Context: an optimization exercise on an open-source flow, tuned for small area. The choices shown serve that exercise and are no tape-out recipe.
The RTL was checked by simulation tests, not by an equivalence proof against the original design.
Some runs may be left out. An edit can pass the tests and still lose a function that they never use.

File: flow/config.mk
export PLATFORM = sky130hd
export DESIGN_NAME = vga_char_86x32
export DESIGN_NICKNAME = vga_char_86x32
export VERILOG_FILES = /design/flow/design.v
export SDC_FILE = /design/flow/constraint.sdc
export NUM_CORES = 4
export LEC_CHECK = 0
export CAP_MARGIN = 20
export CORE_MARGIN = 2
export CORE_UTILIZATION = 40
export SLEW_MARGIN = 20
export SYNTH_MEMORY_MAX_BITS = 32768
File: flow/constraint.sdc
create_clock -name core_clock -period 20.0 [get_ports {clk}]
set_input_delay 4.0000 -clock core_clock [delete_from_list [all_inputs] [get_ports {clk}]]
set_output_delay 4.0000 -clock core_clock [all_outputs]
set_load 0.01 [all_outputs]
File: flow/design.v
module vga_char_86x32 #(
    parameter VGA_CLK_DIV = 1
)(
	input  logic         clk, rst_n,
	output logic         hsync, vsync,
	output logic         red, green, blue,
    output logic         req,
    output logic [ 6:0]  reqx,
    output logic [ 4:0]  reqy,
    input  logic [ 6:0]  ascii
);
localparam  H_END           =                 10'd688,
            H_BRSTART       = H_END         + 10'd4  ,
            H_BREND         = H_BRSTART     + 10'd30 ,
            H_SYNCSTART     = H_BREND       + 10'd25 ,
            H_SYNCEND       = H_SYNCSTART   + 10'd128,
            H_BLSTART       = H_SYNCEND     + 10'd89 ,
            H_BLEND         = H_BLSTART     + 10'd30 ,
            H_PERIOD        = H_BLEND       + 10'd4  ,
            V_END           =                 10'd512,
            V_BRSTART       = V_END         + 10'd4  ,
            V_BREND         = V_BRSTART     + 10'd30 ,
            V_SYNCSTART     = V_BREND       + 10'd38 ,
            V_SYNCEND       = V_SYNCSTART   + 10'd4  ,
            V_BLSTART       = V_SYNCEND     + 10'd66 ,
            V_BLEND         = V_BLSTART     + 10'd30 ,
            V_PERIOD        = V_BLEND       + 10'd4  ;
logic [3:0] rlp, clp, hsp, vsp;
logic vlbr, vgbl, vlbl, vgbr, hlbr, hgbl, hlbl, hgbr;
logic vir, hir, vbr, hbr, vbl, hbl, hb, vb, border;
logic [9:0] cnt, hcnt, vcnt;
logic req1, req2;
logic [6:0] ascii_bufferout, ascii_latch, ascii_to_rom;
logic [7:0] rom_data;
logic [6:0] x_h, x_h1, x_h2;
logic [5:0] y_h;
logic [2:0] x_l, x_l1, x_l2, x_l3, x_l4;
logic [3:0] y_l, y_l1, y_l2, y_l3;
assign {x_h, x_l} = hcnt;
assign {y_h, y_l} = vcnt;
always @ (posedge clk)
    if(~rst_n) begin
        vlbr<= 1'b0;
        vgbl<= 1'b0;
        vlbl<= 1'b0;
        vgbr<= 1'b0;
        hlbr<= 1'b0;
        hgbl<= 1'b0;
        hlbl<= 1'b0;
        hgbr<= 1'b0;
        vir <= 1'b0;
        hir <= 1'b0;
        vbr <= 1'b0;
        hbr <= 1'b0;
        vbl <= 1'b0;
        hbl <= 1'b0;
        hb  <= 1'b0;
        vb  <= 1'b0;
        border <= 1'b0;
    end else begin
        vlbr<= vcnt <  V_BREND  ;
        vgbl<= vcnt >= V_BLSTART;
        vlbl<= vcnt <  V_BLEND  ;
        vgbr<= vcnt >= V_BRSTART;
        hlbr<= hcnt <  H_BREND  ;
        hgbl<= hcnt >= H_BLSTART;
        hlbl<= hcnt <  H_BLEND;
        hgbr<= hcnt >= H_BRSTART;
        vir <= vlbr | vgbl;
        hir <= hlbr | hgbl;
        vbr <= vgbr & vlbr;
        hbr <= hgbr & hlbr;
        vbl <= vgbl & vlbl;
        hbl <= hgbl & hlbl;
        hb  <= (hbr | hbl) & vir;
        vb  <= (vbr | vbl) & hir;
        border <= hb | vb;
    end
always @ (posedge clk or negedge rst_n)
    if(~rst_n) begin
        cnt  <= 10'h0;
        hcnt <= 10'h0;
        vcnt <= 10'h0;
    end else begin
        cnt <= (cnt<(VGA_CLK_DIV-1)) ? cnt + 10'h1 : 10'h0;
        if(cnt==10'h0) begin
            if(hcnt < H_PERIOD) begin
                hcnt <= hcnt + 10'h1;
            end else begin
                hcnt <= 10'h0;
                vcnt <= (vcnt<V_PERIOD) ? vcnt + 10'h1 : 10'h0;
            end
        end
    end
always @ (posedge clk or negedge rst_n)
    if(~rst_n) begin
        req <= 1'b0;
        req1<= 1'b0;
        req2<= 1'b0;
    end else begin
        req <= cnt==10'h0 && hcnt<H_END && vcnt<V_END && x_l==3'h0 && y_l==4'h0;
        req1<= req;
        req2<= req1;
    end
always @ (posedge clk or negedge rst_n)
    if(~rst_n) begin
        clp <= 4'h0;
        rlp <= 4'h0;
        hsp <= 4'h0;
        vsp <= 4'h0;
    end else begin
        clp <= {clp[2:0], ( cnt==10'h0 ) };
        rlp <= {rlp[2:0], ( hcnt<H_END && vcnt<V_END ) };
        hsp <= {hsp[2:0], ( hcnt>=H_SYNCSTART && hcnt<H_SYNCEND ) };
        vsp <= {vsp[2:0], ( vcnt>=V_SYNCSTART && vcnt<V_SYNCEND ) };
    end
always @ (posedge clk or negedge rst_n)
    if(~rst_n) begin
        {reqy, reqx} <= '0;
    end else begin
        if( cnt==10'h0 && hcnt<H_END && vcnt<V_END ) begin
            {reqy, reqx} <= {y_h[4:0],x_h};
        end else begin
            {reqy, reqx} <= '0;
        end
    end
always @ (posedge clk or negedge rst_n)
    if(~rst_n)
        {x_l1, y_l1, x_l2, y_l2, x_l3, y_l3, x_l4, x_h1, x_h2} <= 38'h0;
    else
        {x_l1, y_l1, x_l2, y_l2, x_l3, y_l3, x_l4, x_h1, x_h2} <= {x_l, y_l, x_l1, y_l1, x_l2, y_l2, x_l3, x_h, x_h1};
always @ (posedge clk or negedge rst_n)
    if(~rst_n) begin
        hsync <= 1'b0;
        vsync <= 1'b0;
        {red,green,blue} <= 3'h0;
    end else begin
        if(clp[3]) begin
            hsync <= ~hsp[3];
            vsync <= ~vsp[3];
            if(rlp[3])
                {red,green,blue} <= {3{rom_data[x_l4]}};
            else if(border)
                {red,green,blue} <= 3'b100;
            else
                {red,green,blue} <= 3'b000;
        end
    end
always @ (posedge clk or negedge rst_n)
    if(~rst_n)
        ascii_latch <= 6'h0;
    else begin
        ascii_latch <= req1 ? ascii : 6'h0;
    end
assign ascii_to_rom = req2 ? ascii_latch : ascii_bufferout;
ram128B vga_line_buffer_i(             
    .clk        (  clk                 ),
    .i_we       (  req1                ),
    .i_addr     (  x_h2                ),
    .i_wdata    (  ascii               ),
    .o_rdata    (  ascii_bufferout     )
);
char8x16_rom char_8x16_rom_i(
    .clk        ( clk                  ),
    .addr       ( {ascii_to_rom, y_l3} ),
    .data       ( rom_data             )
);
endmodule
module ram128B(             
    input  logic        clk,
    input  logic        i_we,
    input  logic [ 6:0] i_addr,
    input  logic [ 6:0] i_wdata,
    output logic [ 6:0] o_rdata
);
logic [6:0] data_ram_cell [0:127];
always @ (posedge clk)
    o_rdata <= data_ram_cell[i_addr];
always @ (posedge clk)
    if(i_we) 
        data_ram_cell[i_addr] <= i_wdata;
endmodule
module char8x16_rom(
    input  logic        clk,
    input  logic [10:0] addr,
    output logic [ 7:0] data
);
logic [7:0] rom_cell [0:2047];
initial $readmemh("font8x16.hex", rom_cell);
always @ (posedge clk)
    data <= rom_cell[addr];
endmodule
File: flow/font8x16.hex
00
00
00
00
00
00
00
00
00
00
00
00
00
00
00
00
00
00
00
00
00
00
00
00
00
00
00
00
00
00
00
00
00
00
00
00
00
00
00
00
00
00
00
00
00
00
00
00
00
00
00
00
00
00
00
00
00
00
00
00
00
00
00
00
00
00
00
00
00
00
00
00
00
00
00
00
00
00
00
00
00
00
00
00
00
00
00
00
00
00
00
00
00
00
00
00
00
00
00
00
00
00
00
00
00
00
00
00
00
00
00
00
00
00
00
00
00
00
00
00
00
00
00
00
00
00
00
00
00
00
00
00
00
00
00
00
00
00
00
00
00
00
00
00
00
00
00
00
00
00
00
00
00
00
00
00
00
00
00
00
00
00
00
00
00
00
00
00
00
00
00
00
00
00
00
00
00
00
00
00
00
00
00
00
00
00
00
00
00
00
00
00
00
00
00
00
00
00
00
00
00
00
00
00
00
00
00
00
00
00
00
00
00
00
00
00
00
00
00
00
00
00
00
00
00
00
00
00
00
00
00
00
00
00
00
00
00
00
00
00
00
00
00
00
00
00
00
00
00
00
00
00
00
00
00
00
00
00
00
00
00
00
00
00
00
00
00
00
00
00
00
00
00
00
00
00
00
00
00
00
00
00
00
00
00
00
00
00
00
00
00
00
00
00
00
00
00
00
00
00
00
00
00
00
00
00
00
00
00
00
00
00
00
00
00
00
00
00
00
00
00
00
00
00
00
00
00
00
00
00
00
00
00
00
00
00
00
00
00
00
00
00
00
00
00
00
00
00
00
00
00
00
00
00
00
00
00
00
00
00
00
00
00
00
00
00
00
00
00
00
00
00
00
00
00
00
00
00
00
00
00
00
00
00
00
00
00
00
00
00
00
00
00
00
00
00
00
00
00
00
00
00
00
00
00
00
00
00
00
00
00
00
00
00
00
00
00
00
00
00
00
00
00
00
00
00
00
00
00
00
00
00
00
00
00
00
00
00
00
00
00
00
00
00
00
00
00
00
00
00
00
00
00
00
00
00
00
00
00
00
00
00
00
00
00
00
00
00
00
00
00
00
00
00
00
00
00
00
00
00
00
00
00
00
00
00
00
00
00
00
00
00
00
00
00
00
00
00
00
00
00
00
00
00
00
00
00
00
00
00
00
00
00
00
00
00
00
00
00
00
00
00
00
00
00
00
00
00
00
00
00
18
18
18
18
18
18
10
00
10
18
00
00
00
00
00
00
2c
24
24
24
00
00
00
00
00
00
00
00
00
00
00
00
00
68
24
fe
24
24
24
7e
24
24
00
00
00
00
00
00
10
7c
16
12
16
38
68
48
48
3e
08
08
00
00
00
00
86
4b
69
2e
10
08
68
94
92
63
00
00
00
00
00
00
00
3c
26
26
1c
4e
52
73
62
fe
00
00
00
00
00
00
18
18
18
18
00
00
00
00
00
00
00
00
00
00
00
00
20
10
18
08
0c
0c
0c
0c
08
08
18
30
20
00
00
00
04
08
10
10
30
20
20
20
30
10
18
08
04
00
00
00
10
50
2c
38
56
10
00
00
00
00
00
00
00
00
00
00
00
00
00
18
18
18
fe
18
18
18
00
00
00
00
00
00
00
00
00
00
00
00
00
00
18
18
10
0c
00
00
00
00
00
00
00
00
00
00
3c
00
00
00
00
00
00
00
00
00
00
00
00
00
00
00
00
00
18
18
00
00
00
00
00
00
40
60
20
30
10
10
08
08
04
04
02
00
00
00
00
00
00
3c
66
42
e2
da
ce
42
66
3c
00
00
00
00
00
00
00
18
1e
12
10
10
10
10
10
7e
00
00
00
00
00
00
00
3c
62
60
60
20
10
08
04
7e
00
00
00
00
00
00
00
3e
60
60
20
3c
40
40
60
3e
00
00
00
00
00
00
00
30
38
28
24
26
22
ff
20
20
00
00
00
00
00
00
00
7e
06
06
06
7e
40
40
60
3e
00
00
00
00
00
00
00
78
0c
06
12
6e
42
42
46
3c
00
00
00
00
00
00
00
7e
40
60
20
30
10
18
08
0c
00
00
00
00
00
00
00
3c
46
42
6c
38
66
42
42
3c
00
00
00
00
00
00
00
3c
66
42
42
66
58
40
20
1e
00
00
00
00
00
00
00
00
00
18
18
00
00
00
18
18
00
00
00
00
00
00
00
00
00
18
18
00
00
00
18
18
10
0c
00
00
00
00
00
00
00
20
18
0c
06
08
30
60
00
00
00
00
00
00
00
00
00
00
00
7e
00
7e
00
00
00
00
00
00
00
00
00
00
00
0c
18
20
60
30
08
04
00
00
00
00
00
00
0c
38
60
60
60
18
08
00
08
08
00
00
00
00
00
00
38
44
82
82
bb
ad
a5
a5
f5
29
03
02
3c
00
00
00
00
18
38
2c
24
64
46
7e
c2
83
00
00
00
00
00
00
00
3e
62
42
62
3e
42
42
42
3e
00
00
00
00
00
00
00
78
04
02
02
02
02
02
06
7c
00
00
00
00
00
00
00
3e
62
42
c2
c2
c2
42
62
1e
00
00
00
00
00
00
00
7e
06
06
06
7e
06
06
06
7e
00
00
00
00
00
00
00
7e
06
06
06
7e
06
06
06
06
00
00
00
00
00
00
00
78
06
02
02
73
42
42
46
7c
00
00
00
00
00
00
00
42
42
42
42
7e
42
42
42
42
00
00
00
00
00
00
00
7e
18
18
18
18
18
18
18
7e
00
00
00
00
00
00
00
3e
20
20
20
20
20
20
22
1e
00
00
00
00
00
00
00
42
22
12
0a
0e
1a
32
22
42
00
00
00
00
00
00
00
04
04
04
04
04
04
04
04
7c
00
00
00
00
00
00
00
46
66
e6
fa
da
da
83
83
83
00
00
00
00
00
00
00
46
46
4e
4a
5a
52
72
62
62
00
00
00
00
00
00
00
3c
46
c2
c3
c3
c3
c2
46
3c
00
00
00
00
00
00
00
3e
62
42
42
62
1e
02
02
02
00
00
00
00
00
00
00
3c
46
c2
c3
c3
c3
c2
46
3c
18
f0
00
00
00
00
00
3e
66
46
66
3e
36
26
66
46
00
00
00
00
00
00
00
7c
06
02
06
38
60
40
40
3e
00
00
00
00
00
00
00
fe
18
18
18
18
18
18
18
18
00
00
00
00
00
00
00
42
42
42
42
42
42
42
46
3c
00
00
00
00
00
00
00
83
c2
42
46
64
24
2c
38
18
00
00
00
00
00
00
00
83
83
82
92
da
da
6e
66
66
00
00
00
00
00
00
00
c2
66
2c
18
18
38
24
66
c3
00
00
00
00
00
00
00
83
42
66
2c
38
18
18
18
18
00
00
00
00
00
00
00
7e
40
20
30
18
08
04
06
7e
00
00
00
00
00
00
38
08
08
08
08
08
08
08
08
08
08
08
38
00
00
00
02
04
04
08
08
10
10
30
20
60
40
00
00
00
00
00
3c
30
30
30
30
30
30
30
30
30
30
30
3c
00
00
00
00
18
38
24
46
00
00
00
00
00
00
00
00
00
00
00
00
00
00
00
00
00
00
00
00
00
00
00
ff
00
00
00
04
08
00
00
00
00
00
00
00
00
00
00
00
00
00
00
00
00
00
3c
60
40
7c
42
62
5e
00
00
00
00
00
00
02
02
02
3a
46
42
42
42
42
3e
00
00
00
00
00
00
00
00
00
78
04
06
02
06
04
7c
00
00
00
00
00
00
40
40
40
7c
46
42
42
42
66
5c
00
00
00
00
00
00
00
00
00
3c
46
42
7e
02
06
7c
00
00
00
00
00
00
f0
18
08
08
7e
08
08
08
08
08
00
00
00
00
00
00
00
00
00
fc
66
42
66
1a
02
7c
c2
42
3c
00
00
00
02
02
02
3a
46
42
42
42
42
42
00
00
00
00
00
00
18
18
00
1e
10
10
10
10
10
7e
00
00
00
00
00
00
20
30
00
3e
20
20
20
20
20
20
20
30
1e
00
00
00
06
06
06
46
36
1e
0e
16
26
46
00
00
00
00
00
00
1e
10
10
10
10
10
10
10
10
7e
00
00
00
00
00
00
00
00
00
6e
d2
d2
d2
d2
d2
d2
00
00
00
00
00
00
00
00
00
3a
46
42
42
42
42
42
00
00
00
00
00
00
00
00
00
3c
46
42
c2
42
46
3c
00
00
00
00
00
00
00
00
00
3a
46
42
42
42
42
3e
02
02
02
00
00
00
00
00
00
7c
46
42
42
42
66
5c
40
40
40
00
00
00
00
00
00
76
4e
c6
06
06
06
06
00
00
00
00
00
00
00
00
00
7c
04
04
3c
60
40
3e
00
00
00
00
00
00
00
08
08
7f
08
08
08
08
08
78
00
00
00
00
00
00
00
00
00
42
42
42
42
42
66
5c
00
00
00
00
00
00
00
00
00
c2
42
66
24
2c
18
18
00
00
00
00
00
00
00
00
00
83
83
da
5a
7a
66
66
00
00
00
00
00
00
00
00
00
46
64
38
18
38
64
46
00
00
00
00
00
00
00
00
00
c2
42
66
24
2c
38
18
18
0c
07
00
00
00
00
00
00
7e
60
30
18
08
04
7e
00
00
00
00
00
00
70
18
08
08
08
0c
0e
08
08
08
08
18
70
00
00
10
10
10
10
10
10
10
10
10
10
10
10
10
10
00
00
00
0c
18
10
10
10
30
70
10
10
10
10
18
0c
00
00
00
00
00
00
00
00
8e
d2
60
00
00
00
00
00
00
00
00
00
00
00
00
00
00
00
00
00
00
00
00
00
File: flow/run.sh
#!/bin/bash
# synth_recipe.tcl (not shown) runs the flow's synth.tcl, then flattens the netlist and writes it again
# the make line also repeats each setting of config.mk as NAME=value (left out here)
make -C /OpenROAD-flow-scripts/flow DESIGN_CONFIG=/design/flow/config.mk WORK_HOME=/design/flow/orfs CLKGATE_MAP_FILE= SYNTH_SCRIPT=/design/flow/synth_recipe.tcl finish
==> results_dict.tcl, run 1 <==
set metrics [dict create \
    antenna_cells 2 \
    worst_pin_slew_ns 1.18 \
    cts_tree "built" \
    synth_cell_types 87 \
    synthAdderAreaFrac 0.00397 \
    yosysMostFrequentCell "edfxtp_1" \
    ys_seq_area_frac 0.682 \
    async_flop_share 0.0973 \
    hold_end "x_l3[2]" \
    layout-drive-gt1-share 0.0989 \
    initial_core_util 0.404 \
    syn_avg_cell_area_um2 13.5 \
    syn_nets 3294 \
    ios 27 \
    endpoint_kind "primary output" \
    postCtsSetupBuffers 0 \
    relSlewSlack 0.196 \
    hold-path-cell-count 0 \
    cts_resized 0 \
    firstDrtPassIters 6 \
    period_share 0.279 \
    multi_input_area_um2 12700 \
    ff2ff_setup_slack_ns 15.28 \
    setup.worst_path.end "blue" \
    clk_path_buf_depth 3 \
    syn_to_final_growth_pct 10.6 \
    synth-seq-cells 1028 \
    dp.cells 4512 \
    wl_per_cell_um 32.9 \
    ctsHoldBuffers 0 \
    arrival_ns 1.58 \
    ys_warn_count 3 \
    top_layer_used "met5" \
    dpl_cell_area_um2 45600 \
    multi_input_comb_cells 1923 \
    gr-usage-met3 0.0616 \
    setup.worst_path.start_class "flip-flop" \
    netlist_instances 3271 \
    biggestRegsByFlops "vga_line_buffer_i.data_ram_cell (896), hcnt (10), vcnt (10)" \
    path_max_fanout 3 \
    cpPeakStageDelay_ns 0.55 \
    clk_pin_slew_ns 0.06 \
    die_h_um 336 \
    grt_pass1_wl_um 222000 \
    finalWeightedCongestion 1.06 \
    synthFlopType "edfxtp_1" \
    vias_per_cell 6.71 \
    final_area_um2 48700 \
    synthMuxAreaShare 0.0224 \
    yosysTopAreaCell "edfxtp_1" \
    clk_latency_ns 0.68 \
    postRouteAntennaNets 0 \
    overflow 0 \
    dpl_worst_slack_ns 14.41 \
    crit_slowest_cell "clkdlybuf4s50_1" \
    finClkSkew_ns 0.0427 \
    grt_max_degree 130 \
    met3_length_um 16800 \
    maxSlewViolCount 0 \
    synth_edf_count 896 \
    cts_root_buffer "clkbuf_16" \
    max_freq_ghz 0.179 \
    cp.required_ns 16.00 \
    rsz0062_at_grt "no" \
    status "complete, no violations" \
    die_area_um2 113000 \
    worst_r2r_path_depth 10 \
    final_cells 4693 \
    synth_top_family_by_area "compound AO/OA/AOI/OAI gates" \
    met1_usage 0.372 \
    path_depth 1 \
    n_fill_cell 9734 \
    largest_reg_flops 896 \
    synth_compound_area_frac 0.175 \
    clkbuf_count 128 \
    synth_top_cell_area_share 0.611 \
    antenna_found_initial 6 \
    tns_ns 0 \
    synthSimpleGateAreaFrac 0.0806 \
    path_class "flip-flop to primary output" \
    fin_ws_ns 14.42 \
    gr-max-usage-layer "met2" \
    cp_cell_sequence "clkdlybuf4s50_1" \
    multi_input_area_share 0.260 \
    startpoint "green" \
    reg2reg_to "vga_line_buffer_i.o_rdata[3]" \
    min_path_type "flip-flop to flip-flop" \
    synth_area_leaders "edfxtp_1, dfrtp_1, a22oi_1, nor2_1, a221oi_1" \
    h-tree-depth 3 \
    hold_viol 0 \
    r2r_start "x_h2[1]" \
    cts_num_sinks 1028 \
]
==> run_1/met2.png <==
Scale bar: 100 um. Cells faint in the background.
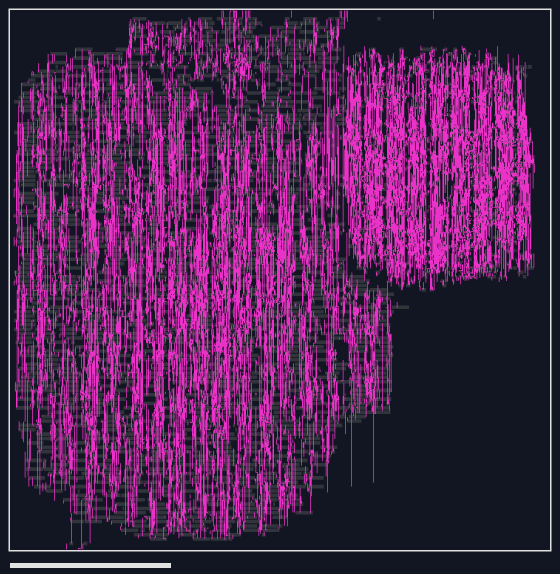
The layer carries 68.2 mm of wire. The layer holds 44% of the routed length. The longest straight run is 130 um. 2607 nets have wire on it. The wires run mostly vertical.
routed wire length: 155000 um
via count: 31487
met2 Resource Use GR: 0.405

==> run_1/registers.png <==
Other sequential cells in the stronger gray, the rest of the logic in the fainter gray.
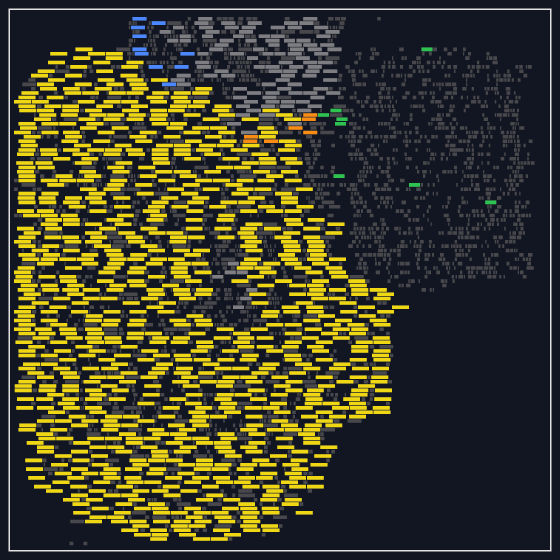
char_8x16_rom_i.data: marked green, placed flops 8, where top middle. vga_line_buffer_i.data_ram_cell: marked yellow, placed flops 896. vcnt: marked blue, placed flops 10, where top left. ascii_latch: marked orange, placed flops 7, where top middle.
Finished Core Util: 0.447
Seq area share: 0.617
register area: 30100 um^2

==> run_1/gate_families.png <==
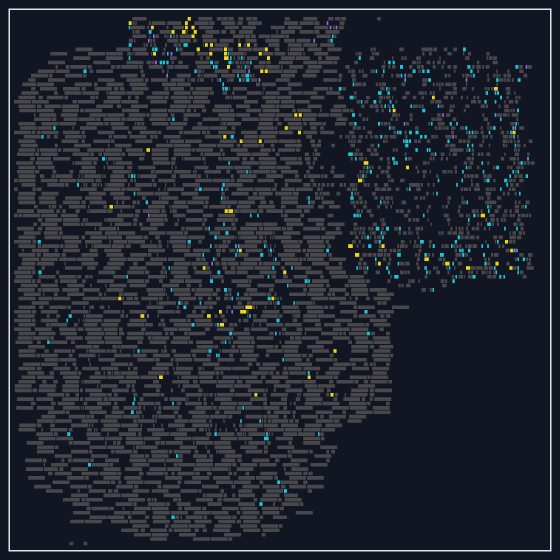
inverters: marked purple, cells 24, most used inv_1. AND and OR gates: marked yellow, cells 72, most used and2_1. NAND gates: marked cyan, cells 303, most used nand2_1.

==> run_1/zoom.png <==
Window x 71 to 96, y 71 to 96 um. Cells in gray, sequential cells in the stronger gray; small squares are vias.
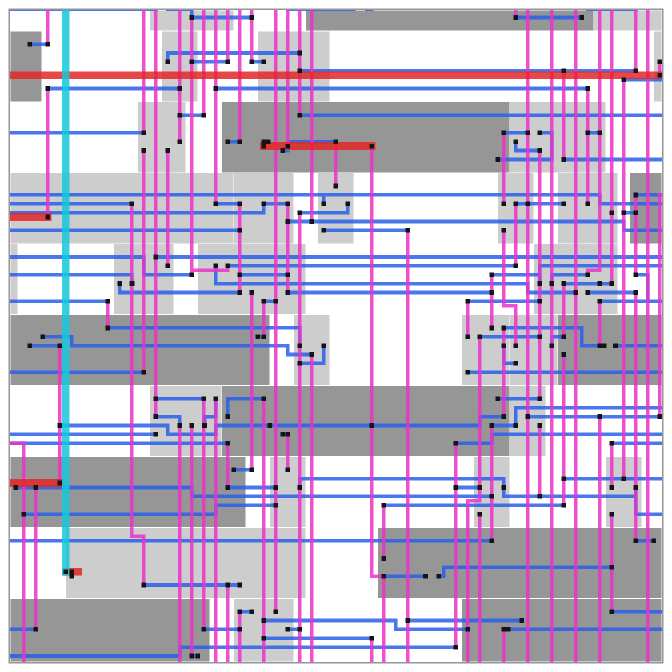

==> run 2: changes to the inputs <==
==> flow/design.v (replaced) <==
module vga_char_86x32 #(
    parameter VGA_CLK_DIV = 1
)(
    input  logic         clk, rst_n,
    output logic         hsync, vsync,
    output logic         red, green, blue,
    output logic         req,
    output logic [ 6:0]  reqx,
    output logic [ 4:0]  reqy,
    input  logic [ 6:0]  ascii
);
logic [9:0] h, v;
logic       hold;
always @ (posedge clk or negedge rst_n)
    if (~rst_n) begin
        h    <= 10'd998;
        v    <= 10'd688;
        hold <= 1'b1;
    end else begin
        if (h == 10'd998) begin
            h <= 10'd0;
            v <= (v == 10'd688) ? 10'd0 : v + 10'd1;
        end else
            h <= h + 10'd1;
        if (h == 10'd3) hold <= 1'b0;
    end
wire [6:0] x  = h[9:3];
wire       act = (h < 10'd688) && (v < 10'd512);
assign req  = act && h[2:0] == 3'd0 && v[3:0] == 4'd0;
assign reqx = act ? x      : 7'd0;
assign reqy = act ? v[8:4] : 5'd0;
wire wr = act && h[2:0] == 3'd1 && v[3:0] == 4'd0;
wire ga = x < 7'd37;
wire gb = ~ga && x < 7'd74;
wire gc = ~ga && ~gb && x < 7'd83;
wire gd = ~ga && ~gb && ~gc;
logic [37*7-1:0] ra, rb;
logic [ 9*7-1:0] rc;
logic [ 3*7-1:0] rd;
always @ (posedge clk) begin
    ra <= {ra[36*7-1:0], (wr && ga) ? ascii : ra[37*7-1 -: 7]};
    rb <= {rb[36*7-1:0], (wr && gb) ? ascii : rb[37*7-1 -: 7]};
    rc <= {rc[ 8*7-1:0], (wr && gc) ? ascii : rc[ 9*7-1 -: 7]};
    rd <= {rd[ 2*7-1:0], (wr && gd) ? ascii : rd[ 3*7-1 -: 7]};
end
logic [6:0] ch;
always @ (posedge clk)
    if (h[2:0] == 3'd3)
        ch <= ga ? ra[13:7] : gb ? rb[13:7] : gc ? rc[13:7] : rd[13:7];
logic [7:0] font [0:2047];
initial $readmemh("font8x16.hex", font);
wire [7:0] row = font[{ch, v[3:0]}];
wire pix = row[h[2:0] ^ 3'd4];
wire txt = (h >= 10'd4) && (h < 10'd692) && (v < 10'd512);
wire hs = (h >= 10'd751) && (h < 10'd879);
wire vs = (h >= 10'd4) ? (v >= 10'd584 && v < 10'd588) : (v >= 10'd585 && v < 10'd589);
wire hr = (h >= 10'd696 && h < 10'd726) || (h >= 10'd968 && h < 10'd998);
wire hi = (h < 10'd726) || (h >= 10'd968);
wire vr = (v >= 10'd516 && v < 10'd546) || (v >= 10'd654 && v < 10'd684);
wire vi = (v < 10'd546) || (v >= 10'd654);
wire vr1 = (v >= 10'd517 && v < 10'd547) || (v >= 10'd655 && v < 10'd685);
wire border = (h < 10'd4) ? vr1 : ((hr && vi) || (vr && hi));
assign hsync = ~hold & ~hs;
assign vsync = ~hold & ~vs;
assign green = txt & pix;
assign blue  = txt & pix;
assign red   = (txt & pix) | border;
endmodule
==> run_2/zoom.png <==
Window x 46 to 71, y 46 to 71 um. Cells in gray, sequential cells in the stronger gray; small squares are vias.
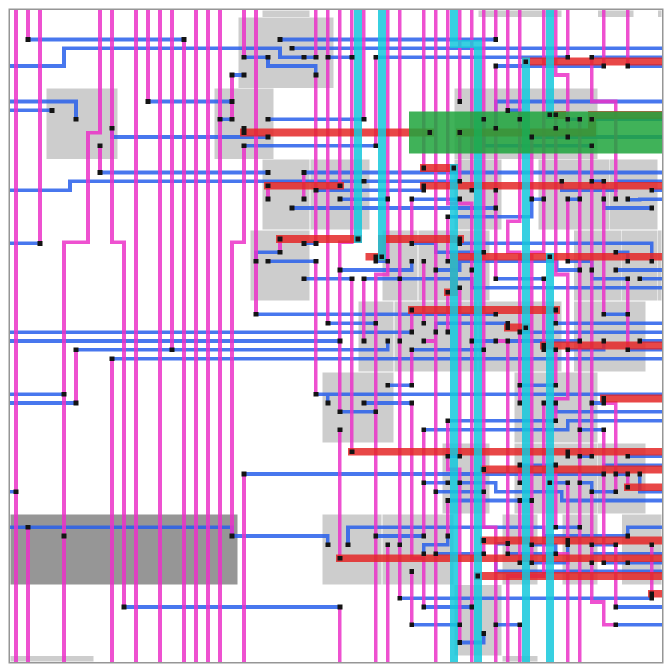
met4: marked cyan. met2: marked magenta. met3: marked red. met1: marked blue. met5: marked green.
Most frequent: nand2_1 (5), o21ai_0 (3). Sequential cells in the window: 1. Netlist names of flops here include v (1). 30 logic cells have their middle in the window.

==> run_2/registers.png <==
Other sequential cells in the stronger gray, the rest of the logic in the fainter gray.
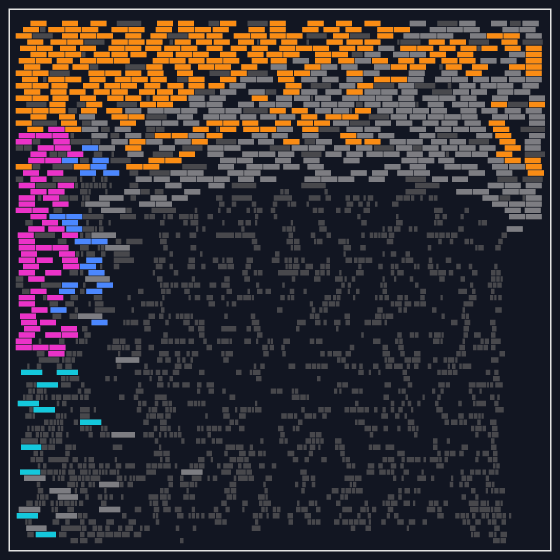
ra: marked orange, placed flops 259, where a horizontal strip, top. rd: marked blue, placed flops 21, where left middle. h: marked cyan, placed flops 10, where bottom left. rc: marked magenta, placed flops 63.
Another 277 sequential cells are not colored.
Seq area share: 0.530
Finished Core Util: 0.457
register area: 12800 um^2

==> run_2/final_congestion.png <==
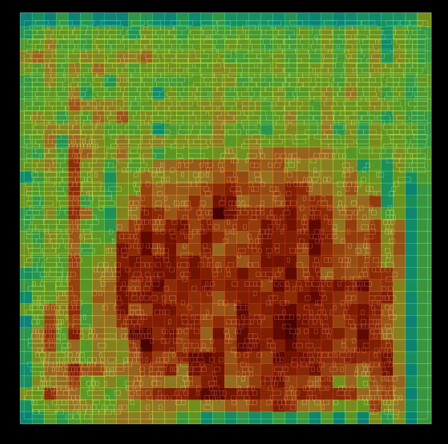
met1 Use GR: 0.430
gr usage total: 0.317
met2 Resource Use GR: 0.440
busiest grt layer: met2
DR WL/cell: 33.3 um

==> run 2 against run 1 <==
Compared with the run above: die area down 51%; fmax fell by 46%; largest cell class unchanged.
==> results_dict.tcl, run 2 <==
set metrics [dict create \
    syn_avg_cell_area_um2 10.7 \
    ctsHoldBuffers 0 \
    multi_input_area_um2 7730 \
    layout-drive-gt1-share 0.126 \
    cts_root_buffer "clkbuf_16" \
    synth_top_family_by_area "compound AO/OA/AOI/OAI gates" \
    cts_resized 0 \
    cts_num_sinks 630 \
    finClkSkew_ns 0.0260 \
    crit_slowest_cell "dfrtp_4" \
    postRouteAntennaNets 0 \
    synth_edf_count 7 \
    clk_path_buf_depth 3 \
    startpoint "v[3]" \
    yosysMostFrequentCell "dfxtp_1" \
    synth-seq-cells 630 \
    maxSlewViolCount 0 \
    cpPeakStageDelay_ns 0.80 \
    finalWeightedCongestion 1.05 \
    grt_max_degree 102 \
    r2r_start "v[3]" \
    dpl_worst_slack_ns 10.62 \
    endpoint_kind "primary output" \
    h-tree-depth 2 \
    synthFlopType "dfxtp_1" \
    ios 27 \
    top_layer_used "met5" \
    synth_top_cell_area_share 0.561 \
    synth_cell_types 95 \
    synthAdderAreaFrac 0.0122 \
    cp.required_ns 16.00 \
    gr-usage-met3 0.107 \
    tns_ns 0 \
    clk_latency_ns 0.60 \
    path_class "flip-flop to primary output" \
    synthSimpleGateAreaFrac 0.135 \
    netlist_instances 2005 \
    path_depth 12 \
    dpl_cell_area_um2 22200 \
    n_fill_cell 4940 \
    ys_warn_count 1 \
    setup.worst_path.end "red" \
    relSlewSlack 0.175 \
    setup.worst_path.start_class "flip-flop" \
    ff2ff_setup_slack_ns 15.98 \
    syn_to_final_growth_pct 12.5 \
    vias_per_cell 6.30 \
    final_cells 2705 \
    multi_input_area_share 0.320 \
    synthMuxAreaShare 0.0232 \
    status "complete, no violations" \
    synth_area_leaders "dfxtp_1, o21ai_0, a21oi_1, nand2_1, mux2_2" \
    die_area_um2 55600 \
    clk_pin_slew_ns 0.07 \
    ys_seq_area_frac 0.596 \
    cp_cell_sequence "buf_4 -> buf_4 -> and2_0 -> a2111oi_0 -> buf_4 -> a211oi_1 -> o311ai_0 -> nor4bb_1 -> a31oi_1 -> o21a_1 -> a32oi_1 -> clkdlybuf4s50_1" \
    antenna_cells 4 \
]
==> run_2/met2.png <==
Scale bar: 50 um. Cells faint in the background.
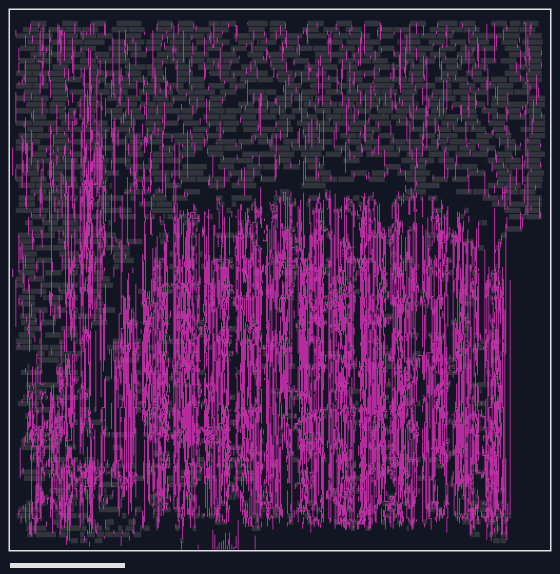

## Run 3: large edit since run 2, in outline
flow/design.v: 68 -> 746 lines; modules unchanged: 0
  vga_char_86x32: edited, 68 -> 66 lines
  glyph_rom: new, 680 lines
==> module vga_char_86x32 as of run 3 <==
module vga_char_86x32 #(
    parameter VGA_CLK_DIV = 1
)(
    input  logic         clk, rst_n,
    output logic         hsync, vsync,
    output logic         red, green, blue,
    output logic         req,
    output logic [ 6:0]  reqx,
    output logic [ 4:0]  reqy,
    input  logic [ 6:0]  ascii
);
logic [9:0] h, v;
logic       hold;
always @ (posedge clk or negedge rst_n)
    if (~rst_n) begin
        h    <= 10'd998;
        v    <= 10'd688;
        hold <= 1'b1;
    end else begin
        if (h == 10'd998) begin
            h <= 10'd0;
            v <= (v == 10'd688) ? 10'd0 : v + 10'd1;
        end else
            h <= h + 10'd1;
        if (h == 10'd3) hold <= 1'b0;
    end
wire [6:0] x  = h[9:3];
wire       act = (h < 10'd688) && (v < 10'd512);
assign req  = act && h[2:0] == 3'd0 && v[3:0] == 4'd0;
assign reqx = act ? x      : 7'd0;
assign reqy = act ? v[8:4] : 5'd0;
wire wr = act && h[2:0] == 3'd1 && v[3:0] == 4'd0;
wire ga = x < 7'd37;
wire gb = ~ga && x < 7'd74;
wire gc = ~ga && ~gb && x < 7'd83;
wire gd = ~ga && ~gb && ~gc;
logic [37*7-1:0] ra, rb;
logic [ 9*7-1:0] rc;
logic [ 3*7-1:0] rd;
always @ (posedge clk) begin
    ra <= {ra[36*7-1:0], (wr && ga) ? ascii : ra[37*7-1 -: 7]};
    rb <= {rb[36*7-1:0], (wr && gb) ? ascii : rb[37*7-1 -: 7]};
    rc <= {rc[ 8*7-1:0], (wr && gc) ? ascii : rc[ 9*7-1 -: 7]};
    rd <= {rd[ 2*7-1:0], (wr && gd) ? ascii : rd[ 3*7-1 -: 7]};
end
logic [6:0] ch;
always @ (posedge clk)
    if (h[2:0] == 3'd3)
        ch <= ga ? ra[13:7] : gb ? rb[13:7] : gc ? rc[13:7] : rd[13:7];
wire pix;
glyph_rom u_rom(.c(ch), .y(v[3:0]), .xc(h[2:0]), .p(pix));
wire txt = (h >= 10'd4) && (h < 10'd692) && (v < 10'd512);
wire hs = (h >= 10'd751) && (h < 10'd879);
wire vs = (h >= 10'd4) ? (v >= 10'd584 && v < 10'd588) : (v >= 10'd585 && v < 10'd589);
wire hr = (h >= 10'd696 && h < 10'd726) || (h >= 10'd968 && h < 10'd998);
wire hi = (h < 10'd726) || (h >= 10'd968);
wire vr = (v >= 10'd516 && v < 10'd546) || (v >= 10'd654 && v < 10'd684);
wire vi = (v < 10'd546) || (v >= 10'd654);
wire vr1 = (v >= 10'd517 && v < 10'd547) || (v >= 10'd655 && v < 10'd685);
wire border = (h < 10'd4) ? vr1 : ((hr && vi) || (vr && hi));
assign hsync = ~hold & ~hs;
assign vsync = ~hold & ~vs;
assign green = txt & pix;
assign blue  = txt & pix;
assign red   = (txt & pix) | border;
endmodule
==> flow/flow/run.sh (new file) <==
#!/bin/bash
# Layout flow: the standard ORFS flow, except that synthesis maps the
# combinational logic with an area-oriented ABC script (flow/abc_area_map.script)
# instead of ORFS's delay-oriented one.  Everything else -- the Yosys front end,
# flip-flop mapping, register names, floorplan, placement, CTS, routing -- is
# standard.sh unchanged, but for the port buffers, which are the
# smallest buffer cell.  Each tool's output goes to a log of its own.
set -euo pipefail
W=$PWD
F=$W/flow

# synth_recipe.tcl with one addition: Yosys's abc command gets our script.
{
  head -n 1 synth_recipe.tcl
  cat <<TCL
proc abc {args} {
  set i [lsearch -exact \$args -script]
  if {\$i >= 0} { lset args [expr {\$i + 1}] $F/abc_area_map.script }
  yosys abc {*}\$args
}
TCL
  tail -n +2 synth_recipe.tcl
} > $W/area_synth.tcl

bash standard.sh SYNTH_SCRIPT=$W/area_synth.tcl synth > $W/synth.log 2>&1
bash standard.sh BUFFER_PORTS_ARGS="-buffer_cell sky130_fd_sc_hd__buf_1" finish > $W/layout.log 2>&1
test -s $W/out/final.def
==> flow/flow/abc_area_map.script (new file) <==
strash
dch
map -a
strash
dch
map -a
topo
==> flow/standard.sh (new file) <==
#!/bin/bash
# synth_recipe.tcl (not shown) runs the flow's synth.tcl, then flattens the netlist and writes it again
# the make line also repeats each setting of config.mk as NAME=value (left out here)
make -C /OpenROAD-flow-scripts/flow DESIGN_CONFIG=/design/flow/config.mk WORK_HOME=/design/flow/orfs CLKGATE_MAP_FILE= SYNTH_SCRIPT=/design/flow/synth_recipe.tcl "${@:-finish}"
--- a/flow/config.mk
+++ b/flow/config.mk
@@ -6,7 +6,11 @@
 export NUM_CORES = 4
 export LEC_CHECK = 0
-export CAP_MARGIN = 20
+export CAP_MARGIN = 10
 export CORE_MARGIN = 2
-export CORE_UTILIZATION = 40
-export SLEW_MARGIN = 20
+export CORE_UTILIZATION = 55
+export CTS_BUF_LIST = sky130_fd_sc_hd__clkbuf_16
+export CTS_CLUSTER_DIAMETER = 100
+export CTS_CLUSTER_SIZE = 25
+export GPL_TIMING_DRIVEN = 0
+export SLEW_MARGIN = 10
 export SYNTH_MEMORY_MAX_BITS = 32768
removed: flow/font8x16.hex
removed: flow/run.sh
==> run_3/met2.png <==
Scale bar: 50 um. Cells faint in the background.
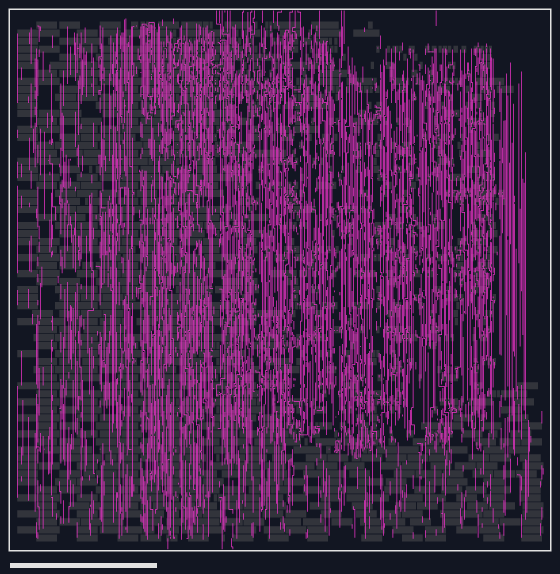
routed wire length: 64700 um
via count: 13010
met2 Resource Use GR: 0.606

==> run_3/final_congestion.png <==
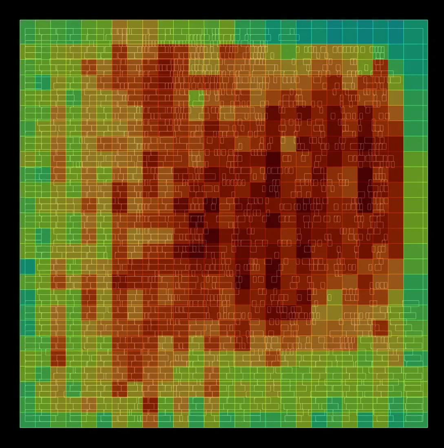
DR WL/cell: 32.0 um
met1 Use GR: 0.486
Finished Core Util: 0.604

==> run_3/gate_families.png <==
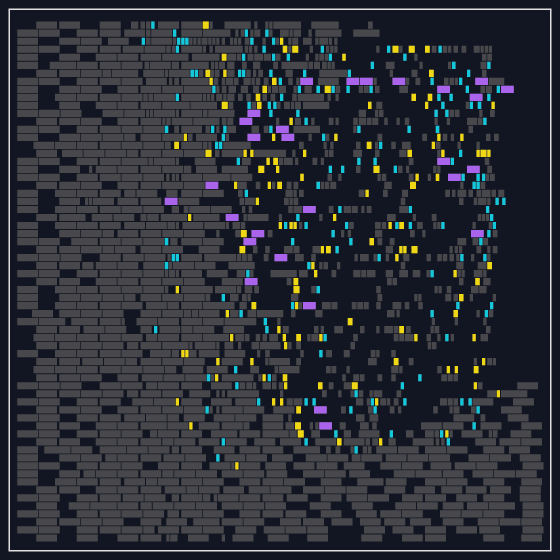
NAND gates: marked yellow, cells 124, most used nand2_1. adder and majority cells: marked purple, cells 28, most used ha_1. inverters: marked cyan, cells 157, most used clkinv_1.
Non-Filler Instances: 2018
commonest non-fill, non-tap cell in the layout: dfxtp_1
multi-input gate share of total cell area: 0.225

==> run 3 against run 2 <==
Compared with the run above: still clean on timing, DRC and antenna; global-route usage rose by 7.1 points; critical path depth grew 4; clock skew grew 0.0066 ns; first-iteration DRC count fell by 15%; synthesized area decreased by 18%; setup slack worse by 2.4 ns; critical endpoint unchanged; largest cell class unchanged; highest routed layer is now met4.
==> results_dict.tcl, run 3 <==
set metrics [dict create \
    worst_pin_slew_ns 1.31 \
    max_freq_ghz 0.0787 \
    cts_resized 0 \
    ys_seq_area_frac 0.724 \
    cts_root_buffer "clkbuf_16" \
    setup.worst_path.start_class "flip-flop" \
    cts_num_sinks 630 \
    seq-cell-share 0.670 \
    setup.worst_path.end "red" \
    tns_ns 0 \
    gr-usage-met3 0.0967 \
    grt_use_total 0.388 \
    crit_slowest_cell "o21ai_0" \
    path_max_fanout 20 \
    hold_viol 0 \
    synthFlopType "dfxtp_1" \
    r2r_start "h[2]" \
    top_layer_used "met4" \
    overflow 0 \
    status "complete, no violations" \
    antenna_cells 0 \
    ctsHoldBuffers 0 \
    synth_cell_types 38 \
    startpoint "v[1]" \
    yosysMostFrequentCell "dfxtp_1" \
    hold-path-cell-count 0 \
    clkbuf_count 29 \
    cp_cell_sequence "clkinv_1 -> ha_1 -> clkinv_1 -> nor2_1 -> clkinv_1 -> o21ai_0 -> clkinv_1 -> nor2_1 -> o21ai_0 -> nand4_1 -> nand4_1 -> nand4_1 -> nand4_1 -> a221oi_1 -> o21bai_1 -> buf_1" \
    rsz0062_at_grt "no" \
    cp.required_ns 16.00 \
    synth_edf_count 7 \
    netlist_instances 1550 \
    period_share 0.635 \
    syn_nets 1587 \
    met3_length_um 6700 \
    grt_max_degree 27 \
    maxSlewViolCount 0 \
    synth_top_family_by_area "compound AO/OA/AOI/OAI gates" \
    cpPeakStageDelay_ns 0.99 \
    finalWeightedCongestion 1.16 \
    multi_input_comb_cells 762 \
    multi_input_area_um2 4300 \
    layout-drive-gt1-share 0.0495 \
    synth-seq-cells 630 \
    ios 27 \
    vias_per_cell 6.45 \
    antenna_found_initial 2 \
    synth_area_leaders "dfxtp_1, nor2_1, clkinv_1, a21oi_1, o21ai_0" \
    async_flop_share 0.0333 \
    fin_ws_ns 7.30 \
    relSlewSlack 0.114 \
    firstDrtPassIters 7 \
    ys_warn_count 1 \
    dp.cells 1981 \
    hold_end "rb[34]" \
    h-tree-depth 1 \
    finClkSkew_ns 0.0326 \
    clk_latency_ns 0.59 \
    synthAdderAreaFrac 0.0198 \
    grt_pass1_wl_um 92300 \
    syn_avg_cell_area_um2 11.4 \
    postCtsSetupBuffers 0 \
    synthMuxAreaShare 0.0178 \
    synth_compound_area_frac 0.110 \
    final_area_um2 19100 \
]
==> run_3/registers.png <==
Other sequential cells in the stronger gray, the rest of the logic in the fainter gray.
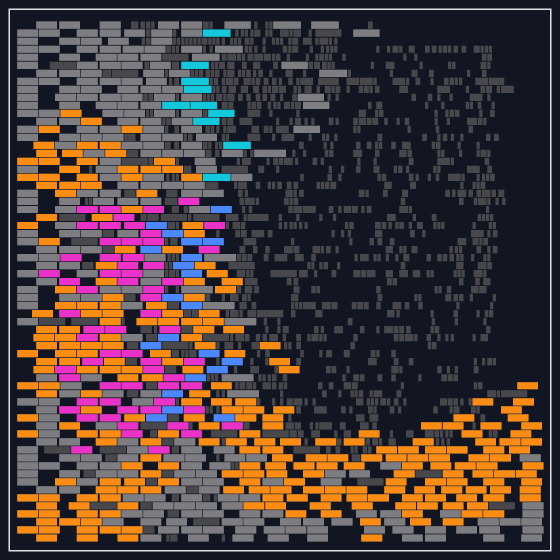

==> run 4: changes to the inputs <==
==> flow/flow/abc_area_map.script (replaced) <==
strash
&get -n
&dch
&nf -R 1000 -p -F 8 -A 4 -C 32
&put
strash
&get -n
&dch
&nf -R 1000 -p -F 8 -A 4 -C 32
&put
topo
--- a/flow/config.mk
+++ b/flow/config.mk
@@ -10,7 +10,7 @@
 export CORE_UTILIZATION = 55
 export CTS_BUF_LIST = sky130_fd_sc_hd__clkbuf_16
 export CTS_CLUSTER_DIAMETER = 100
-export CTS_CLUSTER_SIZE = 25
+export CTS_CLUSTER_SIZE = 27
 export GPL_TIMING_DRIVEN = 0
 export SLEW_MARGIN = 10
 export SYNTH_MEMORY_MAX_BITS = 32768
==> run_4/registers.png <==
Other sequential cells in the stronger gray, the rest of the logic in the fainter gray.
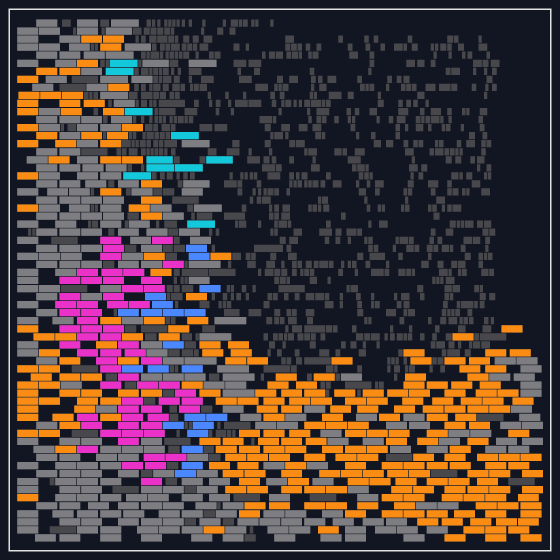
ra: marked orange, placed flops 259, where spread over the die. rc: marked magenta, placed flops 63. rd: marked blue, placed flops 21. h: marked cyan, placed flops 10, where top left.
Another 277 sequential cells are not colored.
Finished Core Util: 0.604
register area: 12800 um^2

==> run_4/final_congestion.png <==
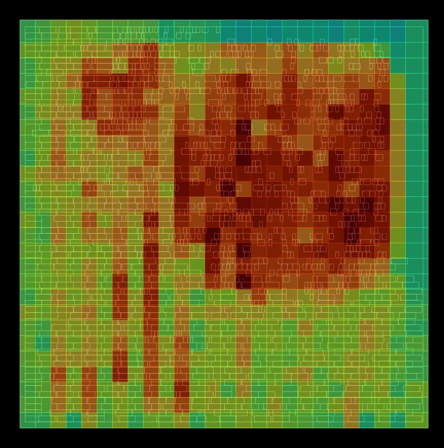
met1 Use GR: 0.440
gr usage total: 0.336
met3 Usage GRT: 0.0858
DR WL/cell: 29.1 um

==> run_4/zoom.png <==
Window x 33 to 58, y 33 to 58 um. Cells in gray, sequential cells in the stronger gray; small squares are vias.
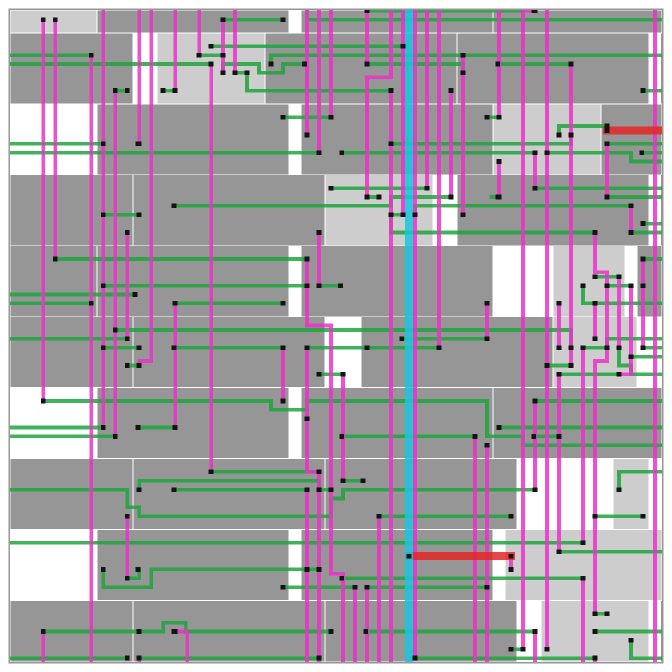
met4: marked cyan. met3: marked red. met1: marked green. met2: marked magenta.
Sequential cells in the window: 24. 32 logic cells have their middle in the window. Most frequent: dfxtp_1 (24), mux2_1 (4). Netlist names of flops here include rc (15), ra (4), rb (4).

==> run 4 against run 3 <==
Compared with the run above: count of clock-buffer cells in the layout shrank 2; clock skew is 0.012 ns lower; non-clock buffer count increased by 2; synthesized area shrank 0.84%; fmax increased by 4.5%; critical path depth shrank 2; routed wire length is 14% lower; die area shrank 0.82%; still clean on timing, DRC and antenna; register-to-register slack improved by 0.43 ns; final area is 0.60% lower.
==> results_dict.tcl, run 4 <==
set metrics [dict create \
    status "complete, no violations" \
    postRouteAntennaNets 0 \
    path_class "flip-flop to primary output" \
    grt_use_met2 0.512 \
    syn_to_final_growth_pct 8.33 \
    cts_tree "built" \
    dp.cells 1874 \
    setup.worst_path.end "green" \
    relSlewSlack 0.111 \
    grt_pass1_wl_um 81600 \
    synthMuxAreaShare 0.0180 \
    cp_cell_sequence "clkinv_1 -> ha_1 -> nor2b_1 -> nor2_1 -> o21ai_0 -> a211o_1 -> nor3b_1 -> a21oi_1 -> o311ai_0 -> a221o_1 -> a31oi_1 -> a2111oi_0 -> buf_4 -> buf_1" \
    synth_top_cell_area_share 0.687 \
    hold-path-cell-count 0 \
    ys_warn_count 1 \
    die_area_um2 33300 \
    finalWeightedCongestion 1.06 \
    yosysMostFrequentCell "dfxtp_1" \
    rsz0062_at_grt "no" \
    dpl_worst_slack_ns 9.08 \
    met3_length_um 6110 \
    final_area_um2 19000 \
    worst_r2r_path_depth 6 \
    synthSimpleGateAreaFrac 0.105 \
    endpoint_kind "primary output" \
    maxSlewViolCount 0 \
    synth_edf_count 7 \
    worst_pin_slew_ns 1.30 \
    num_vias 12126 \
    final_common_cell "dfxtp_1" \
    grt_max_degree 35 \
    h-tree-depth 1 \
    vias_per_cell 6.35 \
    antenna_cells 0 \
    synth_area_leaders "dfxtp_1, nand2_1, a21oi_1, nor2_1, o21ai_0" \
    initial_core_util 0.557 \
    tns_ns 0 \
    postCtsSetupBuffers 0 \
    synth_top_family_by_area "compound AO/OA/AOI/OAI gates" \
    yosysTopAreaCell "dfxtp_1" \
    cts_num_sinks 630 \
    arrival_ns 8.15 \
    ios 27 \
]
==> run_4/met2.png <==
Scale bar: 50 um. Cells faint in the background.
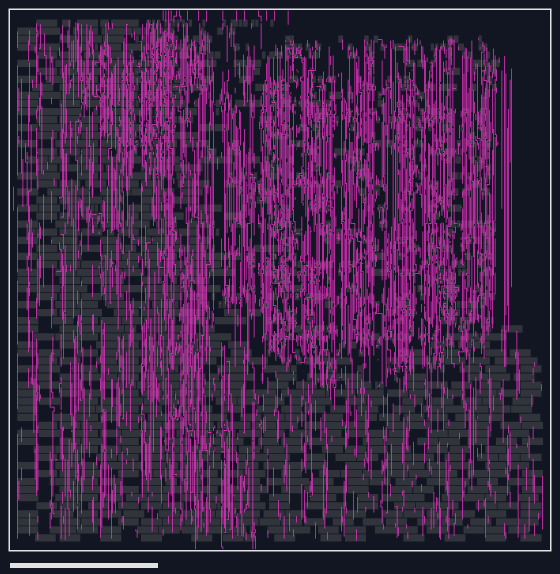

==> run 5: changes to the inputs <==
--- a/flow/design.v
+++ b/flow/design.v
@@ -10,6 +10,17 @@
     input  logic [ 6:0]  ascii
 );
 logic [9:0] h, v;
+function automatic logic lt(input logic [9:0] a, input logic [9:0] c);
+    logic r;
+    integer i;
+    r = 1'b0;
+    for (i = 0; i < 10; i = i + 1)
+        r = c[i] ? (~a[i] | r) : (~a[i] & r);
+    lt = r;
+endfunction
+function automatic logic ge(input logic [9:0] a, input logic [9:0] c);
+    ge = ~lt(a, c);
+endfunction
 logic       hold;
 always @ (posedge clk or negedge rst_n)
     if (~rst_n) begin
@@ -25,14 +36,14 @@
         if (h == 10'd3) hold <= 1'b0;
     end
 wire [6:0] x  = h[9:3];
-wire       act = (h < 10'd688) && (v < 10'd512);
+wire       act = lt(h, 10'd688) && lt(v, 10'd512);
 assign req  = act && h[2:0] == 3'd0 && v[3:0] == 4'd0;
 assign reqx = act ? x      : 7'd0;
 assign reqy = act ? v[8:4] : 5'd0;
 wire wr = act && h[2:0] == 3'd1 && v[3:0] == 4'd0;
-wire ga = x < 7'd37;
-wire gb = ~ga && x < 7'd74;
-wire gc = ~ga && ~gb && x < 7'd83;
+wire ga = lt({3'd0, x}, 10'd37);
+wire gb = ~ga && lt({3'd0, x}, 10'd74);
+wire gc = ~ga && ~gb && lt({3'd0, x}, 10'd83);
 wire gd = ~ga && ~gb && ~gc;
 logic [37*7-1:0] ra, rb;
 logic [ 9*7-1:0] rc;
@@ -49,15 +60,15 @@
         ch <= ga ? ra[13:7] : gb ? rb[13:7] : gc ? rc[13:7] : rd[13:7];
 wire pix;
 glyph_rom u_rom(.c(ch), .y(v[3:0]), .xc(h[2:0]), .p(pix));
-wire txt = (h >= 10'd4) && (h < 10'd692) && (v < 10'd512);
-wire hs = (h >= 10'd751) && (h < 10'd879);
-wire vs = (h >= 10'd4) ? (v >= 10'd584 && v < 10'd588) : (v >= 10'd585 && v < 10'd589);
-wire hr = (h >= 10'd696 && h < 10'd726) || (h >= 10'd968 && h < 10'd998);
-wire hi = (h < 10'd726) || (h >= 10'd968);
-wire vr = (v >= 10'd516 && v < 10'd546) || (v >= 10'd654 && v < 10'd684);
-wire vi = (v < 10'd546) || (v >= 10'd654);
-wire vr1 = (v >= 10'd517 && v < 10'd547) || (v >= 10'd655 && v < 10'd685);
-wire border = (h < 10'd4) ? vr1 : ((hr && vi) || (vr && hi));
+wire txt = ge(h, 10'd4) && lt(h, 10'd692) && lt(v, 10'd512);
+wire hs = ge(h, 10'd751) && lt(h, 10'd879);
+wire vs = ge(h, 10'd4) ? (ge(v, 10'd584) && lt(v, 10'd588)) : (ge(v, 10'd585) && lt(v, 10'd589));
+wire hr = (ge(h, 10'd696) && lt(h, 10'd726)) || (ge(h, 10'd968) && lt(h, 10'd998));
+wire hi = lt(h, 10'd726) || ge(h, 10'd968);
+wire vr = (ge(v, 10'd516) && lt(v, 10'd546)) || (ge(v, 10'd654) && lt(v, 10'd684));
+wire vi = lt(v, 10'd546) || ge(v, 10'd654);
+wire vr1 = (ge(v, 10'd517) && lt(v, 10'd547)) || (ge(v, 10'd655) && lt(v, 10'd685));
+wire border = lt(h, 10'd4) ? vr1 : ((hr && vi) || (vr && hi));
 assign hsync = ~hold & ~hs;
 assign vsync = ~hold & ~vs;
 assign green = txt & pix;
--- a/flow/flow/run.sh
+++ b/flow/flow/run.sh
@@ -1,7 +1,8 @@
 #!/bin/bash
 # Layout flow: the standard ORFS flow, except that synthesis maps the
 # combinational logic with an area-oriented ABC script (flow/abc_area_map.script)
-# instead of ORFS's delay-oriented one.  Everything else -- the Yosys front end,
+# instead of ORFS's delay-oriented one, and leaves adders to ABC rather than
+# mapping them onto half/full-adder cells first (ADDER_MAP_FILE empty).  Everything else -- the Yosys front end,
 # flip-flop mapping, register names, floorplan, placement, CTS, routing -- is
 # standard.sh unchanged, but for the port buffers, which are the
 # smallest buffer cell.  Each tool's output goes to a log of its own.
@@ -22,6 +23,6 @@
   tail -n +2 synth_recipe.tcl
 } > $W/area_synth.tcl
 
-bash standard.sh SYNTH_SCRIPT=$W/area_synth.tcl synth > $W/synth.log 2>&1
+bash standard.sh SYNTH_SCRIPT=$W/area_synth.tcl ADDER_MAP_FILE= synth > $W/synth.log 2>&1
 bash standard.sh BUFFER_PORTS_ARGS="-buffer_cell sky130_fd_sc_hd__buf_1" finish > $W/layout.log 2>&1
 test -s $W/out/final.def
--- a/flow/config.mk
+++ b/flow/config.mk
@@ -10,7 +10,7 @@
 export CORE_UTILIZATION = 55
 export CTS_BUF_LIST = sky130_fd_sc_hd__clkbuf_16
 export CTS_CLUSTER_DIAMETER = 100
-export CTS_CLUSTER_SIZE = 27
+export CTS_CLUSTER_SIZE = 30
 export GPL_TIMING_DRIVEN = 0
 export SLEW_MARGIN = 10
 export SYNTH_MEMORY_MAX_BITS = 32768
==> run_5/met2.png <==
Scale bar: 50 um. Cells faint in the background.
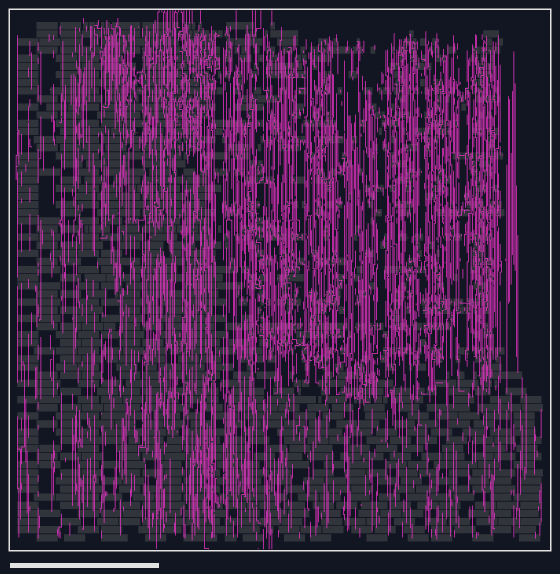
The longest straight run is 94.5 um. 1310 nets have wire on it.
via count: 12032
routed wire length: 55900 um

==> run_5/final_congestion.png <==
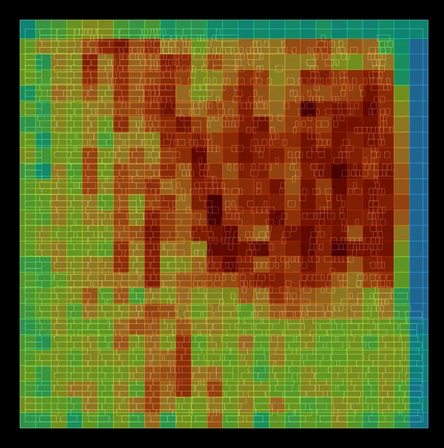
gr usage total: 0.339
DR WL/cell: 30.1 um
Finished Core Util: 0.608
met1 Use GR: 0.452

==> run 5 against run 4 <==
Compared with the run above: still clean; clock skew is 0.028 ns higher; core utilization grew 0.40 points; global-route usage increased by 0.31 points; non-clock buffer count grew 4; final area fell by 1.9%; register-to-register slack worse by 0.33 ns; synthesized area decreased by 2.1%; synthesized cell count is 3.1% lower; die area shrank 2.0%.
==> results_dict.tcl, run 5 <==
set metrics [dict create \
    status "complete, no violations" \
    dp.cells 1828 \
    n_fill_cell 2245 \
    relSlewSlack 0.0840 \
    biggestRegsByFlops "ra (259), rb (259), rc (63)" \
    h-tree-depth 1 \
    postCtsSetupBuffers 0 \
    syn_to_final_growth_pct 8.51 \
    finClkSkew_ns 0.0492 \
    final_area_um2 18600 \
    max_freq_ghz 0.0896 \
    cts_resized 0 \
    startpoint "h[2]" \
    endpoint_kind "primary output" \
    ys_seq_area_frac 0.745 \
    syn_nets 1405 \
    path_max_fanout 36 \
    seq-cell-share 0.687 \
    path_class "flip-flop to primary output" \
    async_flop_share 0.0333 \
    yosysMostFrequentCell "dfxtp_1" \
    setup.worst_path.start_class "flip-flop" \
    regArea_um2 12800 \
    synth_cell_types 56 \
    ctsHoldBuffers 0 \
    cts_tree "built" \
    ios 27 \
    hold-path-cell-count 0 \
    multi_input_area_um2 4380 \
    synthAdderAreaFrac 0 \
    synth-seq-cells 630 \
    multi_input_area_share 0.235 \
    path_depth 15 \
    final_common_cell "dfxtp_1" \
    antenna_found_initial 2 \
    final_cells 1857 \
    antenna_cells 0 \
    die_h_um 181 \
    clk_latency_ns 0.59 \
    dpl_worst_slack_ns 10.12 \
    yosysTopAreaCell "dfxtp_1" \
    synthSimpleGateAreaFrac 0.108 \
    cts_num_sinks 630 \
    postRouteAntennaNets 0 \
    synth_edf_count 7 \
    clk_pin_slew_ns 0.12 \
    period_share 0.558 \
    crit_slowest_cell "dfstp_2" \
    vias_per_cell 6.48 \
    grt_use_met2 0.522 \
    reg2reg_to "v[9]" \
    ys_warn_count 1 \
    hold_end "rb[12]" \
    synth_top_family_by_area "compound AO/OA/AOI/OAI gates" \
    synthMuxAreaShare 0.0201 \
    cp.required_ns 16.00 \
    clkbuf_count 24 \
    maxSlewViolCount 0 \
    synth_top_cell_area_share 0.702 \
    synthFlopType "dfxtp_1" \
    grt_max_degree 39 \
    initial_core_util 0.560 \
    syn_avg_cell_area_um2 12.3 \
    worst_r2r_path_depth 9 \
    cpPeakStageDelay_ns 1.18 \
    firstDrtPassIters 6 \
]
==> run_5/zoom.png <==
Window x 33 to 58, y 33 to 58 um. Cells in gray, sequential cells in the stronger gray; small squares are vias.
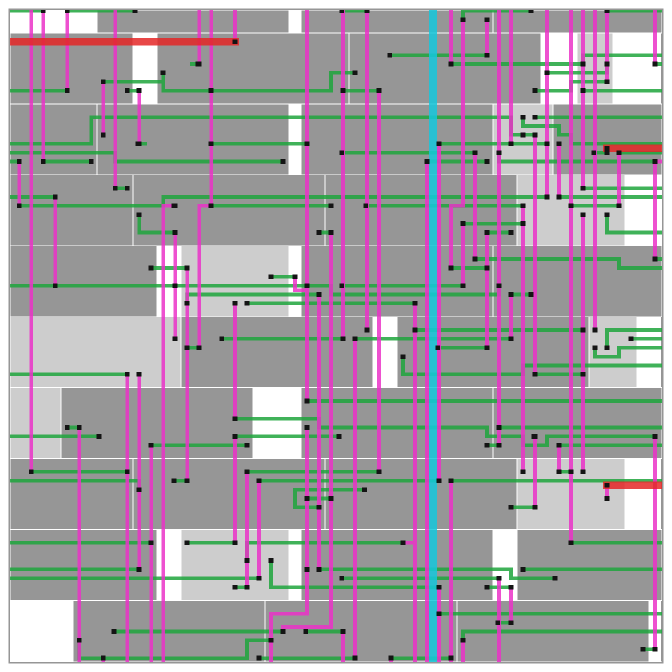
met1: marked green. met3: marked red. met2: marked magenta. met4: marked cyan.
Most frequent: dfxtp_1 (26), mux2_1 (4). 34 logic cells have their middle in the window. Netlist names of flops here include rb (10), ra (9), rc (5). Sequential cells in the window: 26.

==> run_5/gate_families.png <==
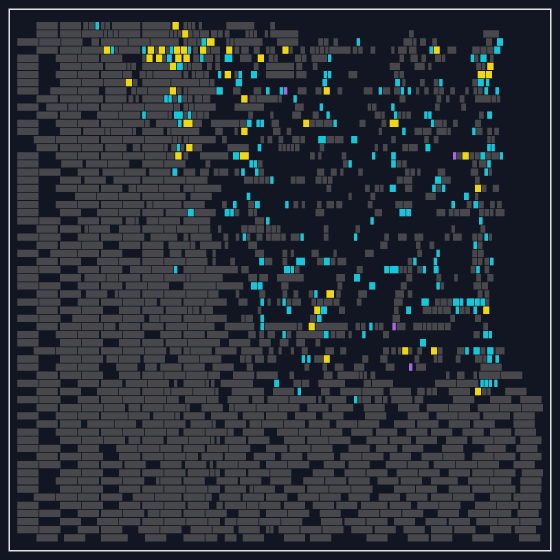

==> run 6: changes to the inputs <==
==> flow/config.mk (replaced) <==
export PLATFORM = sky130hd
export DESIGN_NAME = vga_char_86x32
export DESIGN_NICKNAME = vga_char_86x32
export VERILOG_FILES = /design/flow/design.v
export SDC_FILE = /design/flow/constraint.sdc
export NUM_CORES = 4
export LEC_CHECK = 0
export CAP_MARGIN = 20
export CORE_MARGIN = 2
export CORE_UTILIZATION = 55
export CTS_BUF_LIST = sky130_fd_sc_hd__clkbuf_16
export CTS_CLUSTER_DIAMETER = 100
export CTS_CLUSTER_SIZE = 27
export GPL_TIMING_DRIVEN = 0
export SLEW_MARGIN = 20
export SYNTH_MEMORY_MAX_BITS = 32768
==> run_6/gate_families.png <==
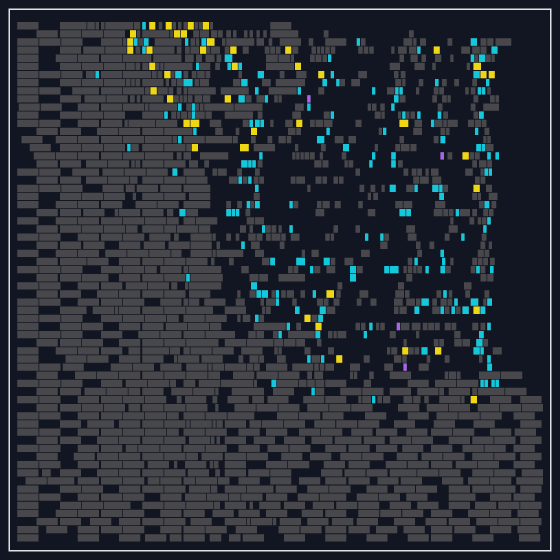
NAND gates: marked cyan, cells 162, most used nand2_1. AND and OR gates: marked yellow, cells 43, most used and3_1. inverters: marked purple, cells 4, most used clkinv_1.
multi-input gate share of total cell area: 0.234
Non-Filler Instances: 1863

==> run_6/registers.png <==
Other sequential cells in the stronger gray, the rest of the logic in the fainter gray.
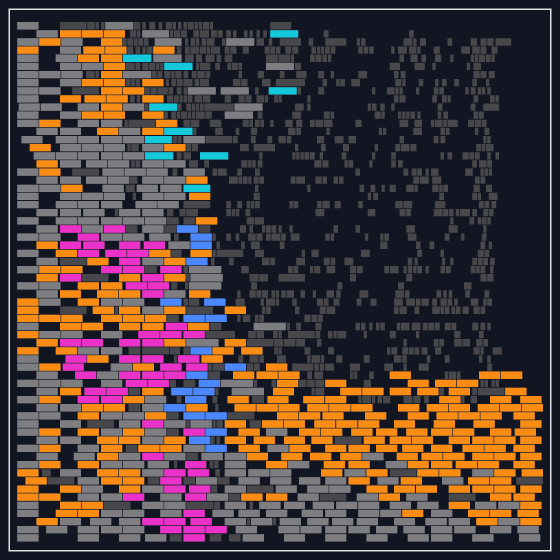
register area: 12800 um^2
Finished Core Util: 0.611
Seq area share: 0.683

==> run 6 against run 5 <==
Compared with the run above: die area stayed put; critical endpoint unchanged; setup slack gained 0.19 ns; flip-flop and latch count unchanged; non-clock buffer count did not move; global-route usage about the same; sequential share of layout area fell by 0.39 points; worst hold slack worse by 0.00065 ns; synthesized cell count did not move; synthesized area unchanged; largest cell class unchanged.
==> results_dict.tcl, run 6 <==
set metrics [dict create \
    finClkSkew_ns 0.0164 \
    synth_cell_types 56 \
    antenna_cells 2 \
    relSlewSlack 0.163 \
    fin_ws_ns 9.04 \
    tns_ns 0 \
    ctsHoldBuffers 0 \
    path_class "flip-flop to primary output" \
    wl_per_cell_um 29.8 \
    clk_latency_ns 0.58 \
    overflow 0 \
    top_layer_used "met5" \
    postCtsSetupBuffers 0 \
    final_area_um2 18700 \
    path_depth 16 \
    startpoint "h[2]" \
    max_freq_ghz 0.0912 \
    reg2reg_to "v[9]" \
    postRouteAntennaNets 0 \
    endpoint_kind "primary output" \
    h-tree-depth 1 \
    syn_avg_cell_area_um2 12.3 \
    cts_resized 0 \
    synth-seq-cells 630 \
    synthFlopType "dfxtp_1" \
    gr-usage-met3 0.0804 \
    worst_pin_slew_ns 1.22 \
    cts_tree "built" \
    cts_num_sinks 630 \
    wl_um 55500 \
    grt_pass1_wl_um 82300 \
    cts_root_buffer "clkbuf_16" \
    clk_pin_slew_ns 0.10 \
    syn_to_final_growth_pct 9.13 \
    initial_core_util 0.560 \
    grt_max_degree 37 \
    rsz0062_at_grt "no" \
    clkbuf_count 27 \
    path_max_fanout 36 \
    crit_slowest_cell "dfstp_2" \
    ff2ff_setup_slack_ns 14.84 \
    status "complete, no violations" \
    setup.worst_path.start_class "flip-flop" \
    grt_use_met2 0.520 \
    cp_cell_sequence "and2_0 -> nand2_1 -> o21ai_0 -> nand3b_1 -> o21ai_0 -> and2_0 -> nand2_1 -> nand2_1 -> o311ai_0 -> a311oi_1 -> o21ai_0 -> nand4_1 -> a211o_1 -> and4_1 -> nand3b_1 -> buf_1" \
    die_h_um 181 \
    r2r_start "h[2]" \
    yosysMostFrequentCell "dfxtp_1" \
    met1_usage 0.450 \
    synth_top_family_by_area "compound AO/OA/AOI/OAI gates" \
    hold_viol 0 \
    multi_input_area_um2 4380 \
    cp.required_ns 16.00 \
    finalWeightedCongestion 1.03 \
    arrival_ns 6.96 \
    layout-drive-gt1-share 0.0457 \
    synthMuxAreaShare 0.0201 \
    vias_per_cell 6.49 \
    setup.worst_path.end "red" \
    die_area_um2 32700 \
    hold_end "ra[98]" \
    synth_top_cell_area_share 0.702 \
    min_path_type "flip-flop to flip-flop" \
    hold-path-cell-count 0 \
    ys_warn_count 1 \
    syn_nets 1405 \
    ios 27 \
    netlist_instances 1396 \
]
==> run_6/met2.png <==
Scale bar: 50 um. Cells faint in the background.
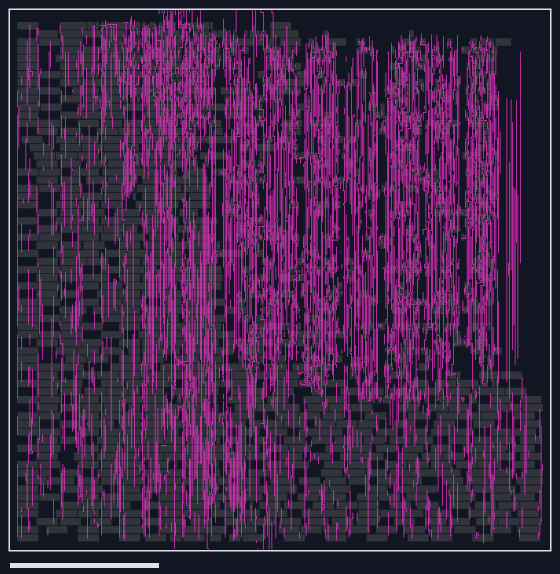
The longest straight run is 94.9 um. The wires run mostly vertical.

==> what the ideal ports hide <==
The results above use ideal ports. As a check the final layouts listed here were re-extracted and re-timed, cells and wires unchanged. Step 1 assumes that a clkbuf_16 drives the clock port and a buf_2 every other input. Step 2 times the ports against the registers' clock, not the clock port: input delays grow and output delays shrink by t, the midpoint of the rising clock arrivals with the driver on. Three values: ideal, step 1, step 2; two values: the first two.
run	t (ns)	setup WS [ns]	worst slew at a driven data input, ns	pins driven straight from the clock port
run 1	0.725	14.424 / 14.353 / 14.382	0.04	1
run 2	0.642	9.700 / 9.643 / 10.285	0.04	1
run 3	0.629	7.300 / 7.246 / 7.875	0.05	1
run 4	0.635	7.852 / 7.793 / 8.429	0.06	1
run 5	0.619	8.844 / 8.788 / 9.407	0.06	1
run 6	0.629	9.037 / 8.978 / 9.607	0.07	1
After both steps every run listed still meets setup and hold. The setup slack of run 1, which loses most, moves by -0.071 ns with the drivers and by -0.042 ns with both steps.
